What follows belongs to an exercise in optimizing a design on an open flow for small area; a production flow would make more cautious choices.
RTL that was checked went through simulation tests only; none was proved equivalent to the original.
Some runs may be left out. An edit can pass the tests and still lose a function that they never use.
The RTL of runs 2 and 3 was laid out without a check of its function.
No activity file was given, so power comes from the tool's default toggle rates.

--- design.v ---
module mux2 #(parameter Width=8)
    (input wire [Width-1:0] d0,d1,
    input wire s,
    output wire [Width-1:0] y);
    assign y=s? d1:d0;
endmodule
module flop (
    input  wire clk, 
    input  wire reset,
    input  wire [31:0] d,
    output reg  [31:0] q  
);
    always @(posedge clk or posedge reset) begin
        if (reset) 
            q <= 32'b0;
        else 
            q <= d;
    end
endmodule
module Extender(
    input [23:0] Instruction, 
    input [1:0] ImmSrc,
    output reg [31:0] ExtImm  
);
always @(*) begin  
    case (ImmSrc)
        2'b00:ExtImm={24'b0 , Instruction[7:0]};  
        2'b01:ExtImm={20'b0 , Instruction[11:0]};  
        2'b10:ExtImm={{6{Instruction[23]}} , Instruction[23:0] , 2'b00};  
        default: ExtImm=32'bx;
    endcase
end
endmodule
module ALU (
    input [31:0] SrcA,
    input [31:0] SrcB,
    input [1:0] AluControl,
    output reg [31:0] AluOutput,
    output reg ZeroFlag,
    output reg CarryFlag,
    output reg OverflowFlag,
    output reg NegativeFlag
);
always @(*) begin
    AluOutput = 32'b0;
    CarryFlag = 0;
    OverflowFlag = 0;
    ZeroFlag = 0;
    NegativeFlag = 0;
    case (AluControl)
        2'b00: begin   
            AluOutput = SrcA & SrcB;
            CarryFlag = 0;
            OverflowFlag = 0;
        end
        2'b01: begin   
            AluOutput = SrcA | SrcB;
            CarryFlag = 0;
            OverflowFlag = 0;
        end
        2'b10: begin   
            {CarryFlag, AluOutput} = {1'b0, SrcA} + {1'b0, SrcB};
            OverflowFlag = (SrcA[31] == SrcB[31]) && (SrcA[31] != AluOutput[31]);
        end
        2'b11: begin   
            {CarryFlag, AluOutput} = {1'b0, SrcA} - {1'b0, SrcB};
            CarryFlag = (SrcA >= SrcB) ? 1 : 0;   
            OverflowFlag = (SrcA[31] != SrcB[31]) && (SrcA[31] != AluOutput[31]);
        end
        default: begin
            AluOutput = 32'b0;
            CarryFlag = 0;
            OverflowFlag = 0;
        end
    endcase
    ZeroFlag = (AluOutput == 32'b0);
    NegativeFlag = AluOutput[31];
end
endmodule
module adder (input [31:0] a,b,
    output [31:0] y);
    assign y = a + b;
endmodule
module GPR(
    input [31:0] R15, 
    input [3:0] A1,A2, 
    input clk,
    input [3:0] A3,  
    input [31:0] WD3,  
    output reg [31:0] RD1,RD2, 
    input WE3 
);
    reg [31:0] register[14:0];
    always@(*) begin  
        RD1=(A1==4'b1111)? R15 : register[A1];
        RD2=(A2==4'b1111)? R15 : register[A2];
    end
    always@(posedge clk) begin  
        if(WE3) begin
            register[A3]<=WD3; 
        end 
    end
endmodule
module datapath(
    input clk,
    input reset,
    input [1:0] RegSrc,
    input RegWrite,
    input [1:0] ImmSrc,
    input ALUSrc,
    input [1:0] ALUControl,
    input MemToReg,
    input PCSrc,
    output [3:0] ALUFlags,
    output [31:0] PC,
    input [31:0] Instr,
    output [31:0] ALUOutput, WriteData,
    input [31:0] ReadData
);
    wire [31:0] PCNext, PCReg, PCplus4, PCplus8;
    wire [31:0] ExtImm, SrcA, SrcB, Result;
    wire [3:0] A1, A2, A3;
    wire ZeroFlag, CarryFlag, OverflowFlag, NegativeFlag;
    assign ALUFlags = {NegativeFlag, ZeroFlag, CarryFlag, OverflowFlag};
    mux2 #(32) pcmux(
        .y(PCNext),
        .d0(PCplus4),
        .d1(Result),
        .s(PCSrc)
    );
    flop pcreg(
        .clk(clk),
        .reset(reset),
        .d(PCNext),
        .q(PCReg)
    );
    assign PC = PCReg;
    adder pcadd1(
        .a(PCReg),
        .b(32'b100),
        .y(PCplus4)
    );
    adder pcadd2(
        .a(PCplus4),
        .b(32'b100),
        .y(PCplus8)
    );
    mux2 #(4) ra1mux(
        .d0(Instr[19:16]),
        .d1(4'b1111),
        .s(RegSrc[0]),
        .y(A1)
    );
    mux2 #(4) ra2mux(
        .d0(Instr[3:0]),
        .d1(Instr[15:12]),
        .s(RegSrc[1]),
        .y(A2)
    );
    GPR rf(
        .clk(clk),
        .WE3(RegWrite),
        .A1(A1),
        .A2(A2),
        .A3(Instr[15:12]),
        .WD3(Result),
        .R15(PCplus8),
        .RD1(SrcA),
        .RD2(WriteData)
    );
    Extender ext(
        .Instruction(Instr[23:0]),
        .ImmSrc(ImmSrc),
        .ExtImm(ExtImm)
    );
    mux2 #(32) srcbmux(
        .d0(WriteData),
        .d1(ExtImm),
        .s(ALUSrc),
        .y(SrcB)
    );
    ALU alu(
        .SrcA(SrcA),
        .SrcB(SrcB),
        .AluControl(ALUControl),
        .AluOutput(ALUOutput),
        .ZeroFlag(ZeroFlag),
        .CarryFlag(CarryFlag),
        .OverflowFlag(OverflowFlag),
        .NegativeFlag(NegativeFlag)
    );
    mux2 #(32) resmux(
        .d0(ALUOutput),
        .d1(ReadData),
        .s(MemToReg),
        .y(Result)
    );
endmodule
--- run.sh ---
#!/bin/bash
# synth_recipe.tcl (not shown) runs the flow's synth.tcl, then flattens the netlist and writes it again
# the make line also repeats each setting of config.mk as NAME=value (left out here)
make -C /OpenROAD-flow-scripts/flow DESIGN_CONFIG=/design/flow/config.mk WORK_HOME=/design/flow/orfs CLKGATE_MAP_FILE= SYNTH_SCRIPT=/design/flow/synth_recipe.tcl finish
--- config.mk ---
export PLATFORM = sky130hd
export DESIGN_NAME = datapath
export DESIGN_NICKNAME = datapath
export VERILOG_FILES = /design/flow/design.v
export SDC_FILE = /design/flow/constraint.sdc
export NUM_CORES = 4
export LEC_CHECK = 0
export CAP_MARGIN = 20
export CORE_MARGIN = 2
export CORE_UTILIZATION = 40
export SLEW_MARGIN = 20
--- constraint.sdc ---
create_clock -name core_clock -period 11.5 [get_ports {clk}]
set_input_delay 2.3000 -clock core_clock [delete_from_list [all_inputs] [get_ports {clk}]]
set_output_delay 2.3000 -clock core_clock [all_outputs]
set_load 0.01 [all_outputs]
==> impl_results.md, run 1 <==
- CTS clock-pin slew for the worst setup and hold paths: ~0.060 ns
- Switching part of the total power: 35.2%
- Post-detail-place hpwl: 98.2 mm
- # hold bufs at CTS: 0
- Final std cells w/o fill: 4952
- Clk sinks: 512
- Outcome: complete, no violations
- Hold Slack: 0.708 ns
- Hold crit path type: reg -> reg
- Starting DRT DRC Count: 3585
- Unrepaired setup endpoints after global routing: no
- CORE AREA: ~0.080 mm2
- Commonest non-fill, non-tap cells in the layout: nand2_1, edfxtp_1, buf_4
- Worst hold path depth: 1
- Part of the power in registers: 34.9%
- Slack of the worst reg-to-reg path: around 3.2 ns
- Reg2reg start: pcreg.q[3]
- CTS H-tree lvls: 2
- Ys async rst share: 6.25%
- Vias in the first global route: 28985
- Slowest CP cell: a2111oi_4
- Largest net degree at the start of global routing: 58
- Post-synth top flop: edfxtp_1
- Register area share after synthesis: 47.1%
- Synth-to-Final Area Change: 24.4%
- Hold_sp: pcreg.q[1]
- Synth Area per Inst: 9.42 um2
- CTS buffer count: 55
- Total grt overflow: 0
- Filler cell count: 7552
- Worst-Skew Late Latency: 0.64 ns
- Die area: just over 0.08 mm2
- CTS tree: yes
- Crit path largest cell delay: 0.54 ns
- Post-synth EDFFs: 480
- Layout net count: 4026
- Port Buffer Count: between 150 and 200
- Placed insts: 4846
- Chip Width: around 290 um
- Commonest non-fill, non-tap cell in the layout: nand2_1
- DR DRC count: 0
- Buffers & Inverters on Critical Path: 4
- PD cells: 162 mW/mm2
- Critical Path RT: 9.20 ns
- Leak: 15.4 nW
- Detail Route Antenna Nets: 0
- Longest Clk Path Bufs: 3
- Clock share of power: 27.7%
- Max-Cap Viols: 0
- Synth warn: 4
- Fraction of layout cells with a size suffix above 1: about a fifth
- Worst-margin pin slew: ~1.2 ns
- Fmax: 88.1 MHz
- Int Pwr: 4.22 mW
- Crit start category: input port
- DR vias: around 30000
- Final Hold Viols: 0
- Worst r2r dst: rf.register[0][24]
- CP top delay family: simple AND/OR/NAND/NOR gates
- Wire per inst: 27.6 um
- First-pass GRT wire length: slightly below 200 mm
==> run 1: cell type report <==
cell class | instances | area, um2 | share of cell area [%]
multi-input combinational | 2523 | 15800 | 39.3
sequential | 512 | 15200 | 37.9
timing repair buffer | 619 | 5520 | 13.7
clock buffer | 71 | 1480 | 3.68
tap | 1060 | 1330 | 3.30
inverter | 137 | 514 | 1.28
clock inverter | 30 | 329 | 0.819
==> run 1: cells by family after synthesis <==
logic type | after synthesis | share of synthesized area (%)
AND/OR/NAND/NOR | 1328 | 18.8
AO/OA/AOI/OAI | 846 | 16.8
flip-flops | 512 | 47.1
buffers and inverters | 390 | 4.89
multiplexers | 170 | 6.29
adder cells (fa/ha/maj) | 103 | 4.03
XOR/XNOR | 76 | 2.06
==> run 1: synthesized netlist by cell type, drive strengths merged, types with 32 or more instances <==
| master | instances | area share [%] |
|---|---|---|
| nor3 | 42 | 0.65 |
| nand3 | 230 | 3.6 |
| a21o | 36 | 0.84 |
| buf | 76 | 1.2 |
| edfxtp | 480 | 45 |
| o22ai | 37 | 0.72 |
| clkbuf | 177 | 2.1 |
| mux2i | 51 | 1.6 |
| nor2 | 174 | 2.0 |
| nand2 | 664 | 7.7 |
| xnor2 | 51 | 1.4 |
| ha | 100 | 3.9 |
| a21oi | 211 | 3.3 |
| a221oi | 47 | 1.3 |
| mux2 | 103 | 3.6 |
| inv | 136 | 1.6 |
| dfrtp | 32 | 2.5 |
| a31oi | 75 | 1.5 |
| o21ai | 223 | 3.5 |
==> run 1: metrics by stage <==
stage                     setup WS, ns  cell area, um2  power [mW]  TNS [ns]  util, %
after floorplan                  0.988           32300        3.47         0        -
after global routing           0.00217           40200        6.75         0     50.1
after global placement          -0.170           38200        4.66    -0.170     47.6
final                            0.144           40200        6.52         0     50.1
after CTS                        0.187           40100        6.46         0     50.0
after detailed placement        -0.216           38200        4.67    -0.216     47.6
==> run 1: worst max path at each step <==
| stage | start | end | slack [ns] | cells after the start |
|---|---|---|---|---|
| final | RegSrc[1] | ALUFlags[2] | 0.14 | 24 |
| after CTS | RegSrc[1] | ALUFlags[2] | 0.19 | 26 |
| after floorplan | RegSrc[1] | ALUFlags[2] | 0.99 | 23 |
| after global routing | RegSrc[1] | ALUFlags[2] | 0.002 | 27 |
| after detailed placement | RegSrc[1] | ALUFlags[2] | -0.22 | 27 |
| after global placement | RegSrc[1] | ALUFlags[2] | -0.17 | 27 |
==> run 1: sequential cells by signal, indices dropped and copies added, names as in the netlist <==
signal	cells
pcreg.q	32
rf.register	480
==> run 1: worst register-to-register path: cells and delay by family (launching register included) <==
kind	cells	cell delay, ns
buffers and inverters	5	0.72
DFF	1	0.50
xor gates and xnor gates	2	0.74
AOI/OAI and AO/OA	7	1.65
adders and majority gates	3	0.92
and+or+nand+nor	11	3.52
==> run 1: routing by layer <==
layer	global-route usage (%)	wire length (um)	up-vias
met5	0	0	-
met4	14.4	6900	0
met3	5.05	13900	318
met2	49.5	60000	1890
met1	45.5	56000	14959
li1	-	-	13416
==> run 1: power groups by stage <==
stage               registers (mW)  clock network [mW]  logic, mW
finish                        2.27                1.80       2.44
floorplan                     2.27                   0       1.20
global route                  2.28                1.89       2.58
detailed placement            2.31                   0       2.36
CTS                           2.27                1.82       2.38
global placement              2.31                   0       2.36
==> run 1: timing repair <==
| item | CTS | global route |
|---|---|---|
| pin swaps | 1 | 1 |
| gates resized for setup | 4 | 19 |
| setup buffers | 3 | 1 |
| hold endpoints to repair | 0 | 0 |
| gates cloned | 1 | 0 |
| setup endpoints to repair | 1 | 1 |
run_1/congestion.png
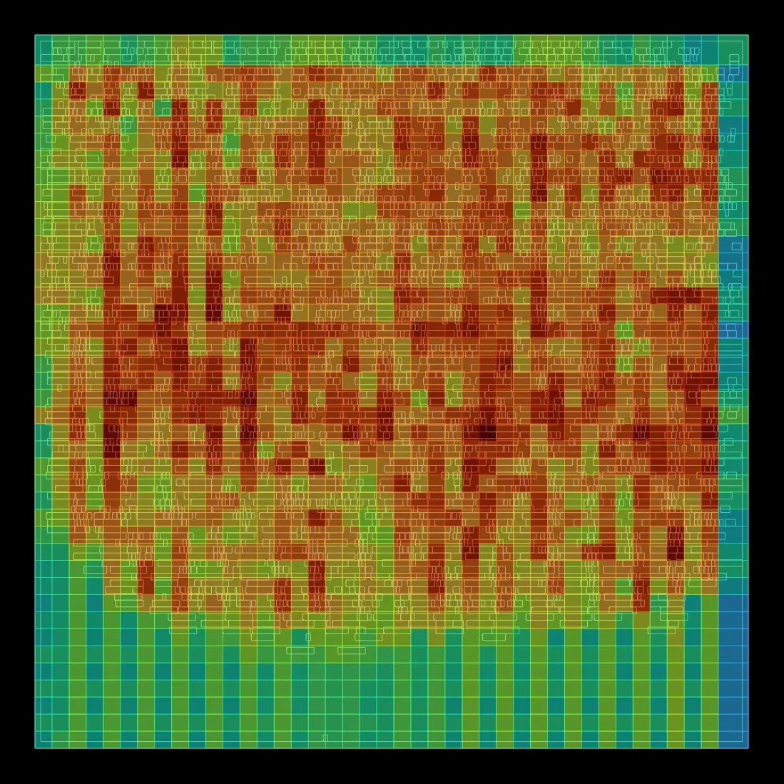
GRT Max-Usage Layer: met2
share of the core filled with cells: 50.1%
total track usage: 32.4%

run_1/detail.png
Window x 124 to 164, y 182 to 222 um. Cells in gray, sequential cells in the stronger gray; small squares are vias.
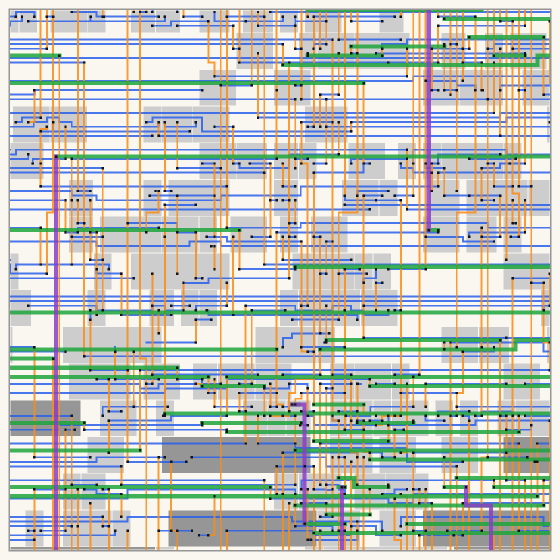
[metal 3] green
[metal 1] blue
[metal 4] purple
[metal 2] orange
cells with their middle in the window: 113
netlist names of flops here include: `rf.register` (3)
sequential cells in the window: 3
most frequent: buf_4 (25), nand2_1 (18), o21ai_0 (10)

run_1/by_instance.png
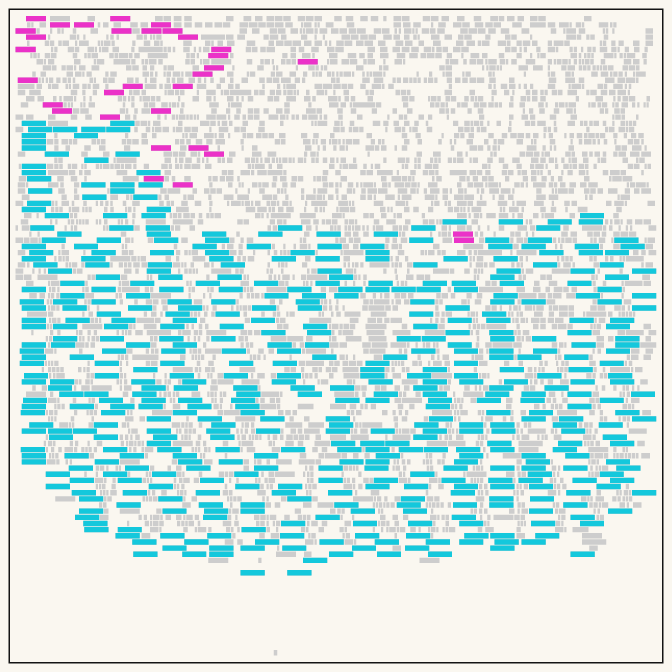
[`pcreg`] magenta | flops: 32 | where: upper left
[`rf`] cyan | flops: 480

run_1/flops_by_reg.png
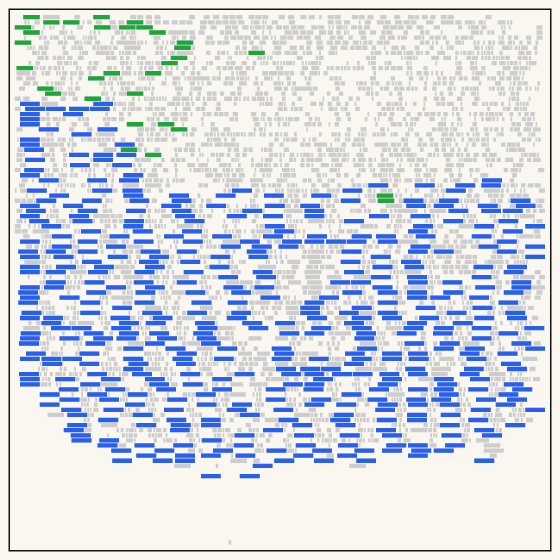

==> inputs of run 2 (changes only) <==
==> design.v (replaced) <==
module datapath(
    input clk,
    input reset,
    input [1:0] RegSrc,
    input RegWrite,
    input [1:0] ImmSrc,
    input ALUSrc,
    input [1:0] ALUControl,
    input MemToReg,
    input PCSrc,
    output [3:0] ALUFlags,
    output [31:0] PC,
    input [31:0] Instr,
    output [31:0] ALUOutput, WriteData,
    input [31:0] ReadData
);
    reg  [31:0] PCReg;
    wire [28:0] pc_inc = PCReg[31:3] + 29'd1;
    wire [31:0] PCplus8 = {pc_inc, PCReg[2:0]};
    wire [31:0] PCplus4 = PCReg[2] ? {pc_inc, 1'b0, PCReg[1:0]}
                                   : {PCReg[31:3], 1'b1, PCReg[1:0]};
    assign PC = PCReg;
    wire [31:0] Result = MemToReg ? ReadData : ALUOutput;
    always @(posedge clk or posedge reset) begin
        if (reset) PCReg <= 32'b0;
        else       PCReg <= PCSrc ? Result : PCplus4;
    end
    reg [31:0] r [0:14];
    wire [3:0] A3 = Instr[15:12];
    integer k;
    always @(posedge clk) begin
        for (k = 0; k < 15; k = k + 1)
            if (RegWrite && A3 == k) r[k] <= Result;
    end
    wire [3:0] A1 = RegSrc[0] ? 4'hF : Instr[19:16];
    wire [3:0] A2 = RegSrc[1] ? Instr[15:12] : Instr[3:0];
    reg [31:0] SrcA, RD2;
    integer j;
    always @(*) begin
        SrcA = {32{A1 == 4'hF}} & PCplus8;
        RD2  = {32{A2 == 4'hF}} & PCplus8;
        for (j = 0; j < 15; j = j + 1) begin
            SrcA = SrcA | ({32{A1 == j}} & r[j]);
            RD2  = RD2  | ({32{A2 == j}} & r[j]);
        end
    end
    assign WriteData = RD2;
    wire [31:0] ExtImm = ImmSrc[1] ? {{6{Instr[23]}}, Instr[23:0], 2'b00}
                       : ImmSrc[0] ? {20'b0, Instr[11:0]}
                       :             {24'b0, Instr[7:0]};
    wire [31:0] SrcB = ALUSrc ? ExtImm : RD2;
    wire sub = ALUControl[1] & ALUControl[0];
    wire [31:0] Bx = SrcB ^ {32{sub}};
    wire [32:0] sum = {1'b0, SrcA} + {1'b0, Bx} + {32'b0, sub};
    wire [31:0] logic_out = ALUControl[0] ? (SrcA | SrcB) : (SrcA & SrcB);
    assign ALUOutput = ALUControl[1] ? sum[31:0] : logic_out;
    wire N = ALUOutput[31];
    wire Z = ~|ALUOutput;
    wire C = ALUControl[1] & sum[32];
    wire V = ALUControl[1] & (SrcA[31] == Bx[31]) & (sum[31] != SrcA[31]);
    assign ALUFlags = {N, Z, C, V};
endmodule
run_2/flops_by_reg.png
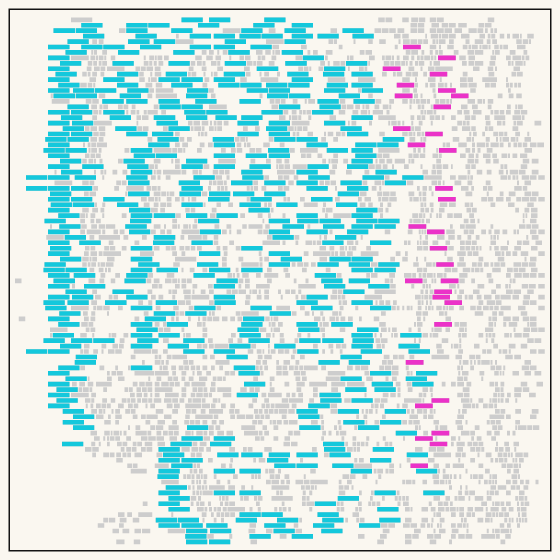
[`PCReg`] magenta | flops: 32 | where: a column on the right
[`r`] cyan | flops: 480

run_2/detail.png
Window x 115 to 155, y 169 to 209 um. Cells in gray, sequential cells in the stronger gray; small squares are vias.
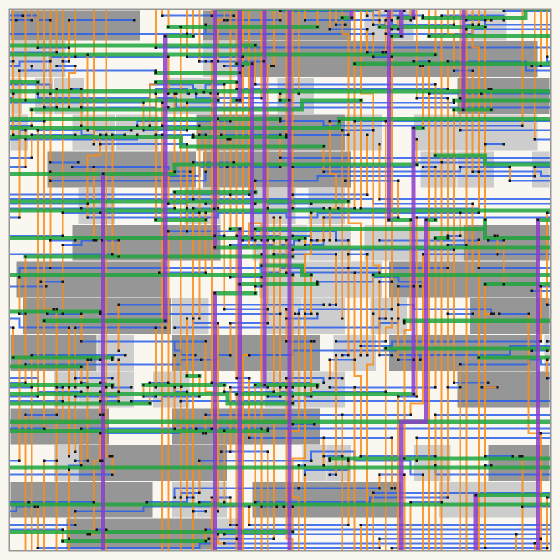
[metal 3] green
[metal 2] orange
[metal 4] purple
[metal 1] blue
most frequent: edfxtp_1 (24), a22oi_1 (7), buf_4 (7)
sequential cells in the window: 24
netlist names of flops here include: `r` (24)
cells with their middle in the window: 69

==> impl_results.md, run 2 <==
- Outcome: complete, no violations
- Routed wire length: 146 mm
- Fmax: 89.8 MHz (+1.9%)
- Max reg flops: 480 (unchanged)
- Final Hold Viols: 0 (unchanged)
- Worst-margin pin slew: 1.07 ns (-0.157 ns)
- Hold crit path type: reg -> reg
- Placement-stage cell area: 0.0342 mm2 (-11%)
- Area leader, netlist: edfxtp_1
- Initial Util: around two fifths
- Slowest CP cell: or4_1
- Unrepaired setup endpoints after global routing: no
- Largest net degree at the start of global routing: 50 (-14%)
- Crit start category: input port
- Register area share after synthesis: 53.7% (+6.6 points)
- Commonest non-fill, non-tap cells in the layout: edfxtp_1, buf_4, nand2_1
- Worst hold path depth: 2 (+1)
- Period utilization: 96.9%
- Worst r2r dst: PCReg[30]
- Antenna violations before repair: 3
- Cells after Synth: 2524
- First-pass GRT wire length: 200 mm (+1.6%)
- Commonest non-fill, non-tap cell in the layout: edfxtp_1
- CP top delay family: simple AND/OR/NAND/NOR gates
- Count of cell types in the netlist: about 100
- Overall power: 6.10 mW (-6.5%)
- Hold EP: PCReg[31]
- Hold_sp: PCReg[31]
- CTS buffer count: 53 (-3.6%)
- Vias in the first global route: 26322 (-9.2%)
- Final Instance Area: 0.0361 mm2 (-10%)
- Synth top cells by count: edfxtp_1, nand2_1, a22oi_1
- Leak: 12.9 nW (-16%)
- Wire per inst: 36.6 um (+33%)
- Fraction of layout cells with a size suffix above 1: 22.2% (+2.5 points)
- IO Pins: 176
- Worst clock skew: 0.0311 ns
- Most common cell in the synthesized netlist: edfxtp_1
- Die area: 0.0730 mm2 (-12%)
- Post-synth top flop: edfxtp_1
- Synth warn: 2 (-2)
- Final std cells w/o fill: 3978 (-20%)
- Clk root buf: clkbuf_16
- CTS tree: yes
- Slack of the worst reg-to-reg path: 4.31 ns (+1.14 ns)
- Most flops, register: r
- Pre-antenna DRT Iters: 11
- # hold bufs at CTS: 0 (unchanged)
- Setup violations, final: 0
- Crit path largest cell delay: 0.68 ns (+0.14 ns)
- Slew headroom: between 20 and 30%
- Total track usage: 38.5% (+6.0 points)
- Worst-Skew Late Latency: 0.64 ns (about the same)
- Port Buffer Count: 167 (unchanged)
- Total grt overflow: 0 (unchanged)
- R2r worst-path depth: 21
- Vias per cell: slightly below 7
- Max VDD drop: about 120 uV
- Ys async rst share: 6.25% (unchanged)
- Synth top area cells: edfxtp_1, a22oi_1, nand3_1, dfrtp_1, nand2_1
- Top flop regs: r x480, PCReg x32
- DR vias: 27524 (-10%)
- Die Y: 270 um
- Clk sinks: 512 (unchanged)
- CP Capture Type: output port
- CORE AREA: 0.0700 mm2 (-13%)
- CTS clock-pin slew for the worst setup and hold paths: 0.06 ns (about the same)
- Post-synth EDFFs: 480 (unchanged)
- Synth-to-Final Area Change: 27.3%
- Placed insts: 3877 (-20%)
- DR DRC count: 0 (unchanged)
- Post-detail-place hpwl: 104 mm (+5.8%)
- Synth Register Bits: 512
- Hold Slack: 0.657 ns (-0.0515 ns)
- Max-Cap Viols: 0 (unchanged)
- Largest fanout on the critical path: 18
- Reg2reg start: PCReg[3]
- Synth top area share: 50.9% (+6.2 points)
- Chip Width: 270 um (-6.2%)
- Starting DRT DRC Count: 5176 (+44%)
- Setup CP Type: in -> out
- Buffers & Inverters on Critical Path: 7 (+3)
- Tmin final: roughly 11 ns
- Most common cell type on the critical path: buf_4
- Worst EP arrival: 8.84 ns
- Synth Area per Inst: 11.2 um2 (+19%)
- RePlAce Congestion: 1.00
- Cell area after synthesis: about 0.028 mm2
- Max Slew Vio Count: 0
- Layout net count: 3104 (-23%)
- Detail Route Antenna Nets: 0 (unchanged)
- Share of the core filled with cells: 51.5% (+1.4 points)
- Critical Path RT: 9.20 ns (about the same)
- Longest Clk Path Bufs: 3 (unchanged)
- CTS H-tree lvls: 2 (unchanged)
- Floorplan row count: 97
- Syn Nets: between 2000 and 3000
- PD cells: 169 mW/mm2 (+4.1%)
run_2/clk_routes.png
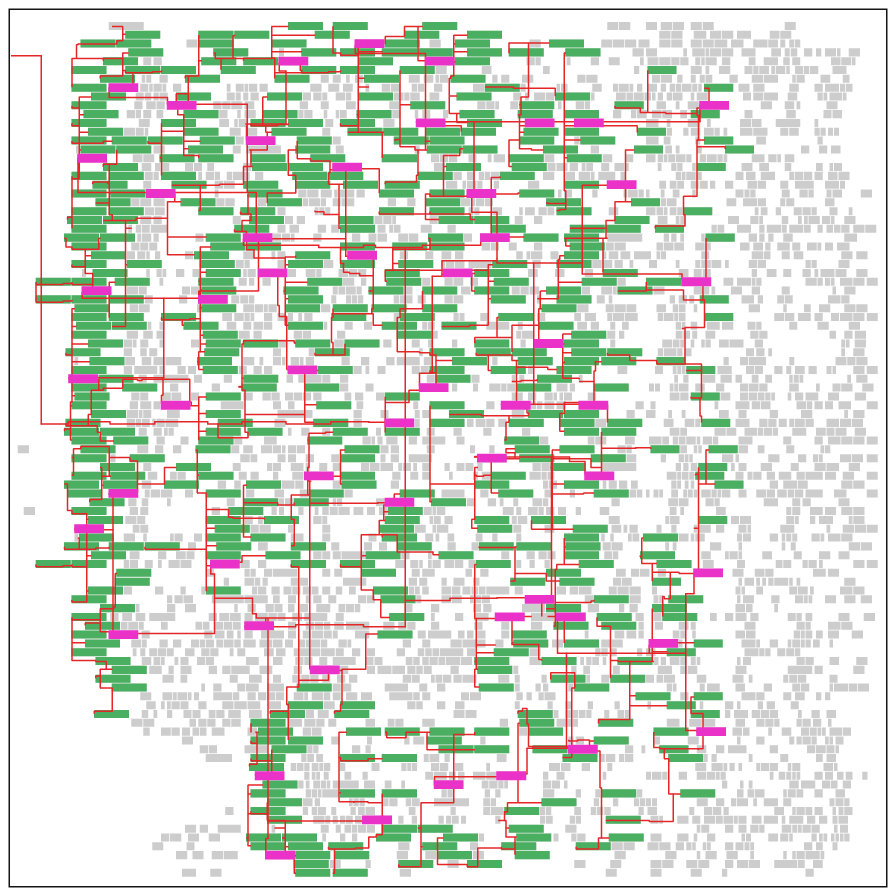
[clock drivers] magenta | count: 53
[flip-flops] green | count: 512
[clock wires] red | length: 6610 um
routed clock nets: 54

[run 2: cell types whose count changed in the layout (fill, tap and decap cells not counted), sizes merged, moves of 56 or more]
cell and change:
nand2 -450, a22oi +184, a21oi -124, inv -101, o21ai -95, nor2 -83
ha -68, nand3 -68, mux2 -56
[run 2: tightest hold or removal path: cells and delay by family, from the launching register on]
family,cells,cell delay [ns]
flops,1,0.39
compound gates,2,0.22
[run 2: timing repair]
item | in CTS | in global routing
resized for setup | 7 | 15
pin swaps | 0 | 7
buffers inserted | 0 | 3
setup endpoints to repair | 2 | 1
[run 2: how the worst max path moves through the flow]
stage | from | end | cells past startpoint
2_1_floorplan | Instr[13] | ALUFlags[2] | 25
3_3_place_gp | RegSrc[1] | ALUFlags[2] | 24
3_5_place_dp | RegSrc[1] | ALUFlags[2] | 24
4_1_cts | RegSrc[1] | ALUFlags[2] | 27
5_1_grt | RegSrc[1] | ALUFlags[2] | 27
6_report | RegSrc[1] | ALUFlags[2] | 27
[run 2: logic make-up after synthesis]
logic type                 share of synthesized area (%)
adders and majority gates                           2.12
buffers and inverters                               3.60
AOI/OAI and AO/OA                                   21.9
muxes                                               2.92
and+or+nand+nor                                     12.9
xor gates and xnor gates                            2.88
DFF                                                 53.7
[run 2: power by group]
part           switching [mW]  internal [mW]  total, mW
registers              0.0921           2.21       2.31
clock network           0.779           1.01       1.79
logic                    1.19          0.816       2.00
[run 2: per-stage QoR]
step / setup TNS [ns] / worst slack (ns)
finish: 0 / 0.359
global route: 0 / 0.171
CTS: 0 / 0.00249
detailed placement: -0.462 / -0.433
global placement: -0.493 / -0.468
floorplan: 0 / 1.52
[run 2: cell type report]
class                   count  area [um2]
fillers                  6172       34000
flip-flops and latches    512       15200
multi-input cells        1772       12400
repair buffers            622        5380
clock buffers              63        1360
well taps                 940        1180
clock inverters            32         370
inverters                  34         128
diodes                      3        7.51
[run 2: per-layer routing]
layer / global-route usage [%] / wire, um / up-vias
met5: 0 / 0 / -
met2: 58.4 / 62500 / 2362
met3: 13.8 / 21200 / 522
li1: - / - / 11105
met4: 17.3 / 8190 / 0
met1: 49.2 / 53600 / 13535
run_2/congestion.png
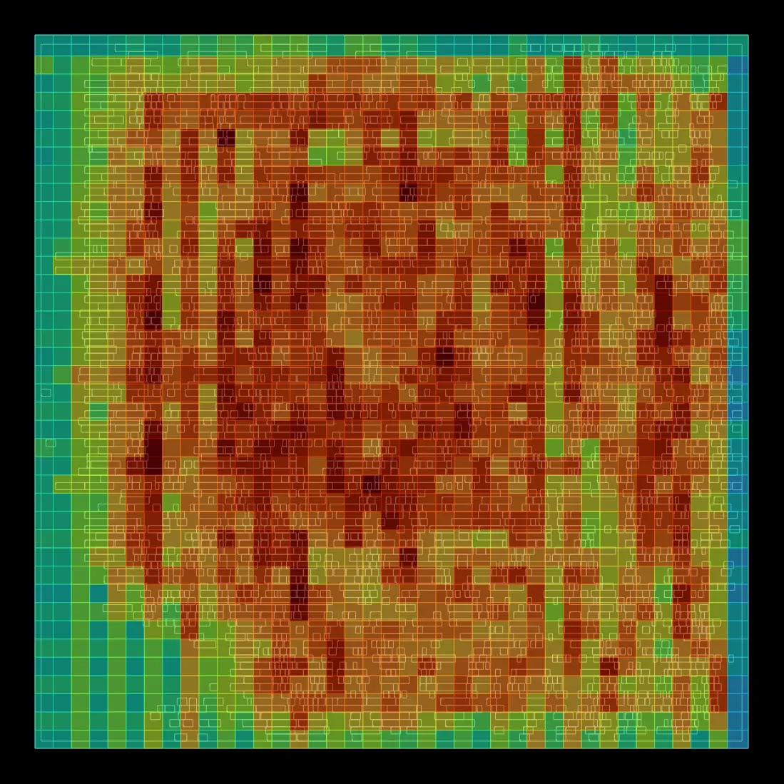

==> inputs of run 3 (changes only) <==
--- a/config.mk
+++ b/config.mk
@@ -8,4 +8,5 @@
 export CAP_MARGIN = 20
 export CORE_MARGIN = 2
 export CORE_UTILIZATION = 40
+export GPL_TIMING_DRIVEN = 0
 export SLEW_MARGIN = 20
run_3/congestion.png
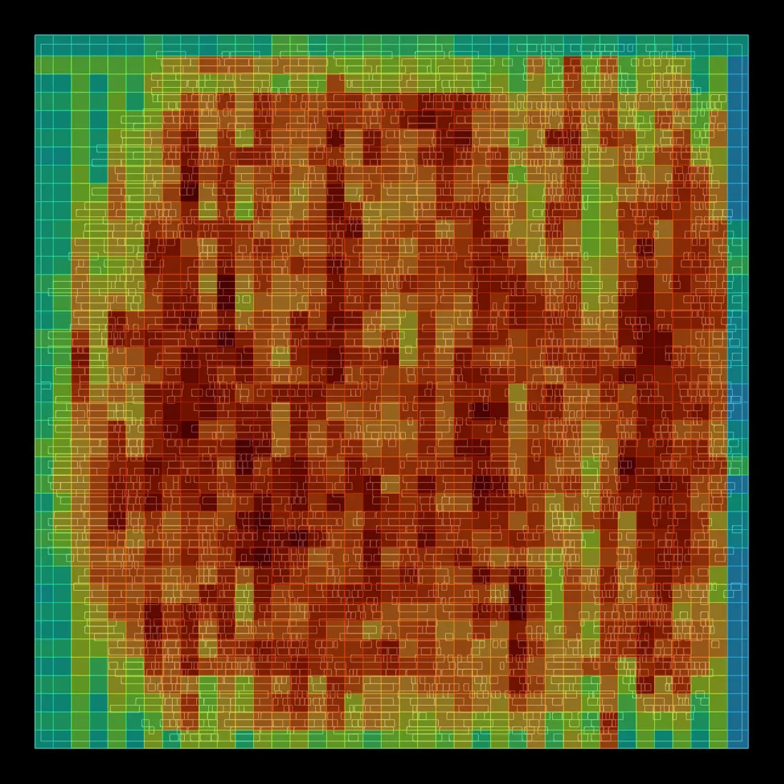
grt met3 use: 16.3%
total track usage: 42.4%
wire per inst: 41.8 um
met2 usage in global routing: 62.6%

run_3/clk_routes.png
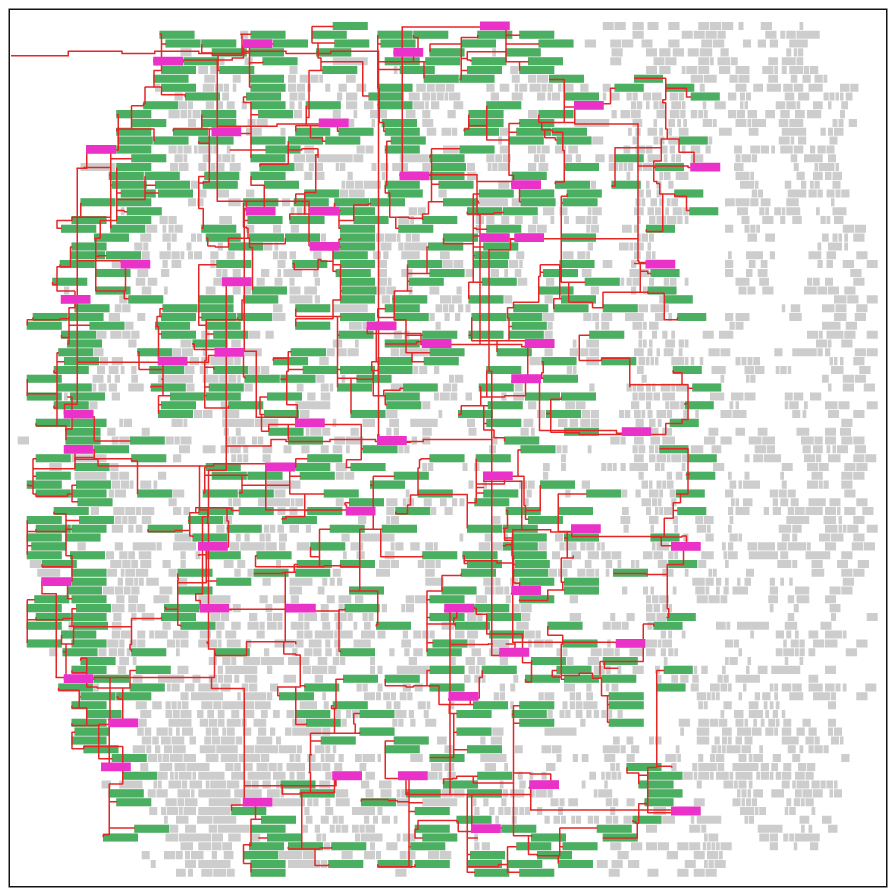
[clock drivers] magenta | count: 54
[clock wires] red | length: 6810 um
[flip-flops] green | count: 512
routed clock nets: 55

==> impl_results.md, run 3 <==
- Slew headroom: 13.6% (-15 points)
- Failing Checks: negative setup slack
- DR vias: 27942 (+1.5%)
- Worst hold path depth: 2 (unchanged)
- Cell area after synthesis: 0.0283 mm2 (unchanged)
- PD cells: 175 mW/mm2 (+3.3%)
- Fraction of layout cells with a size suffix above 1: 18.9% (-3.3 points)
- Die area: 0.0730 mm2 (unchanged)
- Ys async rst share: 6.25% (unchanged)
- Tmin final: 11.51 ns (+0.372 ns)
- Clk sinks: 512 (unchanged)
- Synth top area share: 50.9% (unchanged)
- Fmax: 86.9 MHz (-3.2%)
- Hold crit path type: reg -> reg
- Commonest non-fill, non-tap cells in the layout: edfxtp_1, nand2_1, a22oi_1
- Crit start category: input port
- Critical Path RT: 9.20 ns (about the same)
- Commonest non-fill, non-tap cell in the layout: edfxtp_1
- Worst Setup SP: Instr[12]
- Initial Util: 40.4% (unchanged)
- Largest fanout on the critical path: 8 (-10)
- Slack of the worst reg-to-reg path: 3.45 ns (-0.86 ns)
- Max-Cap Viols: 0 (unchanged)
- Outcome: finished with violations
- Die Y: 270 um (unchanged)
- Pre-antenna DRT Iters: 8 (-3)
- Chip Width: 270 um (unchanged)
- Top flop regs: r x480, PCReg x32
- Worst clock skew: 0.0307 ns (-0.000388 ns)
- IO Pins: 176 (unchanged)
- Longest Clk Path Bufs: 3 (unchanged)
- RePlAce Congestion: 1.01 (+0.73%)
- Worst-margin pin slew: 1.30 ns (+0.227 ns)
- Synth Register Bits: 512 (unchanged)
- Worst EP arrival: 9.21 ns (+0.37 ns)
- Port Buffer Count: 159 (-4.8%)
- CP Capture Type: output port
- Most flops, register: r
- Placed insts: 3693 (-4.7%)
- Total grt overflow: 0 (unchanged)
- Leak: 12.2 nW (-5.6%)
- CORE AREA: 0.0700 mm2 (unchanged)
- CTS clock-pin slew for the worst setup and hold paths: 0.07 ns (about the same)
- Final Hold Viols: 0 (unchanged)
- Synth warn: 2 (unchanged)
- Register area share after synthesis: 53.7% (unchanged)
- Layout net count: 2952 (-4.9%)
- Vias in the first global route: 26405 (+0.32%)
- Post-detail-place hpwl: 117 mm (+12%)
- First-pass GRT wire length: 215 mm (+7.7%)
- Syn Nets: 2633 (unchanged)
- Clk root buf: clkbuf_16
- Synth-to-Final Area Change: 26.1%
- Vias per cell: 7.29 (+5.4%)
- Floorplan row count: 97 (unchanged)
- Post-synth top flop: edfxtp_1
- Setup CP Type: in -> out
- Antenna violations before repair: 7 (+4)
- Post-synth EDFFs: 480 (unchanged)
- Synth top cells by count: edfxtp_1, nand2_1, a22oi_1
- Count of cell types in the netlist: 102 (unchanged)
- CTS tree: yes
- Final std cells w/o fill: 3832 (-3.7%)
- Worst-Skew Late Latency: 0.65 ns (about the same)
- Synth Area per Inst: 11.2 um2 (unchanged)
- Setup violations, final: 1 (+1)
- Max Slew Vio Count: 0 (unchanged)
- Synth top area cells: edfxtp_1, a22oi_1, nand3_1, dfrtp_1, nand2_1
- Largest net degree at the start of global routing: 33 (-34%)
- Max VDD drop: 113 uV (-4.5%)
- Routed wire length: 160 mm (+10%)
- DR DRC count: 0 (unchanged)
- Period utilization: 100% (+3.2 points)
- Cells after Synth: 2524 (unchanged)
- Reg2reg start: PCReg[3]
- CTS H-tree lvls: 2 (unchanged)
- # hold bufs at CTS: 0 (unchanged)
- Area leader, netlist: edfxtp_1
- Final worst setup slack: -0.0132 ns (-0.372 ns)
- CTS buffer count: 54 (+1.9%)
- Starting DRT DRC Count: 5570 (+7.6%)
- Detail Route Antenna Nets: 0 (unchanged)
- Worst setup endpoint: ALUFlags[2]
- Share of the core filled with cells: 51.0% (-0.52 points)
- R2r worst-path depth: 18 (-14%)
- Most common cell in the synthesized netlist: edfxtp_1
- Max reg flops: 480 (unchanged)
- Worst r2r dst: r[13][31]
run_3/logic_types.png
The bar under the picture is 100 um long.
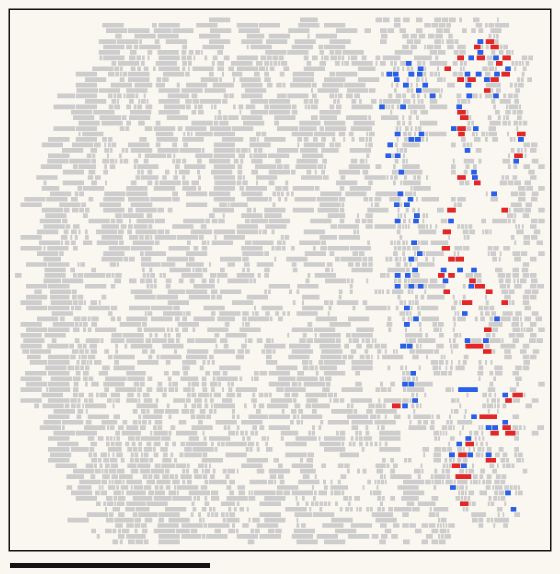
[XOR/XNOR gates] blue | cells: 93 | most used: xnor2_1 | where: a column on the right
[adder and majority cells] red | cells: 51 | most used: ha_1 | where: a column on the right

## run 3: final cells by class
type | instances | area, um2
Fill cell | 6248 | 34300
Clock buffer | 62 | 1400
Multi-Input combinational cell | 1772 | 13000
Inverter | 34 | 128
Clock inverter | 38 | 499
Tap cell | 940 | 1180
Sequential cell | 512 | 15200
Antenna cell | 5 | 12.5
Timing Repair Buffer | 276 | 2930
Buffer | 193 | 1340
## run 3: critical path, stage by stage
cell and delay (ns):
clkdlybuf4s50_1 0.49, buf_6 0.14, and3b_1 0.19, buf_6 0.14, a22o_1 0.64, a22o_1 0.45, nor4_4 0.40, a41oi_1 0.36
xnor2_1 0.27, ha_1 0.45, and3_1 0.27, a221oi_2 0.29, o21ai_1 0.20, or3_1 0.42, a21oi_4 0.27, o31ai_1 0.18
nor4_4 0.46, nand4b_1 0.28, nor3_4 0.21, nand4_1 0.25, nor4_2 0.28, buf_4 0.14, clkbuf_2 0.12
## run 3: per-layer routing
metal | GRT usage, % | part of all wire (%) | up-vias
li1 | - | - | 10818
met1 | 52.1 | 35 | 13640
met2 | 62.6 | 42 | 2791
met3 | 16.3 | 16 | 691
met4 | 26.7 | 7.8 | 2
met5 | 0 | 0.012 | -
## run 3: repair_timing
action                                  4_1_cts  5_1_grt
resized for setup                           332       31
setup buffers                                38        9
pin swaps                                    38       24
endpoints found under the setup margin       32        4
## run 3: how the worst min path moves through the flow
stage,slack [ns],start,to
2_1_floorplan,0.59,PCReg[0],PCReg[0]
3_3_place_gp,0.65,PCReg[31],PCReg[31]
3_5_place_dp,0.66,PCReg[30],PCReg[30]
4_1_cts,0.68,PCReg[31],PCReg[31]
5_1_grt,0.70,PCReg[31],PCReg[31]
6_report,0.67,PCReg[31],PCReg[31]
## run 3: cell families (layout without fill, tap and decap cells)
| group | after synthesis | after routing | synth area share, % |
|---|---|---|---|
| flip-flops | 512 | 512 | 53.7 |
| multiplexers | 73 | 73 | 2.92 |
| adder cells (fa/ha/maj) | 51 | 51 | 2.12 |
| buffers and inverters | 240 | 603 | 3.60 |
| XOR/XNOR | 93 | 93 | 2.88 |
| AND/OR/NAND/NOR | 719 | 719 | 12.9 |
| other | 0 | 5 | 0 |
| AO/OA/AOI/OAI | 836 | 836 | 21.9 |
## run 3: stage by stage
step | hold WS [ns] | setup TNS [ns] | total power [mW] | area (um2) | setup WS [ns]
6_report | 0.673 | -0.0132 | 6.24 | 35700 | -0.0132
5_1_grt | 0.699 | -0.0916 | 6.35 | 35700 | -0.0916
4_1_cts | 0.676 | 0 | 6.10 | 35500 | 0.151
3_5_place_dp | 0.656 | -33.88 | 4.10 | 32400 | -3.21
3_3_place_gp | 0.646 | -151.09 | 4.07 | 31100 | -3.72
2_1_floorplan | 0.586 | 0 | 3.21 | 28300 | 1.52
## run 3: power breakdown
part / switching, mW / total [mW] / internal, mW
Sequential: 0.0845 / 2.30 / 2.21
Combinational: 1.29 / 2.01 / 0.722
Clock: 0.801 / 1.92 / 1.12
run_3/routing.png
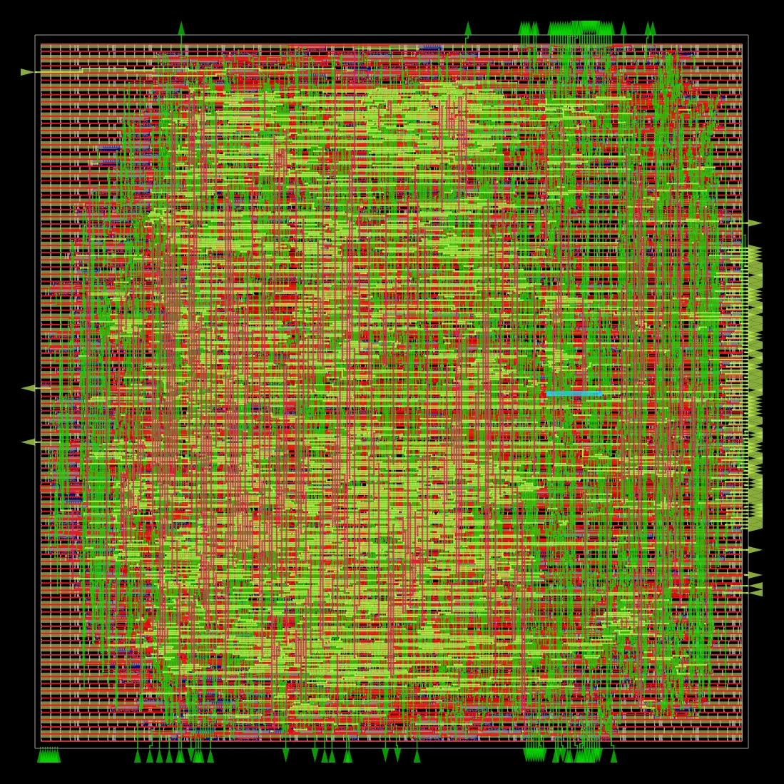

==> inputs of run 4 (changes only) <==
--- a/design.v
+++ b/design.v
@@ -51,12 +51,31 @@
     wire [31:0] SrcB = ALUSrc ? ExtImm : RD2;
     wire sub = ALUControl[1] & ALUControl[0];
     wire [31:0] Bx = SrcB ^ {32{sub}};
-    wire [32:0] sum = {1'b0, SrcA} + {1'b0, Bx} + {32'b0, sub};
-    wire [31:0] logic_out = ALUControl[0] ? (SrcA | SrcB) : (SrcA & SrcB);
-    assign ALUOutput = ALUControl[1] ? sum[31:0] : logic_out;
+    wire [31:0] p = SrcA ^ Bx;
+    wire [31:0] g = SrcA & Bx;
+    reg [31:0] G, P;
+    integer lvl, q;
+    always @(*) begin
+        G = {g[31:1], g[0] | (p[0] & sub)};
+        P = p;
+        for (lvl = 1; lvl < 32; lvl = lvl * 2)
+            for (q = 2 * lvl - 1; q < 32; q = q + 2 * lvl) begin
+                G[q] = G[q] | (P[q] & G[q - lvl]);
+                P[q] = P[q] & P[q - lvl];
+            end
+        for (lvl = 8; lvl >= 1; lvl = lvl / 2)
+            for (q = 3 * lvl - 1; q < 32; q = q + 2 * lvl) begin
+                G[q] = G[q] | (P[q] & G[q - lvl]);
+                P[q] = P[q] & P[q - lvl];
+            end
+    end
+    wire [32:0] c = {G, sub};
+    wire [31:0] s = p ^ c[31:0];
+    wire [31:0] logic_out = g | (p & {32{ALUControl[0]}});
+    assign ALUOutput = ALUControl[1] ? s : logic_out;
     wire N = ALUOutput[31];
     wire Z = ~|ALUOutput;
-    wire C = ALUControl[1] & sum[32];
-    wire V = ALUControl[1] & (SrcA[31] == Bx[31]) & (sum[31] != SrcA[31]);
+    wire C = ALUControl[1] & c[32];
+    wire V = ALUControl[1] & (SrcA[31] == Bx[31]) & (s[31] != SrcA[31]);
     assign ALUFlags = {N, Z, C, V};
 endmodule
==> flow/run.sh (new file) <==
#!/bin/bash
# Own layout flow: the standard ORFS flow (standard.sh, unchanged synthesis script and
# register mapping), with these changes:
#  - ABC maps the combinational logic with an area-oriented script (flow/abc.script);
#    registers are mapped by dfflibmap before ABC, exactly as in the standard synthesis.
#  - port buffers use the smallest buffer cell (repair may still upsize them).
#  - CTS without dummy loads, with smaller sink clusters.
#
set -euo pipefail
W=$PWD
rm -rf "$W/own_scripts"
cp -r "$FLOW_HOME/scripts" "$W/own_scripts"
cp "$W/flow/abc.script" "$W/own_scripts/abc_area.script"
cp "$W/flow/abc.script" "$W/own_scripts/abc_speed.script"
CTS="-sink_clustering_enable -repair_clock_nets -dont_use_dummy_load"
CTS="$CTS -sink_clustering_size 12 -sink_clustering_max_diameter 60"
CTS="$CTS -buf_list sky130_fd_sc_hd__clkbuf_8"
bash "$W/standard.sh" \
  "SCRIPTS_DIR=$W/own_scripts" \
  "BUFFER_PORTS_ARGS=-buffer_cell sky130_fd_sc_hd__buf_1" \
  "CTS_ARGS=$CTS" \
  finish > "$W/own_flow_make.log" 2>&1
==> flow/abc.script (new file) <==
&get -n
&st
&dch -f
&nf -a -p
&put
buffer -c
upsize -c
dnsize -c
topo
stime -c
==> standard.sh (new file) <==
#!/bin/bash
# synth_recipe.tcl (not shown) runs the flow's synth.tcl, then flattens the netlist and writes it again
# the make line also repeats each setting of config.mk as NAME=value (left out here)
make -C /OpenROAD-flow-scripts/flow DESIGN_CONFIG=/design/flow/config.mk WORK_HOME=/design/flow/orfs CLKGATE_MAP_FILE= SYNTH_SCRIPT=/design/flow/synth_recipe.tcl "${@:-finish}"
==> config.mk (replaced) <==
export PLATFORM = sky130hd
export DESIGN_NAME = datapath
export DESIGN_NICKNAME = datapath
export VERILOG_FILES = /design/flow/design.v
export SDC_FILE = /design/flow/constraint.sdc
export NUM_CORES = 4
export LEC_CHECK = 0
export ABC_AREA = 1
export CAP_MARGIN = 10
export CORE_MARGIN = 2
export CORE_UTILIZATION = 50
export GPL_TIMING_DRIVEN = 0
export SETUP_SLACK_MARGIN = 0.2
export SLEW_MARGIN = 10
removed: run.sh
run_4/routing.png
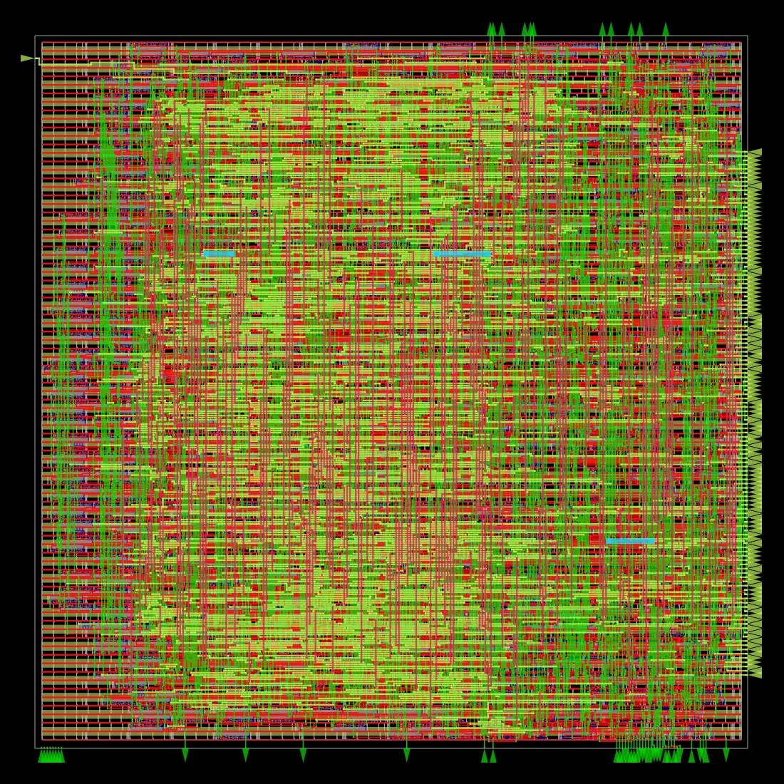
Met1 Wirelength: 40.7 mm
routed wire length: 124 mm
met3 wire length: 22.8 mm

run_4/detail.png
Window x 94 to 134, y 140 to 180 um. Cells in gray, sequential cells in the stronger gray; small squares are vias.
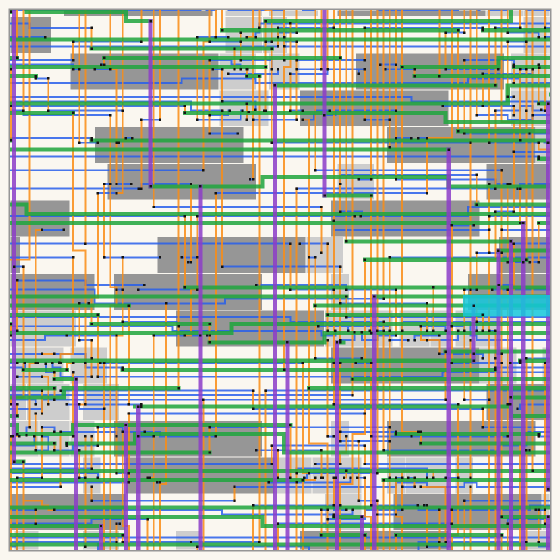
[metal 3] green
[metal 1] blue
[metal 2] orange
[metal 4] purple
[metal 5] cyan
most frequent: edfxtp_1 (19), a22oi_1 (9)
netlist names of flops here include: `r` (19)
sequential cells in the window: 19
cells with their middle in the window: 56

run_4/flops_by_reg.png
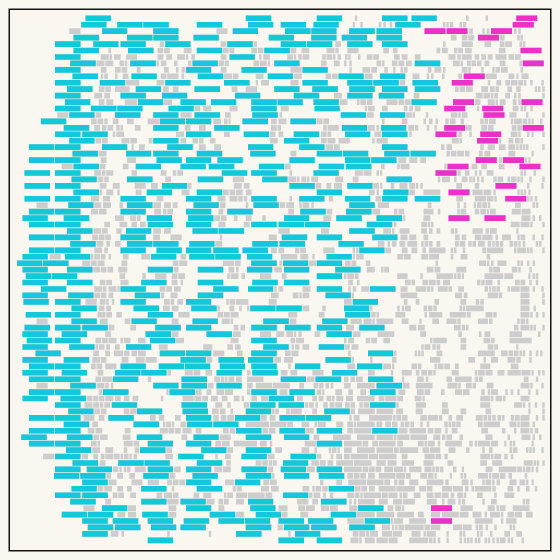
[`r`] cyan | flops: 480
[`PCReg`] magenta | flops: 32 | where: upper right

==> impl_results.md, run 4 <==
- Commonest non-fill, non-tap cells in the layout: edfxtp_1, a22oi_1, nand2_1
- Layout net count: 2364 (-20%)
- Pre-antenna DRT Iters: 11 (+3)
- Synth Register Bits: 512 (unchanged)
- Worst-margin pin slew: 1.42 ns (+0.120 ns)
- Outcome: complete, no violations
- Worst path depth: 24 (+4.3%)
- CP top delay family: simple AND/OR/NAND/NOR gates
- Total grt overflow: 0 (unchanged)
- R2r worst-path depth: 20 (+2)
- CTS tree: yes
- Worst Setup SP: Instr[16]
- Max-Cap Viols: 0 (unchanged)
- Area leader, netlist: edfxtp_1
- Max VDD drop: 92.8 uV (-18%)
- Most common cell in the synthesized netlist: edfxtp_1
- Initial Util: 50.3% (+9.8 points)
- Post-synth EDFFs: 480 (unchanged)
- Placement-stage cell area: 0.0272 mm2 (-16%)
- Count of cell types in the netlist: 70 (-31%)
- DR DRC count: 0 (unchanged)
- Worst-Skew Late Latency: 0.68 ns (+0.03 ns)
- Crit path largest cell delay: 0.92 ns (+0.28 ns)
- Tmin final: 11.35 ns (-0.165 ns)
- Setup CP Type: in -> out
- Wire per inst: 42.7 um (+2.0%)
- Slowest CP cell: clkdlybuf4s15_1
- Clk sinks: 512 (unchanged)
- Commonest non-fill, non-tap cell in the layout: edfxtp_1
- Chip Width: 228 um (-16%)
- Slew headroom: 4.92% (-8.7 points)
- Cell area after synthesis: 0.0251 mm2 (-12%)
- First-pass GRT wire length: 166 mm (-23%)
- Largest net degree at the start of global routing: 33 (unchanged)
- Register area share after synthesis: 60.7% (+7.0 points)
- Setup_tns: 0 ns (+0.0132 ns)
- RePlAce Congestion: 1.09 (+7.4%)
- Synth top area cells: edfxtp_1, a22oi_1, a222oi_1, dfrtp_1, nand2_1
- Detail Route Antenna Nets: 0 (unchanged)
- Filler cell count: 4072 (-35%)
- CP Capture Type: output port
- Synth warn: 2 (unchanged)
- CTS H-tree lvls: 2 (unchanged)
- Fraction of layout cells with a size suffix above 1: 16.6% (-2.3 points)
- CTS clock-pin slew for the worst setup and hold paths: 0.09 ns (+0.02 ns)
- Period utilization: 98.7% (-1.4 points)
- Largest fanout on the critical path: 10 (+2)
- Worst clock skew: 0.0473 ns (+0.0167 ns)
- Floorplan row count: 82 (-15%)
- Leak: 9.47 nW (-22%)
- # hold bufs at CTS: 0 (unchanged)
- Worst EP arrival: 9.05 ns (-0.16 ns)
- Synth top cells by count: edfxtp_1, a22oi_1, nand2_1
- DR vias: 22605 (-19%)
- Crit start category: input port
- Worst r2r dst: PCReg[23]
- Clock share of power: 21.0% (-9.9 points)
- CTS buffer count: 50 (-7.4%)
- IO Pins: 176 (unchanged)
- Cells after Synth: 1937 (-23%)
run 4: cell types whose count changed in the layout (fill, tap and decap cells not counted), sizes merged, moves of 22 or more:
cell and delta:
clkbuf -46, a222oi +77, o211ai -22, nand3 -117, nor3 -31, nand2 -26
o21ai -66, a221oi +25, and3 -22, a21oi -24, clkdlybuf4s50 -155, a31oi -22
buf +113
run 4: area by class of cell:
type,instances,area (um2),share of cell area (%)
Sequential cell,512,15200,52.4
Multi-Input combinational cell,1263,9650,33.2
Clock buffer,50,688,2.37
Timing Repair Buffer,248,1630,5.62
Antenna cell,8,20.0,0.0689
Tap cell,672,841,2.89
Buffer,143,926,3.19
Inverter,21,78.8,0.271
run 4: stage by stage:
| step | setup slack (ns) | power, mW | utilization, % | cells |
|---|---|---|---|---|
| floorplan | 1.52 | 3.04 | - | 1937 |
| global placement | -2.14 | 3.61 | 53.2 | 2770 |
| detailed placement | -2.15 | 3.65 | 54.5 | 2805 |
| CTS | 0.257 | 4.65 | 57.9 | 2901 |
| global route | 0.175 | 4.87 | 58.2 | 2909 |
| finish | 0.151 | 4.78 | 58.3 | 2917 |
run 4: per-layer routing:
metal | vias up | global-route usage, % | routed length [um] | part of all wire, %
met1 | 10929 | 56.4 | 40700 | 33
met4 | 6 | 30.7 | 10600 | 8.5
met5 | - | 0 | 38 | 0.031
met3 | 603 | 23.1 | 22800 | 18
li1 | 8575 | - | - | -
met2 | 2492 | 65.7 | 50300 | 40
run 4: worst min-delay path: stages (launching register included):
cell and delay, ns:
dfrtp_1 0.46, nand2_1 0.07, nand2_1 0.06
run 4: repair_timing:
item | CTS | global route
buffers inserted | 44 | 8
setup endpoints to repair | 21 | 1
endpoints found under the hold margin | 0 | 0
cloned | 2 | 0
pin swaps | 17 | 13
gates resized for setup | 209 | 33
run 4: how the worst min path moves through the flow:
stage / endpoint / slack [ns] / start / depth (start not counted)
after global routing: PCReg[29] / 0.62 / PCReg[29] / 2
after detailed placement: PCReg[6] / 0.57 / PCReg[6] / 2
after global placement: PCReg[4] / 0.55 / PCReg[4] / 2
final: PCReg[6] / 0.61 / PCReg[6] / 2
after CTS: PCReg[6] / 0.60 / PCReg[6] / 2
after floorplan: PCReg[4] / 0.57 / PCReg[4] / 2
run 4: power by group through the flow:
stage | Sequential [mW] | Combinational [mW] | Clock (mW)
6_report | 2.30 | 1.47 | 1.00
4_1_cts | 2.30 | 1.37 | 0.985
3_5_place_dp | 2.34 | 1.31 | 0
2_1_floorplan | 2.33 | 0.711 | 0
5_1_grt | 2.31 | 1.51 | 1.05
3_3_place_gp | 2.34 | 1.27 | 0
run 4: logic make-up (layout without fill, tap and decap cells):
logic type | after synthesis | count (layout) | synth area share (%)
xor+xnor | 80 | 80 | 2.80
simple gates | 470 | 470 | 9.55
flops | 512 | 512 | 60.7
other cells | 0 | 8 | 0
fa+ha+maj | 49 | 49 | 2.93
compound gates | 623 | 623 | 19.3
mux | 39 | 41 | 1.97
buf+inv | 164 | 462 | 2.73
run_4/clk_routes.png
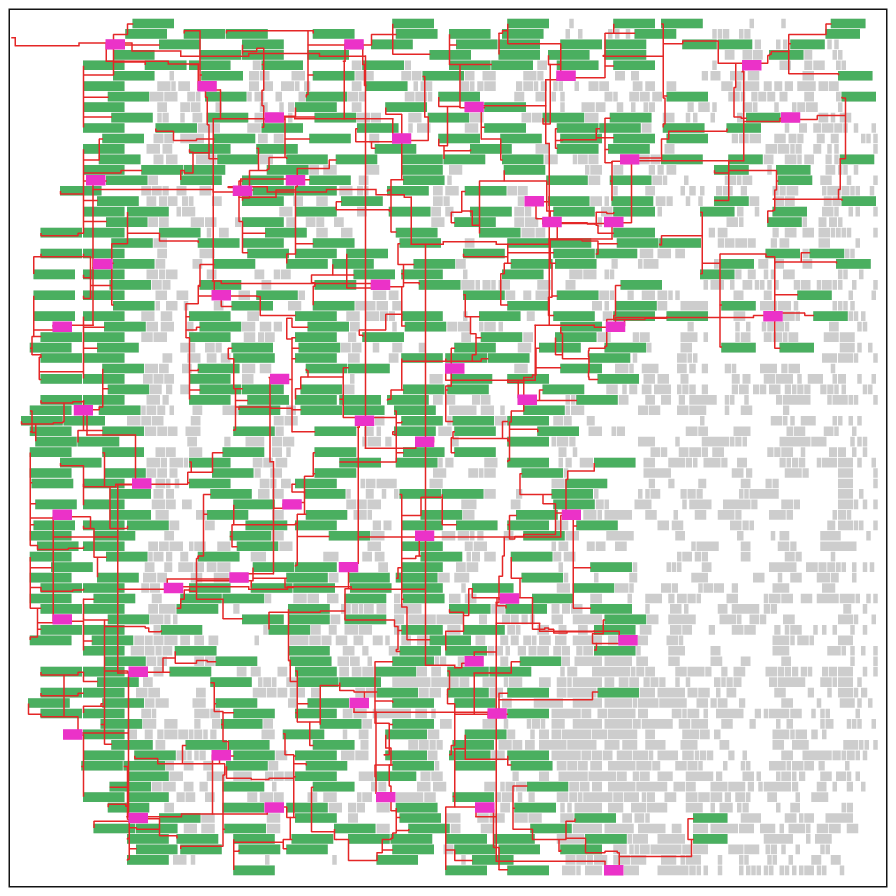

==> inputs of run 5 (changes only) <==
--- a/config.mk
+++ b/config.mk
@@ -6,9 +6,9 @@
 export NUM_CORES = 4
 export LEC_CHECK = 0
 export ABC_AREA = 1
-export CAP_MARGIN = 10
+export CAP_MARGIN = 0
 export CORE_MARGIN = 2
 export CORE_UTILIZATION = 50
 export GPL_TIMING_DRIVEN = 0
 export SETUP_SLACK_MARGIN = 0.2
-export SLEW_MARGIN = 10
+export SLEW_MARGIN = 0
run_5/clk_routes.png
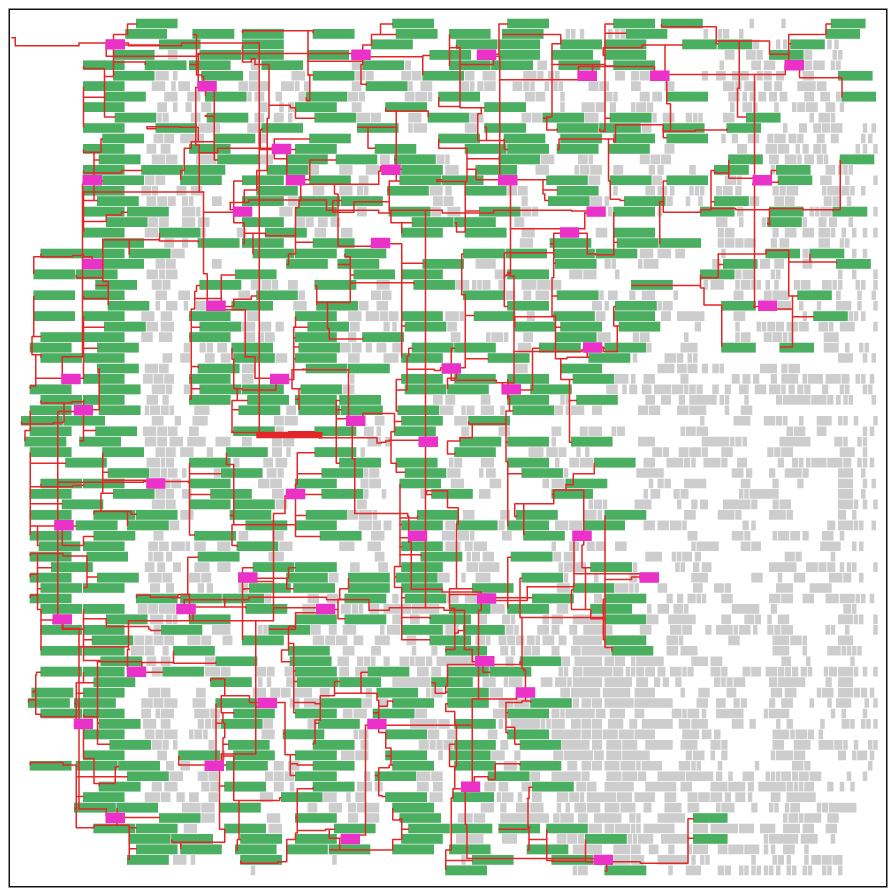
[clock drivers] magenta | count: 50
[clock wires] red | length: 6080 um
[flip-flops] green | count: 512
flops lie: spread over the die

run_5/congestion.png
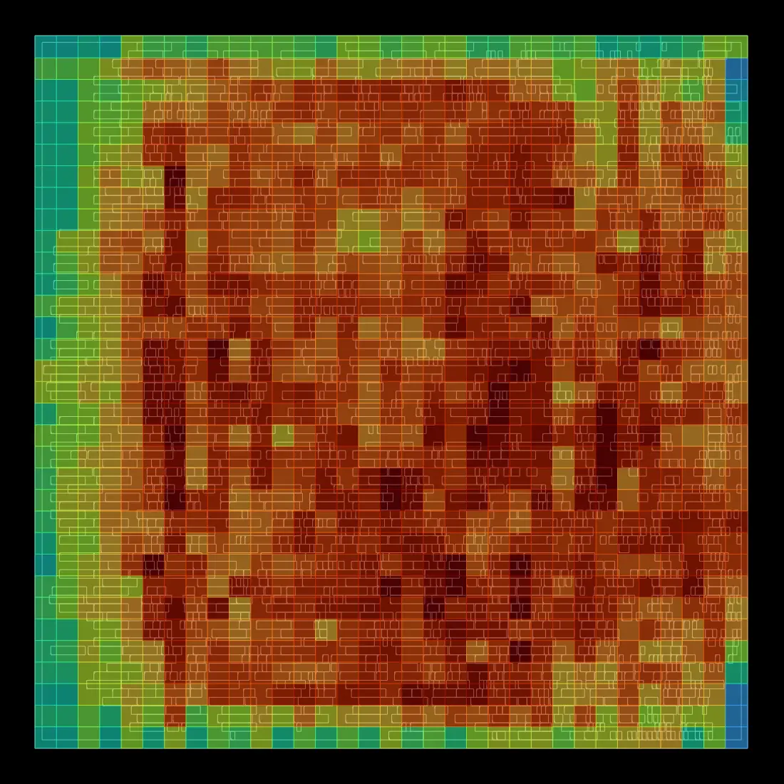
total track usage: 46.6%
wire per inst: 42.9 um
met2 usage in global routing: 66.0%

==> impl_results.md, run 5 <==
- Outcome: complete, no violations
- Period utilization: 98.3% (-0.41 points)
- Initial Util: 50.3% (unchanged)
- Most common cell in the synthesized netlist: edfxtp_1
- Worst EP arrival: 9.00 ns (-0.05 ns)
- Worst-Skew Late Latency: 0.68 ns (about the same)
- IO Pins: 176 (unchanged)
- Commonest non-fill, non-tap cells in the layout: edfxtp_1, a22oi_1, nand2_1
- Synth top cells by count: edfxtp_1, a22oi_1, nand2_1
- Met3 wire length: 22.2 mm (-2.6%)
- Floorplan row count: 82 (unchanged)
- Post-synth EDFFs: 480 (unchanged)
- Largest fanout on the critical path: 10 (unchanged)
- Tmin final: 11.30 ns (-0.0475 ns)
- Layout net count: 2350 (-0.59%)
- DR DRC count: 0 (unchanged)
- CTS tree: yes
- Final std cells w/o fill: 2907 (-0.34%)
- CP Capture Type: output port
- First-pass GRT wire length: 167 mm (+0.14%)
- Register area share after synthesis: 60.7% (unchanged)
- Crit start category: input port
- Placed insts: 2799 (-0.21%)
- Clk sinks: 512 (unchanged)
- CTS clock-pin slew for the worst setup and hold paths: 0.09 ns (about the same)
- Met2 WL: 50.8 mm (+1.0%)
- Max-Cap Viols: 0 (unchanged)
- Worst-margin pin slew: 1.41 ns (-0.00236 ns)
- Placement-stage cell area: 0.0271 mm2 (-0.25%)
- Max VDD drop: 109 uV (+17%)
- Leak: 9.38 nW (-1.0%)
- Final worst setup slack: 0.199 ns (+0.0475 ns)
- Synth warn: 2 (unchanged)
- Synth top area cells: edfxtp_1, a22oi_1, a222oi_1, dfrtp_1, nand2_1
- Port Buffer Count: 161
- Area leader, netlist: edfxtp_1
- Filler cell count: 4104 (+0.79%)
- Slew headroom: 5.08% (+0.16 points)
- Post-Place Worst Slack: -2.05 ns (+0.0982 ns)
- Cells after Synth: 1937 (unchanged)
- Pre-antenna DRT Iters: 11 (unchanged)
- Cell area after synthesis: 0.0251 mm2 (unchanged)
- Total grt overflow: 0 (unchanged)
- Chip Width: 228 um (unchanged)
- Synth Register Bits: 512 (unchanged)
- Setup CP Type: in -> out
- Commonest non-fill, non-tap cell in the layout: edfxtp_1
- Largest net degree at the start of global routing: 33 (unchanged)
- CTS buffer count: 50 (unchanged)
run_5/routing.png
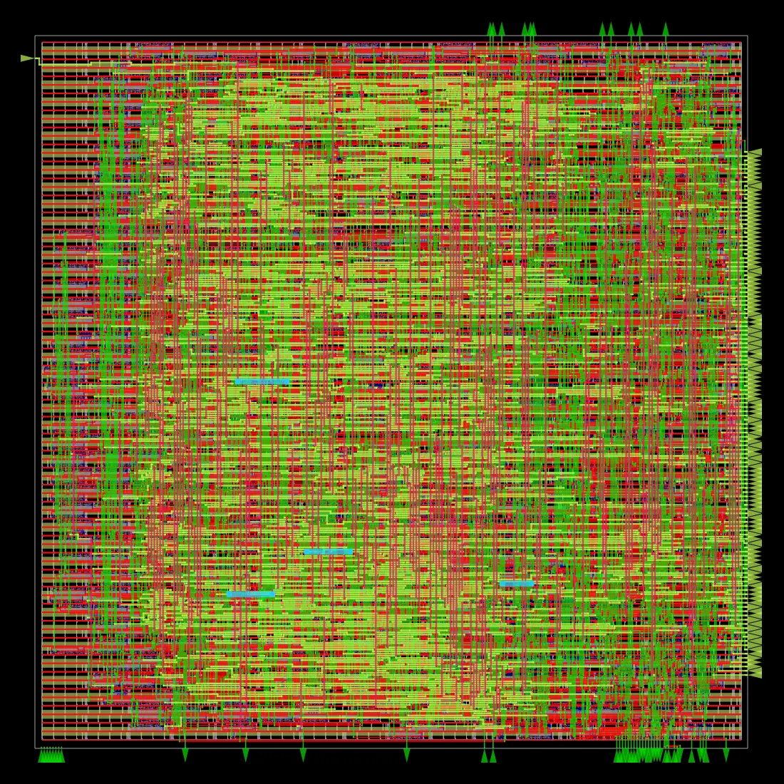
Met1 Wirelength: 41.1 mm
routed wire length: 125 mm
top layer in use: met5
DR vias: 22771

## run 5: cell count changes in the layout (fill, tap and decap cells not counted), sizes merged
cell / delta
buf: -9
clkbuf: -7
diode: +4
mux2: +2
## run 5: timing repair
item	CTS	global route
setup endpoints to repair	21	1
pin swaps	16	9
resized for setup	203	40
hold buffers	0	0
setup buffers	36	6
gates cloned	4	0
## run 5: cell families after synthesis
kind of cell,count (synthesis),synth area share [%]
adders and majority gates,49,2.93
xor gates and xnor gates,80,2.80
buffers and inverters,164,2.73
AOI/OAI and AO/OA,623,19.3
DFF,512,60.7
and+or+nand+nor,470,9.55
muxes,39,1.97
## run 5: cell type report
class	instances	area (um2)	share of cell area (%)
Inverter	21	78.8	0.273
Timing Repair Buffer	232	1470	5.08
Antenna cell	12	30.0	0.104
Clock buffer	50	688	2.38
Multi-Input combinational cell	1265	9650	33.4
Tap cell	672	841	2.91
Buffer	143	907	3.14
Sequential cell	512	15200	52.7
## run 5: path summary, 6_finish.rpt
kind	end	cells past startpoint	slack (ns)	from
max	ALUFlags[2]	27	0.20	Instr[19]
min	PCReg[6]	2	0.61	PCReg[6]
max reg2reg	r[6][31]	19	4.35	PCReg[3]
min reg2reg	PCReg[6]	2	0.61	PCReg[6]
max in group asynchronous	PCReg[0]	2	9.21	reset
min in group asynchronous	PCReg[23]	2	1.74	reset
## run 5: report_power, final
group	total (mW)	switching (mW)	leakage, nW	internal (mW)
registers	2.30	0.0820	4.73	2.22
logic	1.46	1.05	4.28	0.411
clock network	1.00	0.616	0.360	0.386
total	4.77	1.75	9.38	3.02
## run 5: worst max-delay path, cell delays in order
cell and delay [ns]:
buf_1 0.33, or3b_2 0.57, nor2_2 0.35, clkdlybuf4s15_1 0.90, a22oi_1 0.22, nand2_1 0.17
nor3_4 0.10, o21ai_2 0.22, ha_1 0.38, nand2_1 0.15, nor2_1 0.08, a211oi_2 0.28
o31ai_4 0.15, a21oi_2 0.29, inv_2 0.12, a21oi_4 0.22, o31ai_4 0.12, a31o_2 0.30
fa_2 0.49, xor2_1 0.20, a21oi_2 0.23, inv_1 0.13, nor4_4 0.18, nand4_1 0.12
nor2_1 0.14, buf_4 0.11, buf_1 0.14
## run 5: layer usage
layer / global-route usage [%] / vias up
met1: 56.8 / 11050
met5: 0 / -
met3: 22.1 / 632
li1: - / 8561
met2: 66.0 / 2520
met4: 30.8 / 8
## run 5: through the flow
step / utilization, % / TNS, ns / hold slack, ns / total power, mW
6_report: 57.9 / 0 / 0.611 / 4.77
5_1_grt: 57.9 / 0 / 0.632 / 4.87
4_1_cts: 57.6 / 0 / 0.598 / 4.65
3_5_place_dp: 54.3 / -12.93 / 0.577 / 3.64
3_3_place_gp: 53.2 / -37.41 / 0.554 / 3.61
2_1_floorplan: - / 0 / 0.566 / 3.04
run_5/detail.png
Window x 94 to 134, y 140 to 180 um. Cells in gray, sequential cells in the stronger gray; small squares are vias.
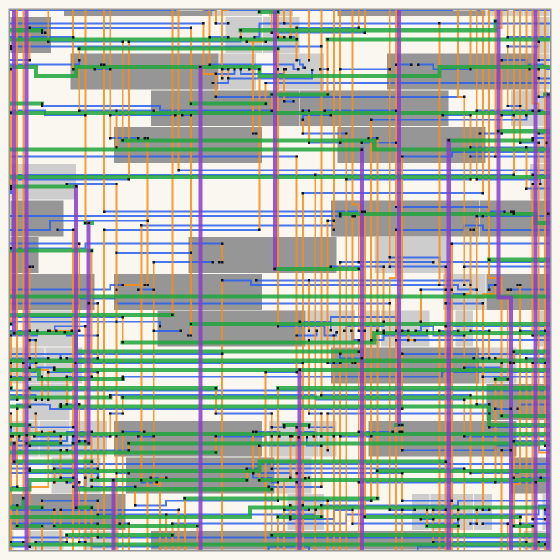

==> inputs of run 6 (changes only) <==
--- a/design.v
+++ b/design.v
@@ -33,15 +33,21 @@
             if (RegWrite && A3 == k) r[k] <= Result;
     end
     wire [3:0] A1 = RegSrc[0] ? 4'hF : Instr[19:16];
-    wire [3:0] A2 = RegSrc[1] ? Instr[15:12] : Instr[3:0];
-    reg [31:0] SrcA, RD2;
+    reg [15:0] s1, s2;
     integer j;
     always @(*) begin
-        SrcA = {32{A1 == 4'hF}} & PCplus8;
-        RD2  = {32{A2 == 4'hF}} & PCplus8;
+        for (j = 0; j < 16; j = j + 1) begin
+            s1[j] = (A1 == j);
+            s2[j] = RegSrc[1] ? (Instr[15:12] == j) : (Instr[3:0] == j);
+        end
+    end
+    reg [31:0] SrcA, RD2;
+    always @(*) begin
+        SrcA = {32{s1[15]}} & PCplus8;
+        RD2  = {32{s2[15]}} & PCplus8;
         for (j = 0; j < 15; j = j + 1) begin
-            SrcA = SrcA | ({32{A1 == j}} & r[j]);
-            RD2  = RD2  | ({32{A2 == j}} & r[j]);
+            SrcA = SrcA | ({32{s1[j]}} & r[j]);
+            RD2  = RD2  | ({32{s2[j]}} & r[j]);
         end
     end
     assign WriteData = RD2;
run_6/detail.png
Window x 94 to 134, y 139 to 179 um. Cells in gray, sequential cells in the stronger gray; small squares are vias.
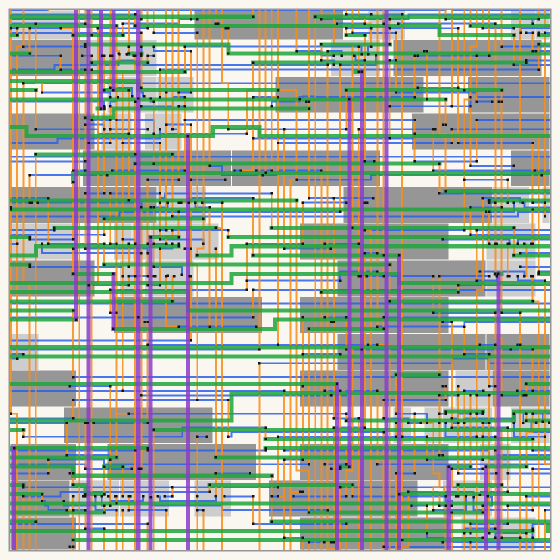
[metal 3] green
[metal 1] blue
[metal 4] purple
[metal 2] orange
cells with their middle in the window: 56
most frequent: edfxtp_1 (23), a222oi_1 (11), nand2_1 (6)
sequential cells in the window: 23
netlist names of flops here include: `r` (23)

run_6/congestion.png
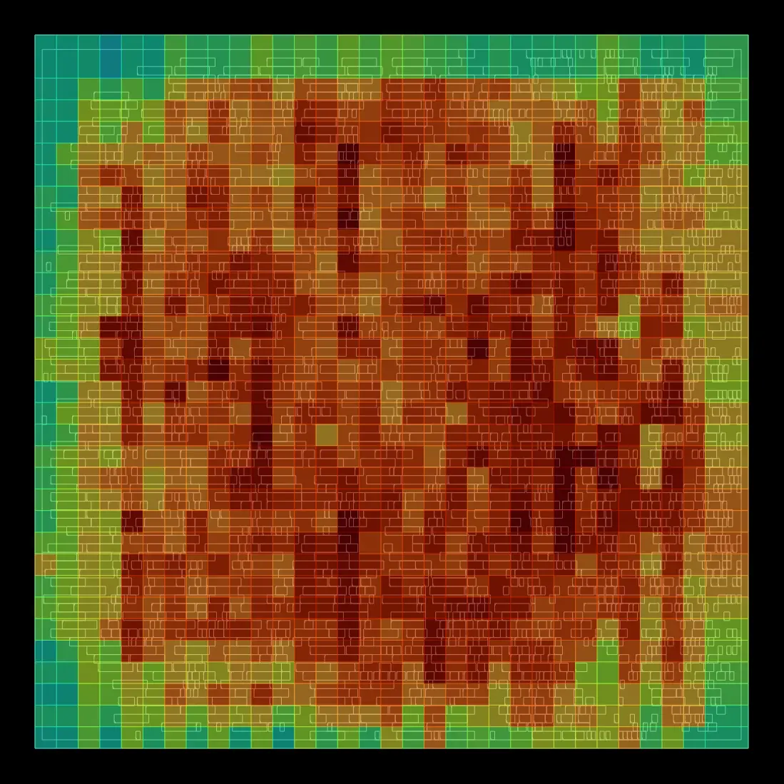
total track usage: 46.0%
met1 Use GR: 55.5%
share of the core filled with cells: 57.7%
met2 usage in global routing: 64.5%

==> impl_results.md, run 6 <==
- Area leader, netlist: edfxtp_1
- Ys async rst share: under 10%
- Final worst setup slack: 0.250 ns (+0.0510 ns)
- Vias per cell: 7.84
- Synth warn: 2 (unchanged)
- Synth-to-Final Area Change: 13.3%
- Synth Area per Inst: 12.9 um2
- Xor/xnor share of the synthesized area: 2.87% (+0.071 points)
- Synth top area cells: edfxtp_1, a222oi_1, a22oi_1, dfrtp_1, nand2_1
- Setup CP Type: in -> out
- Antenna violations before repair: 13
- Die Y: 228 um
- CTS clock-pin slew for the worst setup and hold paths: 0.09 ns (about the same)
- Register area share after synthesis: 60.8% (+0.12 points)
- CP Capture Type: output port
- Leak: 9.38 nW (about the same)
- Reg2reg start: PCReg[3]
- CTS tree: yes
- Vias in the first global route: 20188
- Worst hold path depth: 2 (unchanged)
- Simple-Gate Fraction of Synth Area: 9.97% (+0.42 points)
- Outcome: complete, no violations
- DR DRC count: 0 (unchanged)
- Total grt overflow: 0 (unchanged)
- Clk root buf: clkbuf_8
- Max-Cap Viols: 0 (unchanged)
- Chip Width: 228 um (about the same)
- CORE AREA: 0.0492 mm2
- Wire per inst: 42.4 um (-1.2%)
- Port Buffer Count: 162 (+0.62%)
- Top flop regs: r x480, PCReg x32
- CTS buffer count: 50 (unchanged)
- Layout net count: 2318 (-1.4%)
- Initial Util: 50.9% (+0.62 points)
- PD cells: about 160 mW/mm2
- Worst EP arrival: 8.95 ns (-0.05 ns)
- Fraction of layout cells with a size suffix above 1: 15.4%
- Setup violations, final: 0
- Mux contribution to synthesized area: 1.53% (-0.45 points)
- Post-synthesis adder-cell area fraction: 2.93% (+0.0059 points)
- Hold crit path type: reg -> reg
- Worst-margin pin slew: 1.39 ns (-0.0207 ns)
- Post-synth top flop: edfxtp_1
- Commonest non-fill, non-tap cells in the layout: edfxtp_1, nand2_1, a22oi_1
- Slack of the worst reg-to-reg path: 3.97 ns (-0.38 ns)
- Largest fanout on the critical path: 10 (unchanged)
- Max Slew Vio Count: 0
- Max VDD drop: 99.5 uV (-8.7%)
- Period utilization: 97.8% (-0.44 points)
- # hold bufs at CTS: 0 (unchanged)
- Cells after Synth: 1943 (+0.31%)
- Max reg flops: 480
- Synth Register Bits: 512 (unchanged)
- Hold_sp: PCReg[30]
- Fmax: 88.9 MHz
- Die area: 0.0518 mm2
- Overall power: 4.66 mW (-2.2%)
- Most common cell in the synthesized netlist: edfxtp_1
- Post-synth EDFFs: 480 (unchanged)
- CTS H-tree lvls: 2
- Routed wire length: 121 mm (-2.8%)
- Worst r2r dst: PCReg[31]
- Post-detail-place hpwl: 83.2 mm
- Floorplan row count: 81 (-1.2%)
- Synth top area share: 57.6%
- Slew headroom: 6.47% (+1.4 points)
- RePlAce Congestion: 1.04
- Longest Clk Path Bufs: 3
- Worst-Skew Late Latency: 0.68 ns (about the same)
- Count of cell types in the netlist: 69
- Post-Place Worst Slack: -2.35 ns (-0.301 ns)
- Unrepaired setup endpoints after global routing: no
- Worst clock skew: 0.0554 ns
- Starting DRT DRC Count: 5644
- Clk sinks: 512 (unchanged)
- Critical Path RT: approximately 9 ns
- Detail Route Antenna Nets: 0
- Hold EP: PCReg[30]
- Final Hold Viols: 0
- R2r worst-path depth: 24 (+5)
- Cell area after synthesis: 0.0250 mm2 (-0.20%)
- First-pass GRT wire length: 160 mm (-4.1%)
- Pre-antenna DRT Iters: 16 (+5)
- Setup_tns: 0 ns (unchanged)
- Synth Area in Compound Gates: 19.3% (-0.051 points)
- Largest net degree at the start of global routing: 33 (unchanged)
- Most flops, register: r
- Syn Nets: 2068
- Largest family of logic cells by synthesized area: compound AO/OA/AOI/OAI gates
- Tmin final: 11.25 ns (-0.0510 ns)
- Synth top cells by count: edfxtp_1, nand2_1, a22oi_1
- Commonest non-fill, non-tap cell in the layout: edfxtp_1
- Crit start category: input port
- IO Pins: 176 (unchanged)
run_6/routing.png
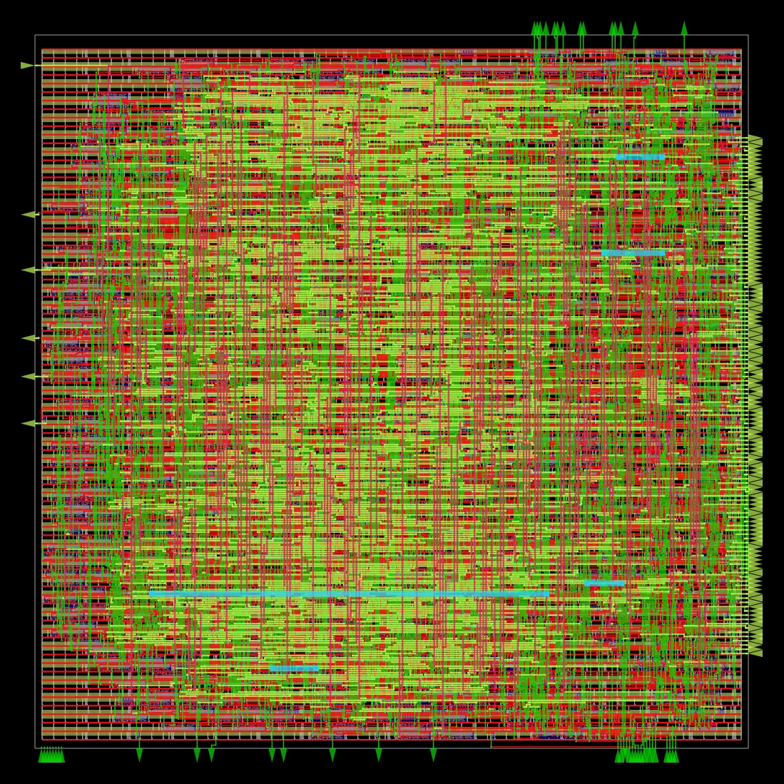
met2 WL: 48.8 mm
DR vias: 22434

## run 6: worst max-delay path, stage by stage
cell      delay (ns)
buf_1           0.09
buf_4           0.21
nor3_1          0.12
a22o_2          0.41
clkbuf_4        0.32
clkbuf_4        0.34
a221oi_2        0.42
nand3_1         0.32
a222oi_1        0.34
buf_4           0.19
xnor2_1         0.06
ha_1            0.34
nand3_1         0.13
nand2_2         0.15
a21oi_4         0.08
o31ai_2         0.44
a21oi_2         0.15
buf_4           0.15
buf_4           0.14
o21ai_0         0.29
fa_1            0.45
nand2_1         0.07
o21ai_0         0.26
nor4_2          0.58
nand2_1         0.11
nor3_1          0.19
buf_4           0.13
buf_1           0.13
## run 6: how the worst max path moves through the flow
stage                    from          end  slack (ns)  depth (start not counted)
floorplan           Instr[13]  ALUFlags[2]        1.23                         28
global placement     Instr[3]  ALUFlags[2]       -2.34                         30
detailed placement   Instr[3]  ALUFlags[2]       -2.35                         30
CTS                 Instr[18]  ALUFlags[2]        0.20                         28
global route        Instr[15]  ALUFlags[2]        0.17                         31
finish               Instr[1]  ALUFlags[2]        0.25                         28
## run 6: layer usage
metal	global-route usage, %	routed length [um]	vias up
met4	29.5	9720	10
met5	0	183	-
li1	-	-	8521
met2	64.5	48800	2502
met1	55.5	40100	10817
met3	23.9	22500	584
## run 6: cell type report
class	count	area (um2)
fill	4039	20800
sequential	512	15200
multi-input combinational	1267	9500
timing repair buffer	198	1110
buffer	143	902
tap	664	831
clock buffer	50	688
inverter	21	78.8
antenna	7	17.5
## run 6: repair_timing
item / CTS / global route
setup buffers: 11 / 6
gates resized for setup: 217 / 101
setup endpoints to repair: 23 / 5
cloned: 0 / 0
pin swaps: 12 / 20
## run 6: kinds of logic (layout without fill, tap and decap cells)
logic type / count (synthesis) / after routing
xor+xnor: 81 / 81
compound gates: 611 / 611
other cells: 0 / 7
fa+ha+maj: 49 / 49
simple gates: 492 / 492
buf+inv: 164 / 412
mux: 34 / 34
flops: 512 / 512
## run 6: through the flow
step	instances	hold WS [ns]	instance area, um2
after floorplan	1943	0.592	25000
after global placement	2769	0.563	26500
after detailed placement	2787	0.569	26800
after CTS	2848	0.591	28100
after global routing	2855	0.633	28300
final	2862	0.591	28300
## run 6: where the power goes
| group | internal (mW) | switching [mW] | total, mW |
|---|---|---|---|
| registers | 2.22 | 0.0876 | 2.31 |
| logic | 0.382 | 0.977 | 1.36 |
| clock network | 0.386 | 0.612 | 0.998 |
| total | 2.99 | 1.68 | 4.66 |
run_6/clk_routes.png
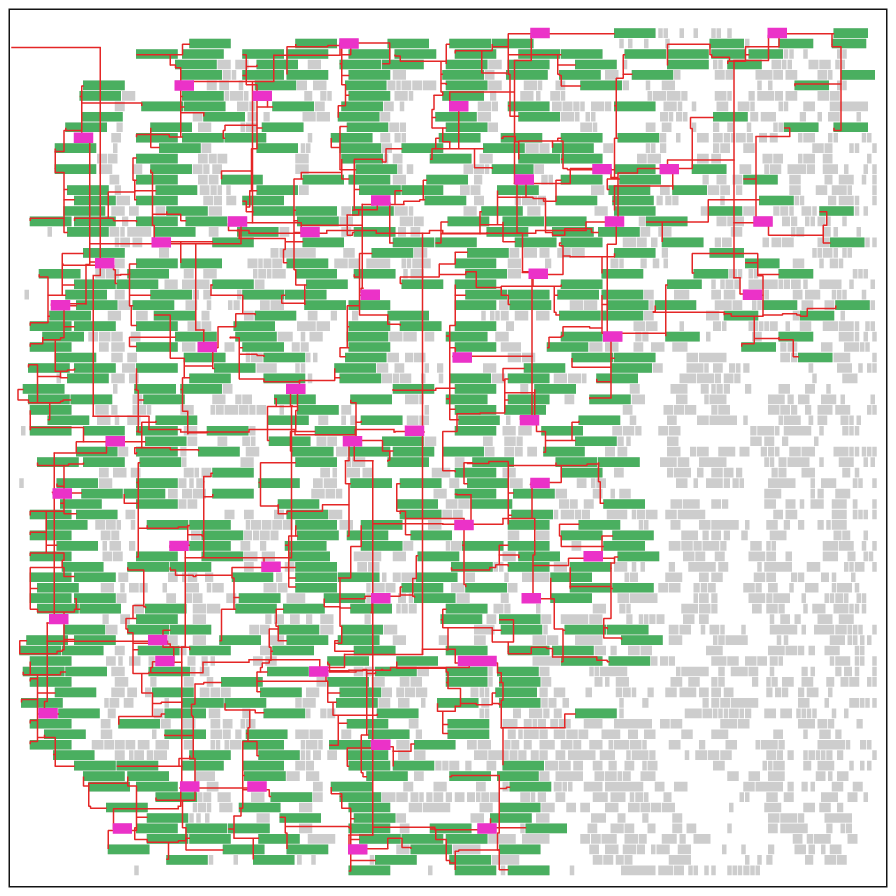

==> inputs of run 7 (changes only) <==
--- a/flow/run.sh
+++ b/flow/run.sh
@@ -13,7 +13,7 @@
 cp "$W/flow/abc.script" "$W/own_scripts/abc_area.script"
 cp "$W/flow/abc.script" "$W/own_scripts/abc_speed.script"
 CTS="-sink_clustering_enable -repair_clock_nets -dont_use_dummy_load"
-CTS="$CTS -sink_clustering_size 12 -sink_clustering_max_diameter 60"
+CTS="$CTS -sink_clustering_size 14 -sink_clustering_max_diameter 60"
 CTS="$CTS -buf_list sky130_fd_sc_hd__clkbuf_8"
 bash "$W/standard.sh" \
   "SCRIPTS_DIR=$W/own_scripts" \
==> flow/abc.script (replaced) <==
&get -n
&st
&synch2
&dch -f
&nf -a -p
&put
buffer -c
upsize -c
dnsize -c
topo
stime -c
--- a/config.mk
+++ b/config.mk
@@ -8,7 +8,7 @@
 export ABC_AREA = 1
 export CAP_MARGIN = 0
 export CORE_MARGIN = 2
-export CORE_UTILIZATION = 50
+export CORE_UTILIZATION = 55
 export GPL_TIMING_DRIVEN = 0
 export SETUP_SLACK_MARGIN = 0.2
 export SLEW_MARGIN = 0
run_7/clk_routes.png
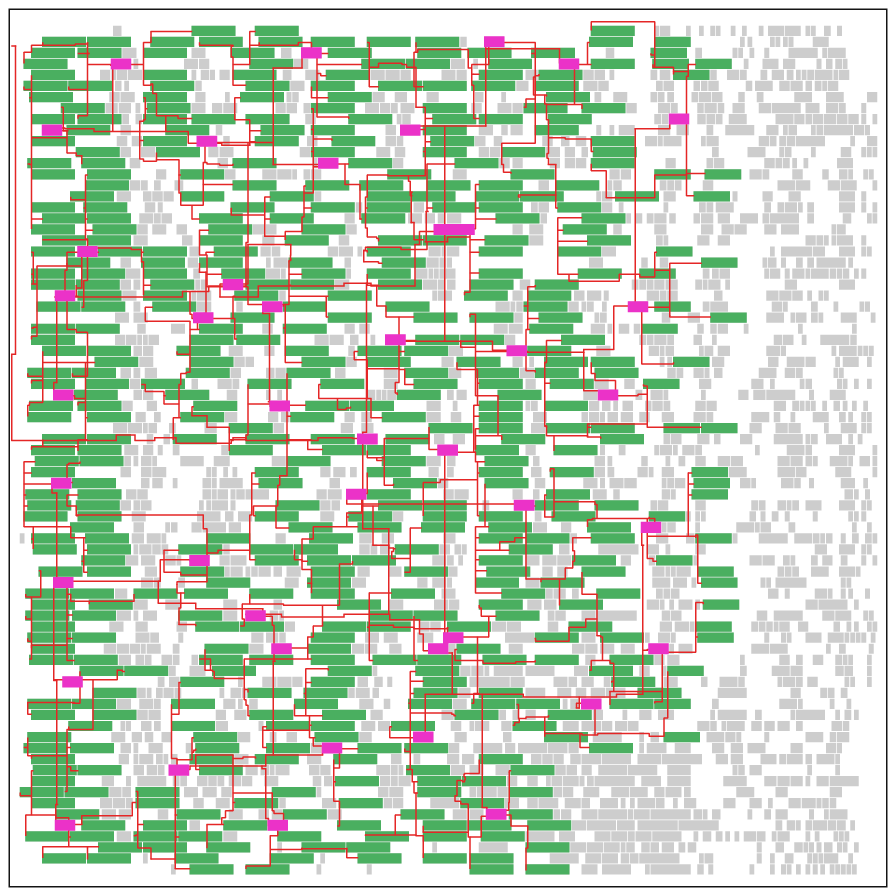
[flip-flops] green | count: 512
[clock drivers] magenta | count: 43
[clock wires] red | length: 5510 um
routed clock nets: 44

run_7/routing.png
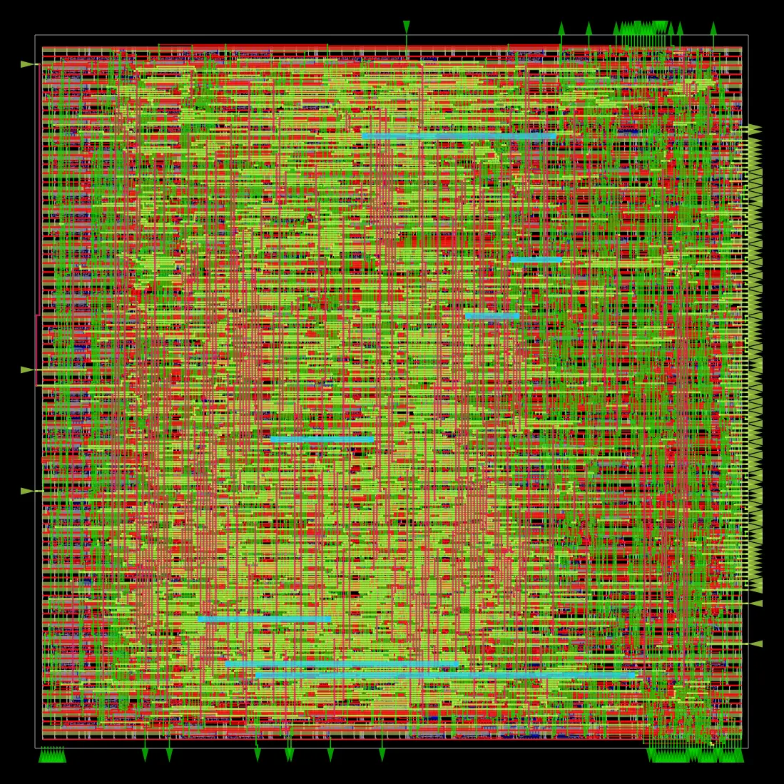
Met1 Wirelength: 37.6 mm
DR vias: 22307
routed wire length: 116 mm
met3 wire length: 22.2 mm
total track usage: 48.5%

run_7/logic_types.png
The bar under the picture is 50 um long.
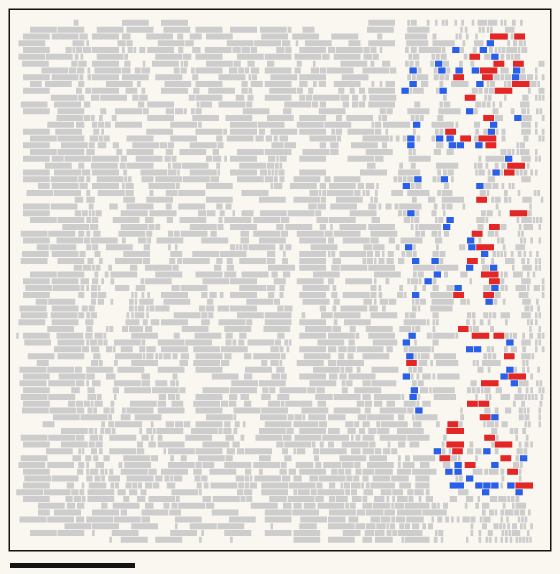
[adder and majority cells] red | cells: 49 | most used: ha_1 | where: a column on the right
[XOR/XNOR gates] blue | cells: 79 | where: a column on the right

==> impl_results.md, run 7 <==
- Placed insts: 2669 (-4.2%)
- Post-Place Worst Slack: -1.51 ns (+0.846 ns)
- Clk root buf: clkbuf_8
- CTS buffer count: 43 (-14%)
- Worst-Skew Late Latency: 0.63 ns (-0.05 ns)
- Chip Width: 216 um (-5.2%)
- CORE AREA: 0.0443 mm2 (-9.8%)
- Most common cell in the synthesized netlist: edfxtp_1
- Largest net degree at the start of global routing: 33 (unchanged)
- Crit path largest cell delay: 0.59 ns (about the same)
- CTS tree: yes
- Longest Clk Path Bufs: 3 (unchanged)
- Leak: 8.86 nW (-5.5%)
- Final std cells w/o fill: 2728 (-4.7%)
- Commonest non-fill, non-tap cell in the layout: edfxtp_1
- Largest fanout on the critical path: 10 (unchanged)
- Final worst setup slack: 0.248 ns (-0.00216 ns)
- Post-synth EDFFs: 480 (unchanged)
- Wire per inst: 42.7 um (+0.81%)
- Worst clock skew: 0.0416 ns (-0.0138 ns)
- CTS clock-pin slew for the worst setup and hold paths: 0.09 ns (about the same)
- Count of cell types in the netlist: 66 (-4.3%)
- R2r worst-path depth: 25 (+4.2%)
- CTS H-tree lvls: 2 (unchanged)
- Max-Cap Viols: 0 (unchanged)
- Die area: 0.0466 mm2 (-10%)
- Cell area after synthesis: 0.0247 mm2 (-1.3%)
- Period utilization: 97.8% (about the same)
- Pre-antenna DRT Iters: 14 (-2)
- Antenna violations before repair: 9 (-4)
- PD cells: 161 mW/mm2 (-2.4%)
- Tmin final: 11.25 ns (+0.00216 ns)
- Buffers & Inverters on Critical Path: 5 (-4)
- Worst-margin pin slew: 1.35 ns (-0.0432 ns)
- Top flop regs: r x480, PCReg x32
- Vias in the first global route: 20059 (-0.64%)
- Die Y: 216 um (-5.2%)
- Ys async rst share: 6.25% (unchanged)
- Initial Util: 55.7% (+4.8 points)
- Clk sinks: 512 (unchanged)
- Post-detail-place hpwl: 78.8 mm (-5.2%)
- Fraction of layout cells with a size suffix above 1: 12.8% (-2.6 points)
- Crit start category: input port
- Most flops, register: r
- First-pass GRT wire length: 155 mm (-3.0%)
- Max VDD drop: 112 uV (+12%)
- Reg2reg start: PCReg[3]
- Setup violations, final: 0 (unchanged)
- CP Capture Type: output port
- Outcome: complete, no violations
- IO Pins: 176 (unchanged)
- Worst r2r dst: PCReg[31]
- Hold crit path type: reg -> reg
- Unrepaired setup endpoints after global routing: no
- Synth-to-Final Area Change: 13.1%
- Synth top cells by count: edfxtp_1, a22oi_1, a222oi_1
- Synth warn: 2 (unchanged)
- Commonest non-fill, non-tap cells in the layout: edfxtp_1, a22oi_1, buf_1
- Register area share after synthesis: 61.6% (+0.77 points)
- Slew headroom: 10.0% (+3.5 points)
- Synth Register Bits: 512 (unchanged)
- Fmax: 88.9 MHz (about the same)
- Synth top area share: 58.3% (+0.73 points)
- Critical Path RT: 9.20 ns (about the same)
- Syn Nets: 2017 (-2.5%)
- Detail Route Antenna Nets: 0 (unchanged)
- Area leader, netlist: edfxtp_1
- Post-synth top flop: edfxtp_1
- Worst hold path depth: 2 (unchanged)
- Starting DRT DRC Count: 6390 (+13%)
- Slowest CP cell: clkbuf_2
- Cells after Synth: 1892 (-2.6%)
- Port Buffer Count: 161 (-0.62%)
- Synth Area per Inst: 13.1 um2 (+1.4%)
- Setup_tns: 0 ns (unchanged)
- Layout net count: 2252 (-2.8%)
- Setup CP Type: in -> out
- DR DRC count: 0 (unchanged)
- Worst EP arrival: 8.95 ns (about the same)
- Final Hold Viols: 0 (unchanged)
- Total grt overflow: 0 (unchanged)
- Synth top area cells: edfxtp_1, a222oi_1, a22oi_1, dfrtp_1, ha_1
- Vias per cell: 8.18 (+4.3%)
- RePlAce Congestion: 1.01 (-3.0%)
- Floorplan row count: 77 (-4.9%)
- Overall power: 4.49 mW (-3.8%)
- Hold EP: PCReg[24]
- CP top delay family: simple AND/OR/NAND/NOR gates
[run 7: changes by cell type in the layout (fill, tap and decap cells not counted), sizes merged, moves of 14 or more]
cell    change
nand2     -100
buf        -24
nand4      -20
nand2b     +14
xor2       +15
xnor2      -17
nand3      +19
o21ai      +23
and3       +15
nor2       +41
[run 7: logic make-up (layout without fill, tap and decap cells)]
group / after synthesis / in the layout / share of synthesized area (%)
other cells: 0 / 11 / 0
buf+inv: 165 / 398 / 2.67
fa+ha+maj: 49 / 49 / 2.97
compound gates: 655 / 655 / 20.7
mux: 29 / 29 / 1.32
xor+xnor: 79 / 79 / 2.80
flops: 512 / 512 / 61.6
simple gates: 403 / 403 / 7.99
[run 7: routing by layer]
metal  global-route usage (%)  wire (um)
met5                     1.25        335
met1                     59.4      37600
met4                     28.3       9130
met3                     25.5      22200
met2                     68.1      47300
[run 7: what timing repair did]
action / 4_1_cts / 5_1_grt
setup buffers: 0 / 4
resized for setup: 158 / 48
gates cloned: 0 / 0
hold buffers: 0 / 0
setup endpoints to repair: 17 / 3
pin swaps: 3 / 7
[run 7: final cells by class]
cell class	count	area [um2]
Timing Repair Buffer	190	1140
Multi-Input combinational cell	1215	9300
Buffer	139	828
Antenna cell	11	27.5
Fill cell	3486	16400
Clock buffer	43	592
Inverter	26	97.6
Tap cell	592	741
Sequential cell	512	15200
[run 7: metrics by stage]
stage,area (um2),hold WS [ns],util [%]
finish,27900,0.606,63.0
global route,27900,0.646,63.0
CTS,27700,0.615,62.5
detailed placement,26600,0.595,60.1
global placement,26000,0.570,58.8
floorplan,24700,0.591,-
[run 7: worst min-delay path, stage by stage (launching register included)]
cell	delay (ns)
dfrtp_1	0.41
a22oi_1	0.10
o21ai_0	0.07
[run 7: power breakdown]
group	switching [mW]	leakage [nW]	total (mW)	internal, mW
clock	0.588	0.309	0.923	0.335
combinational	0.887	3.82	1.26	0.372
sequential	0.0849	4.74	2.31	2.22
[run 7: how the worst max path moves through the flow]
stage / from / endpoint / slack [ns] / cells past startpoint
6_report: Instr[17] / ALUFlags[2] / 0.25 / 26
5_1_grt: Instr[15] / ALUFlags[2] / 0.14 / 29
4_1_cts: Instr[14] / ALUFlags[2] / 0.24 / 29
3_5_place_dp: Instr[15] / ALUFlags[2] / -1.51 / 29
3_3_place_gp: Instr[16] / ALUFlags[2] / -1.34 / 26
2_1_floorplan: RegSrc[1] / ALUFlags[2] / 1.73 / 26
run_7/flops_by_reg.png
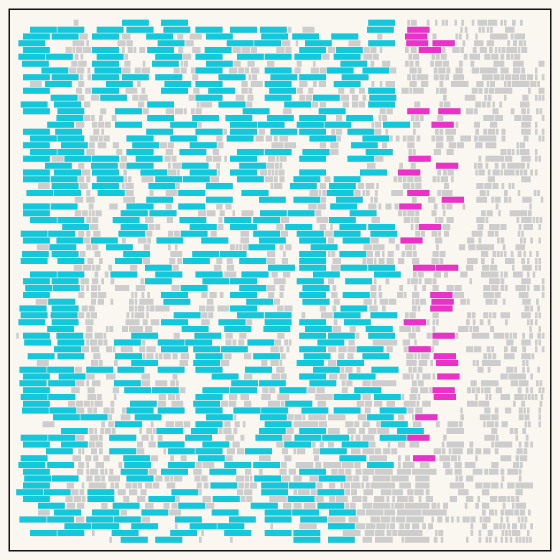

==> inputs of run 8 (changes only) <==
--- a/flow/run.sh
+++ b/flow/run.sh
@@ -5,6 +5,8 @@
 #    registers are mapped by dfflibmap before ABC, exactly as in the standard synthesis.
 #  - port buffers use the smallest buffer cell (repair may still upsize them).
 #  - CTS without dummy loads, with smaller sink clusters.
+#  - after placement repair, the slew/cap buffers it inserted are shrunk to the
+#    smallest size that keeps every max-slew and max-capacitance limit (flow/post_resize.tcl).
 #
 set -euo pipefail
 W=$PWD
@@ -19,4 +21,5 @@
   "SCRIPTS_DIR=$W/own_scripts" \
   "BUFFER_PORTS_ARGS=-buffer_cell sky130_fd_sc_hd__buf_1" \
   "CTS_ARGS=$CTS" \
+  "POST_RESIZE_TCL=$W/flow/post_resize.tcl" \
   finish > "$W/own_flow_make.log" 2>&1
==> flow/post_resize.tcl (new file) <==
# repair_design sizes the buffers it inserts for slew and capacitance generously;
# give each the smallest buffer that still leaves no max-slew or max-capacitance
# violation (setup repair later upsizes any that timing needs)
proc own_downsize_repair_buffers {} {
  set sizes {sky130_fd_sc_hd__buf_1 sky130_fd_sc_hd__buf_2 sky130_fd_sc_hd__buf_4
    sky130_fd_sc_hd__buf_6 sky130_fd_sc_hd__buf_8 sky130_fd_sc_hd__buf_12
    sky130_fd_sc_hd__buf_16}
  estimate_parasitics -placement
  if {[sta::max_slew_violation_count] != 0 || [sta::max_capacitance_violation_count] != 0} {
    puts "own_downsize: violations before, skipped"
    return
  }
  foreach inst [get_cells -quiet {load_slew* max_cap* wire*}] {
    set orig [get_property $inst ref_name]
    set oi [lsearch $sizes $orig]
    if {$oi <= 0} continue
    for {set i 0} {$i < $oi} {incr i} {
      replace_cell $inst [lindex $sizes $i]
      estimate_parasitics -placement
      if {[sta::max_slew_violation_count] == 0 && [sta::max_capacitance_violation_count] == 0} { break }
    }
    if {$i == $oi} {
      replace_cell $inst $orig
      estimate_parasitics -placement
    } else {
      puts "own_downsize: [get_full_name $inst] $orig -> [lindex $sizes $i]"
    }
  }
  report_design_area
}
own_downsize_repair_buffers
run_8/flops_by_reg.png
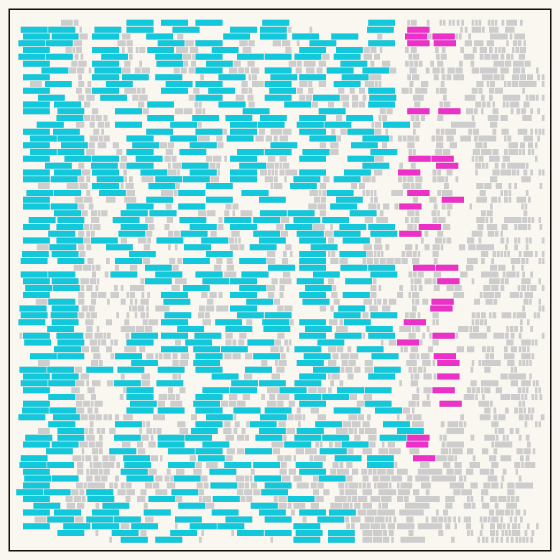
[`r`] cyan | flops: 480
[`PCReg`] magenta | flops: 32 | where: a column on the right

run_8/congestion.png
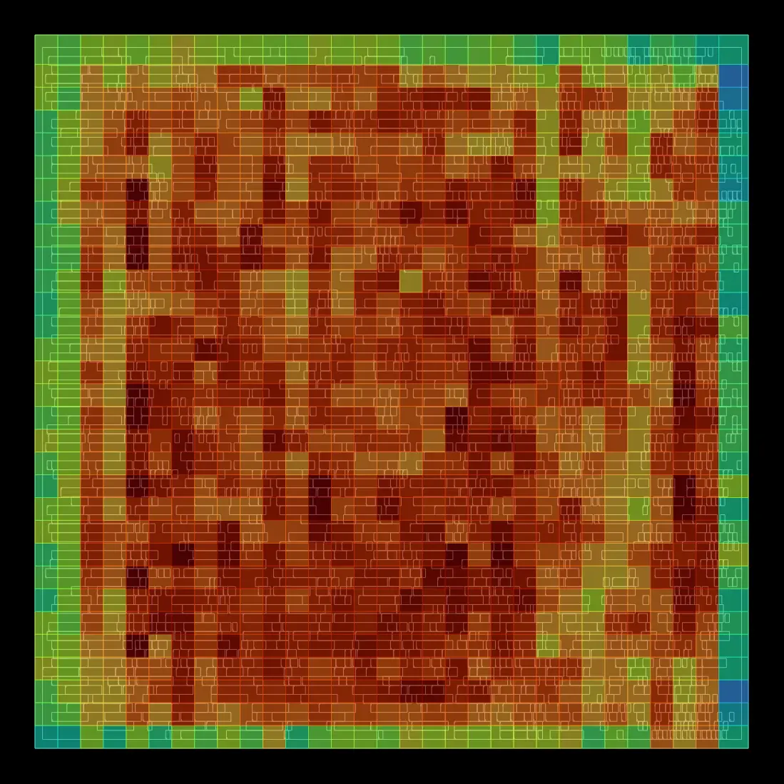
grt met3 use: 25.9%
met1 Use GR: 59.1%
total track usage: 48.3%

run_8/detail.png
Window x 88 to 128, y 131 to 171 um. Cells in gray, sequential cells in the stronger gray; small squares are vias.
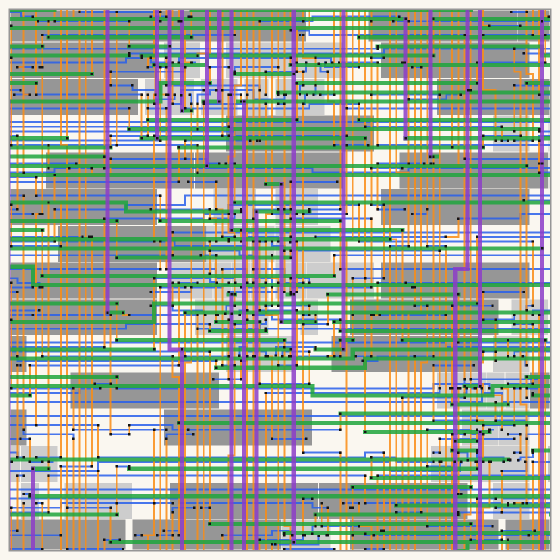
[metal 3] green
[metal 1] blue
[metal 4] purple
[metal 2] orange
netlist names of flops here include: `r` (26)
cells with their middle in the window: 65
sequential cells in the window: 26
most frequent: edfxtp_1 (26), a222oi_1 (9), a22oi_1 (8)

==> impl_results.md, run 8 <==
- Outcome: finished with violations
- Failing Checks: max-capacitance violations, max-slew violations
- Commonest non-fill, non-tap cells in the layout: edfxtp_1, a22oi_1, buf_1
- Slew headroom: -1.05% (-11 points)
- Largest fanout on the critical path: 10 (unchanged)
- Cell area after synthesis: 0.0247 mm2 (unchanged)
- PD cells: 162 mW/mm2 (+0.55%)
- CTS tree: yes
- Routed wire length: 116 mm (-0.55%)
- Leak: 8.79 nW (-0.85%)
- Clk root buf: clkbuf_8
- Final worst setup slack: 0.269 ns (+0.0212 ns)
- Register area share after synthesis: 61.6% (unchanged)
- Crit path largest cell delay: 0.55 ns (-0.04 ns)
- Setup violations, final: 0 (unchanged)
- RePlAce Congestion: 1.01 (unchanged)
- Worst-Skew Late Latency: 0.64 ns (about the same)
- Ys async rst share: 6.25% (unchanged)
- Synth top area cells: edfxtp_1, a222oi_1, a22oi_1, dfrtp_1, ha_1
- Starting DRT DRC Count: 6561 (+2.7%)
- Synth top cells by count: edfxtp_1, a22oi_1, a222oi_1
- Placed insts: 2669 (unchanged)
- First-pass GRT wire length: 154 mm (-0.47%)
- Vias in the first global route: 19928 (-0.65%)
- Antenna violations before repair: 9 (unchanged)
- Die Y: 216 um (unchanged)
- Max-Cap Viols: 1 (+1)
- Worst clock skew: 0.0628 ns (+0.0212 ns)
- Tmin final: 11.23 ns (-0.0212 ns)
- Unrepaired setup endpoints after global routing: no
- Post-synth top flop: edfxtp_1
- Synth top area share: 58.3% (unchanged)
- Fmax: 89.0 MHz (+0.19%)
- # hold bufs at CTS: 0 (unchanged)
- Initial Util: 55.7% (unchanged)
- Setup CP Type: in -> out
- Wire per inst: 42.4 um (-0.73%)
- Hold crit path type: reg -> reg
- Floorplan row count: 77 (unchanged)
- Commonest non-fill, non-tap cell in the layout: edfxtp_1
- CP Capture Type: output port
- Period utilization: 97.7% (-0.18 points)
- Most common cell in the synthesized netlist: edfxtp_1
- IO Pins: 176 (unchanged)
- Synth warn: 2 (unchanged)
- Worst EP arrival: 8.93 ns (-0.02 ns)
- Total grt overflow: 0 (unchanged)
- Post-synth EDFFs: 480 (unchanged)
- Count of cell types in the netlist: 66 (unchanged)
- Synth Area per Inst: 13.1 um2 (unchanged)
- Final std cells w/o fill: 2733 (+0.18%)
- CTS clock-pin slew for the worst setup and hold paths: 0.07 ns (-0.02 ns)
- Max Slew Vio Count: 16
- Final Hold Viols: 0 (unchanged)
- DR vias: 22068 (-1.1%)
- Synth Register Bits: 512 (unchanged)
- Cells after Synth: 1892 (unchanged)
- Crit start category: input port
- Slowest CP cell: nor2_2
- Top flop regs: r x480, PCReg x32
- Detail Route Antenna Nets: 0 (unchanged)
- Worst-margin pin slew: 1.52 ns (+0.166 ns)
- Synth-to-Final Area Change: 11.9%
- Longest Clk Path Bufs: 3 (unchanged)
- Max VDD drop: 131 uV (+17%)
- Die area: 0.0466 mm2 (unchanged)
- Clk sinks: 512 (unchanged)
- Critical Path RT: 9.20 ns (about the same)
- Vias per cell: 8.07 (-1.3%)
- Largest net degree at the start of global routing: 33 (unchanged)
- Pre-antenna DRT Iters: 15 (+1)
- Fraction of layout cells with a size suffix above 1: 12.5% (-0.32 points)
- DR DRC count: 0 (unchanged)
- Most flops, register: r
- Post-Place Worst Slack: -1.49 ns (+0.0123 ns)
- Layout net count: 2258 (+0.27%)
- Area leader, netlist: edfxtp_1
- CTS H-tree lvls: 2 (unchanged)
- Post-detail-place hpwl: 78.7 mm (-0.11%)
- CORE AREA: 0.0443 mm2 (unchanged)
- Syn Nets: 2017 (unchanged)
- Chip Width: 216 um (unchanged)
[run 8: cell families (layout without fill, tap and decap cells)]
group | after synthesis | count (layout) | synth area share (%)
DFF | 512 | 512 | 61.6
AOI/OAI and AO/OA | 655 | 655 | 20.7
muxes | 29 | 29 | 1.32
other | 0 | 10 | 0
adders and majority gates | 49 | 49 | 2.97
xor gates and xnor gates | 79 | 79 | 2.80
and+or+nand+nor | 403 | 403 | 7.99
buffers and inverters | 165 | 404 | 2.67
[run 8: power by group]
group	leakage (nW)	internal (mW)	switching (mW)	total, mW
Clock	0.309	0.335	0.580	0.915
Sequential	4.74	2.22	0.0854	2.31
Combinational	3.74	0.365	0.875	1.24
Total	8.79	2.92	1.54	4.46
[run 8: layout make-up]
type,count,area (um2)
Antenna cell,10,25.0
Buffer,139,843
Clock buffer,43,592
Fill cell,3488,16700
Inverter,26,97.6
Multi-Input combinational cell,1215,9290
Sequential cell,512,15200
Tap cell,592,741
Timing Repair Buffer,196,833
[run 8: repair_timing]
item	CTS	global route
hold endpoints to repair	0	0
pin swaps	1	11
resized for setup	166	43
setup buffers	1	9
endpoints found under the setup margin	16	3
[run 8: path summary, 6_finish.rpt]
kind	from	end	depth (start not counted)
max in group asynchronous	reset	PCReg[5]	3
hold reg to reg	PCReg[26]	PCReg[26]	2
hold / removal	PCReg[26]	PCReg[26]	2
min in group asynchronous	reset	PCReg[28]	2
setup / recovery	Instr[19]	ALUFlags[2]	26
setup reg to reg	PCReg[3]	PCReg[31]	25
[run 8: through the flow]
step	power, mW	TNS [ns]	hold WS (ns)	cell area, um2	util, %
detailed placement	3.48	-5.56	0.603	26300	59.3
global placement	3.46	-3.90	0.570	26000	58.8
floorplan	2.99	0	0.591	24700	-
finish	4.46	0	0.625	27600	62.4
CTS	4.36	0	0.622	27400	61.8
global route	4.57	0	0.639	27600	62.3
[run 8: per-layer routing]
metal	vias to the layer above	share of wire, %	global-route usage [%]
met2	2527	40	67.0
met3	616	19	25.9
met1	10570	33	59.1
met4	8	8.1	29.7
met5	-	0.080	0
li1	8347	-	-
[run 8: worst max-delay path, delay by kind of cell]
family          cells  cell delay, ns
simple gates       10            2.48
fa+ha+maj           2            0.92
buf+inv             5            1.45
compound gates      9            1.73
run_8/clk_routes.png
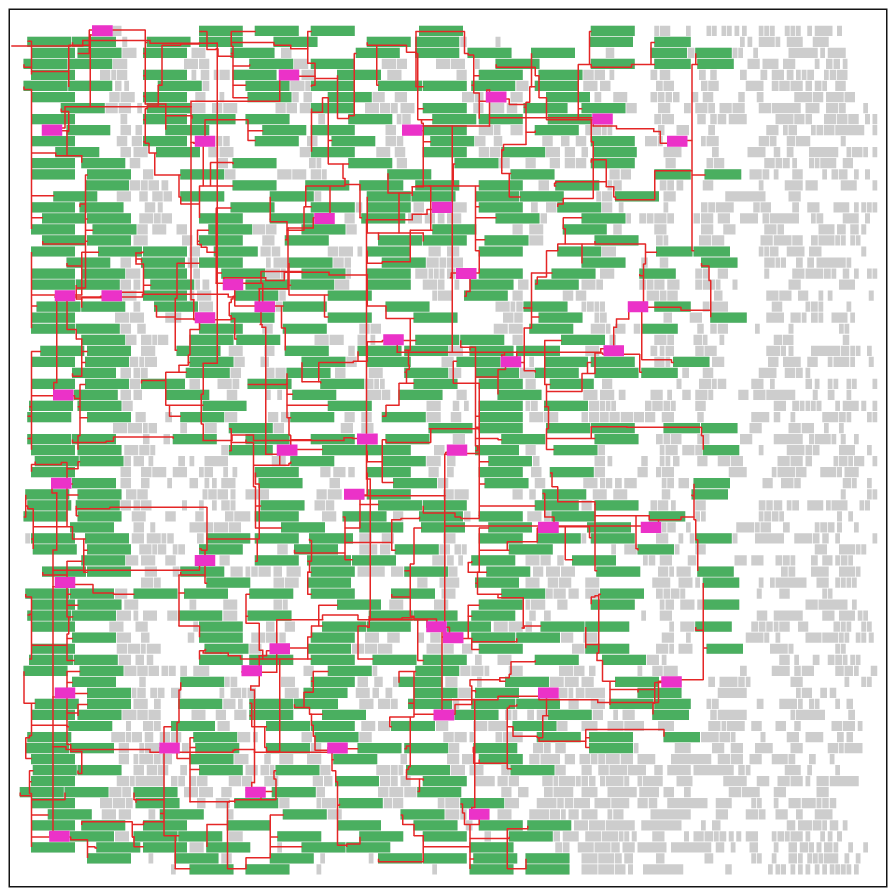

==> inputs of run 9 (changes only) <==
--- a/flow/run.sh
+++ b/flow/run.sh
@@ -6,7 +6,7 @@
 #  - port buffers use the smallest buffer cell (repair may still upsize them).
 #  - CTS without dummy loads, with smaller sink clusters.
 #  - after placement repair, the slew/cap buffers it inserted are shrunk to the
-#    smallest size that keeps every max-slew and max-capacitance limit (flow/post_resize.tcl).
+#    smallest size that keeps their nets' slews within 75% of the limit (flow/post_resize.tcl).
 #
 set -euo pipefail
 W=$PWD
==> flow/post_resize.tcl (replaced) <==
# repair_design sizes the buffers it inserts for slew and capacitance generously;
# give each the smallest buffer that keeps the slews on its nets at most 75% of the
# limit and leaves no max-slew or max-capacitance violation (setup repair later
# upsizes any that timing needs)
proc own_net_slew_ok {inst limit} {
  foreach p [get_pins -of_objects $inst] {
    set net [get_nets -quiet -of_objects $p]
    if {$net eq ""} continue
    foreach q [get_pins -quiet -of_objects $net] {
      set s [get_property $q slew_max]
      if {$s ne "" && $s > $limit} { return 0 }
    }
  }
  return 1
}
proc own_downsize_repair_buffers {} {
  set sizes {sky130_fd_sc_hd__buf_1 sky130_fd_sc_hd__buf_2 sky130_fd_sc_hd__buf_4
    sky130_fd_sc_hd__buf_6 sky130_fd_sc_hd__buf_8 sky130_fd_sc_hd__buf_12
    sky130_fd_sc_hd__buf_16}
  set limit [expr {0.75 * 1.5}]
  estimate_parasitics -placement
  if {[sta::max_slew_violation_count] != 0 || [sta::max_capacitance_violation_count] != 0} {
    puts "own_downsize: violations before, skipped"
    return
  }
  foreach inst [get_cells -quiet {load_slew* max_cap* wire*}] {
    set orig [get_property $inst ref_name]
    set oi [lsearch $sizes $orig]
    if {$oi <= 0} continue
    for {set i 0} {$i < $oi} {incr i} {
      replace_cell $inst [lindex $sizes $i]
      estimate_parasitics -placement
      if {[sta::max_slew_violation_count] == 0 && [sta::max_capacitance_violation_count] == 0
          && [own_net_slew_ok $inst $limit]} { break }
    }
    if {$i == $oi} {
      replace_cell $inst $orig
      estimate_parasitics -placement
    } else {
      puts "own_downsize: [get_full_name $inst] $orig -> [lindex $sizes $i]"
    }
  }
  report_design_area
}
own_downsize_repair_buffers
run_9/clk_routes.png
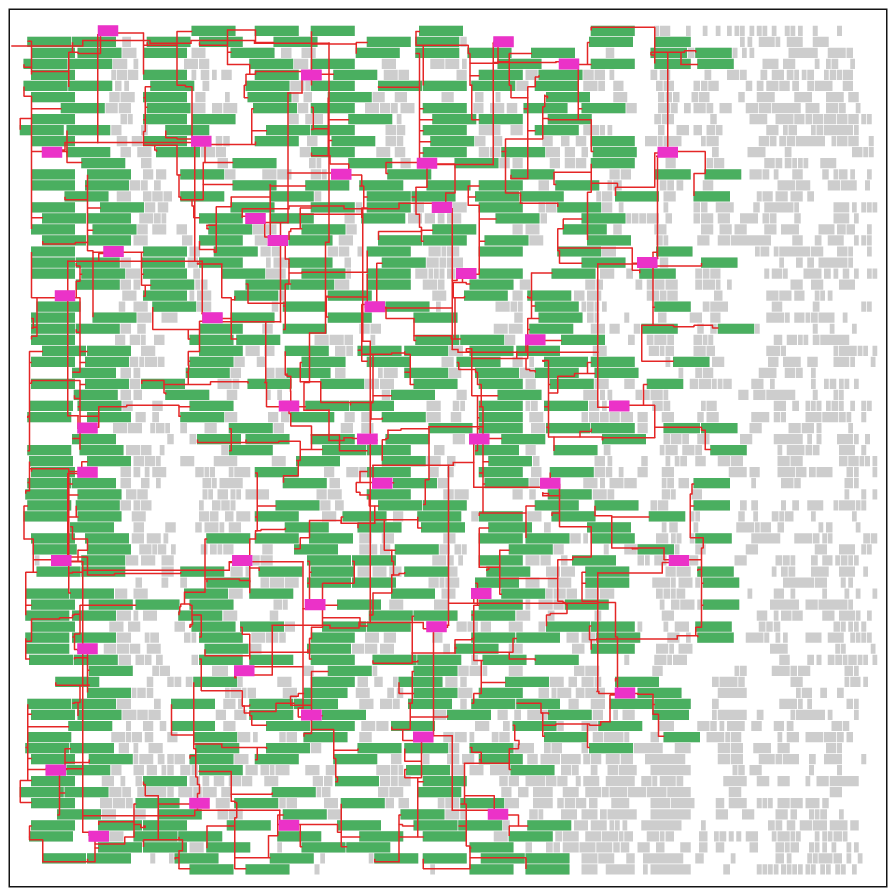
[flip-flops] green | count: 512
[clock drivers] magenta | count: 43
[clock wires] red | length: 5630 um
flops lie: spread over the die

run_9/detail.png
Window x 88 to 128, y 131 to 171 um. Cells in gray, sequential cells in the stronger gray; small squares are vias.
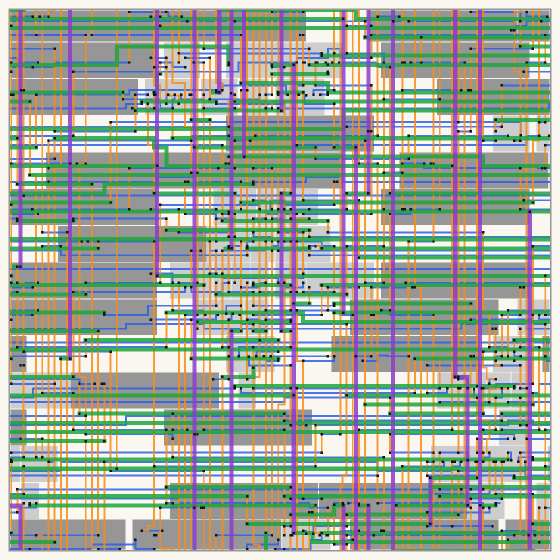
[metal 4] purple
[metal 2] orange
[metal 3] green
[metal 1] blue
cells with their middle in the window: 64
sequential cells in the window: 26
most frequent: edfxtp_1 (26), a222oi_1 (9), a22oi_1 (7)
netlist names of flops here include: `r` (26)

run_9/flops_by_reg.png
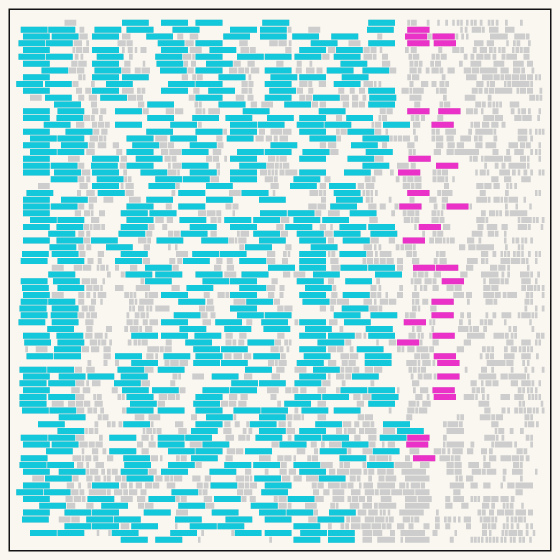
[`r`] cyan | flops: 480
[`PCReg`] magenta | flops: 32 | where: a column on the right

==> impl_results.md, run 9 <==
- Cells after Synth: 1892 (unchanged)
- Synth-to-Final Area Change: 11.7%
- CORE AREA: 0.0443 mm2 (unchanged)
- Wire per inst: 42.5 um (+0.17%)
- Overall power: 4.48 mW (+0.43%)
- Post-synth EDFFs: 480 (unchanged)
- Hold crit path type: reg -> reg
- Largest family of logic cells by synthesized area: compound AO/OA/AOI/OAI gates
- Most common cell in the synthesized netlist: edfxtp_1
- CTS tree: yes
- Placement-stage cell area: 0.0263 mm2 (about the same)
- CP Capture Type: output port
- Synth top area cells: edfxtp_1, a222oi_1, a22oi_1, dfrtp_1, ha_1
- Commonest non-fill, non-tap cell in the layout: edfxtp_1
- Vias per cell: 8.06 (-0.20%)
- Fmax: 88.8 MHz (-0.23%)
- Setup_tns: 0 ns (unchanged)
- Clk sinks: 512 (unchanged)
- RePlAce Congestion: 1.01 (unchanged)
- Initial Util: 55.7% (unchanged)
- Mux contribution to synthesized area: 1.32% (unchanged)
- Met1 Use GR: 59.1% (about the same)
- Register area share after synthesis: 61.6% (unchanged)
- Chip Width: 216 um (unchanged)
- Top flop regs: r x480, PCReg x32
- PD cells: 162 mW/mm2 (+0.54%)
- Setup CP Type: in -> out
- Largest net degree at the start of global routing: 33 (unchanged)
- Layout net count: 2253 (-0.22%)
- Synth top area share: 58.3% (unchanged)
- Hold EP: PCReg[26]
- Simple-Gate Fraction of Synth Area: 7.99% (unchanged)
- GRT Max-Usage Layer: met2
- First-pass GRT wire length: 155 mm (+0.38%)
- Final worst setup slack: 0.243 ns (-0.0254 ns)
- Die Y: 216 um (unchanged)
- DR vias: 21999 (-0.31%)
- Leak: 8.77 nW (-0.14%)
- Filler cell count: 3502 (+0.40%)
- Grt met3 use: 25.3% (-0.66 points)
- Vias in the first global route: 20007 (+0.40%)
- Reg2reg start: PCReg[3]
- R2r worst-path depth: 25 (unchanged)
- Max-Cap Viols: 0 (-1)
- Clk root buf: clkbuf_8
- Unrepaired setup endpoints after global routing: no
- Worst-margin pin slew: 1.46 ns (-0.0515 ns)
- Max Slew Vio Count: 0 (-16)
- Cell area after synthesis: 0.0247 mm2 (unchanged)
- DR DRC count: 0 (unchanged)
- Floorplan row count: 77 (unchanged)
- Synth Register Bits: 512 (unchanged)
- Buffers & Inverters on Critical Path: 5 (unchanged)
- Worst clock skew: 0.0460 ns (-0.0169 ns)
- Period utilization: 97.9% (+0.22 points)
- Crit path largest cell delay: 0.65 ns (+0.10 ns)
- Worst hold path depth: 2 (unchanged)
- Final std cells w/o fill: 2730 (-0.11%)
- Fraction of layout cells with a size suffix above 1: 12.5% (-0.065 points)
- Tmin final: 11.26 ns (+0.0254 ns)
- CTS H-tree lvls: 2 (unchanged)
- Share of the core filled with cells: 62.3% (-0.073 points)
- Worst-Skew Late Latency: 0.65 ns (about the same)
- Routed wire length: 116 mm (about the same)
- Synth warn: 2 (unchanged)
- Slew headroom: 2.38% (+3.4 points)
- Syn Nets: 2017 (unchanged)
- Most flops, register: r
- Critical Path RT: 9.20 ns (about the same)
- Met2 usage in global routing: 67.6% (+0.64 points)
- Area leader, netlist: edfxtp_1
- Crit start category: input port
- Detail Route Antenna Nets: 0 (unchanged)
- Placed insts: 2669 (unchanged)
- Slowest CP cell: clkdlybuf4s15_2
- IO Pins: 176 (unchanged)
- Outcome: complete, no violations
- Post-synth top flop: edfxtp_1
- Synth top cells by count: edfxtp_1, a22oi_1, a222oi_1
- Ys async rst share: 6.25% (unchanged)
- Starting DRT DRC Count: 5809 (-11%)
- Final Instance Area: 0.0276 mm2 (-0.12%)
- Total grt overflow: 0 (unchanged)
- # hold bufs at CTS: 0 (unchanged)
- Hold_sp: PCReg[26]
- Hold Slack: 0.630 ns (+0.00552 ns)
- CP top delay family: simple AND/OR/NAND/NOR gates
- Synth Area per Inst: 13.1 um2 (unchanged)
- Post-synthesis adder-cell area fraction: 2.97% (unchanged)
- Final Hold Viols: 0 (unchanged)
- Longest Clk Path Bufs: 3 (unchanged)
- Largest fanout on the critical path: 10 (unchanged)
- Synth Area in Compound Gates: 20.7% (unchanged)
- Xor/xnor share of the synthesized area: 2.80% (unchanged)
- Post-Place Worst Slack: -1.54 ns (-0.0482 ns)
- Pre-antenna DRT Iters: 10 (-5)
- Worst r2r dst: PCReg[31]
- Count of cell types in the netlist: 66 (unchanged)
- Max VDD drop: 101 uV (-23%)
- Setup violations, final: 0 (unchanged)
run 9: where the power goes:
| group | leakage (nW) | switching (mW) | internal [mW] |
|---|---|---|---|
| logic | 3.73 | 0.880 | 0.366 |
| registers | 4.74 | 0.0855 | 2.22 |
| clock network | 0.309 | 0.594 | 0.335 |
run 9: worst register-to-register path: cells and delay by family (launching register included):
kind                     cells  cell delay [ns]
AO/OA/AOI/OAI               10             2.49
AND/OR/NAND/NOR              8             1.72
adder cells (fa/ha/maj)      3             1.17
flip-flops                   1             0.67
XOR/XNOR                     3             0.55
multiplexers                 1             0.55
run 9: worst max path at each step:
stage | startpoint | end
6_report | Instr[16] | ALUFlags[2]
5_1_grt | Instr[15] | ALUFlags[2]
4_1_cts | Instr[15] | ALUFlags[2]
3_5_place_dp | Instr[19] | ALUFlags[2]
3_3_place_gp | Instr[16] | ALUFlags[2]
2_1_floorplan | RegSrc[1] | ALUFlags[2]
run 9: layer usage:
metal	up-vias	share of wire, %
met5	-	0.16
met4	10	8.2
met3	622	19
met2	2613	40
met1	10421	32
li1	8333	-
run 9: kinds of logic after synthesis:
| family | after synthesis |
|---|---|
| DFF | 512 |
| xor gates and xnor gates | 79 |
| buffers and inverters | 165 |
| muxes | 29 |
| adders and majority gates | 49 |
| AOI/OAI and AO/OA | 655 |
| and+or+nand+nor | 403 |
run 9: cell type report:
type	instances	area, um2	share of cell area [%]
repair buffers	191	803	2.91
inverters	26	97.6	0.354
clock buffers	43	592	2.14
multi-input cells	1215	9290	33.7
plain buffers	139	832	3.01
diodes	12	30.0	0.109
well taps	592	741	2.68
flip-flops and latches	512	15200	55.1
run 9: repair_timing:
item	4_1_cts	5_1_grt
setup endpoints to repair	19	3
hold endpoints to repair	0	0
gates resized for setup	167	32
setup buffers	1	4
pin swaps	1	5

## afterwards: timing with drivers on the ports
The results above use ideal ports. As a check the final layouts listed here were re-extracted and re-timed, cells and wires unchanged. Step 1 (the two cells are an assumption about what drives the block):
set clk [get_ports {clk}]
set_driving_cell -lib_cell sky130_fd_sc_hd__clkbuf_16 $clk
set_driving_cell -lib_cell sky130_fd_sc_hd__buf_2 [delete_from_list [all_inputs] $clk]
Step 2 also shifts input and output timing later by t, the mid clock arrival at the registers, as if the neighbouring blocks saw the same clock. a / b / c = ideal ports / drivers / drivers and shift; a / b = the first two.
| run | shift t [ns] | slack for setup (ns) | slew at the worst register clock pin (ns) |
|---|---|---|---|
| run 1 | 0.689 | 0.144 / 0.117 / 0.117 | 0.07 / 0.07 |
| run 2 | 0.678 | 0.359 / 0.337 / 0.337 | 0.07 / 0.07 |
| run 3 | 0.696 | -0.013 / -0.038 / -0.038 | 0.08 / 0.08 |
| run 4 | 0.715 | 0.151 / 0.064 / 0.064 | 0.09 / 0.09 |
| run 5 | 0.705 | 0.199 / 0.127 / 0.127 | 0.09 / 0.09 |
| run 6 | 0.715 | 0.250 / 0.217 / 0.217 | 0.09 / 0.09 |
| run 7 | 0.659 | 0.248 / 0.223 / 0.223 | 0.10 / 0.10 |
| run 8 | 0.667 | 0.269 / 0.236 / 0.236 | 0.10 / 0.10 |
| run 9 | 0.679 | 0.243 / 0.214 / 0.214 | 0.10 / 0.10 |
The setup slack of run 4, which loses most, moves by -0.087 ns with the drivers and by -0.087 ns with both steps.
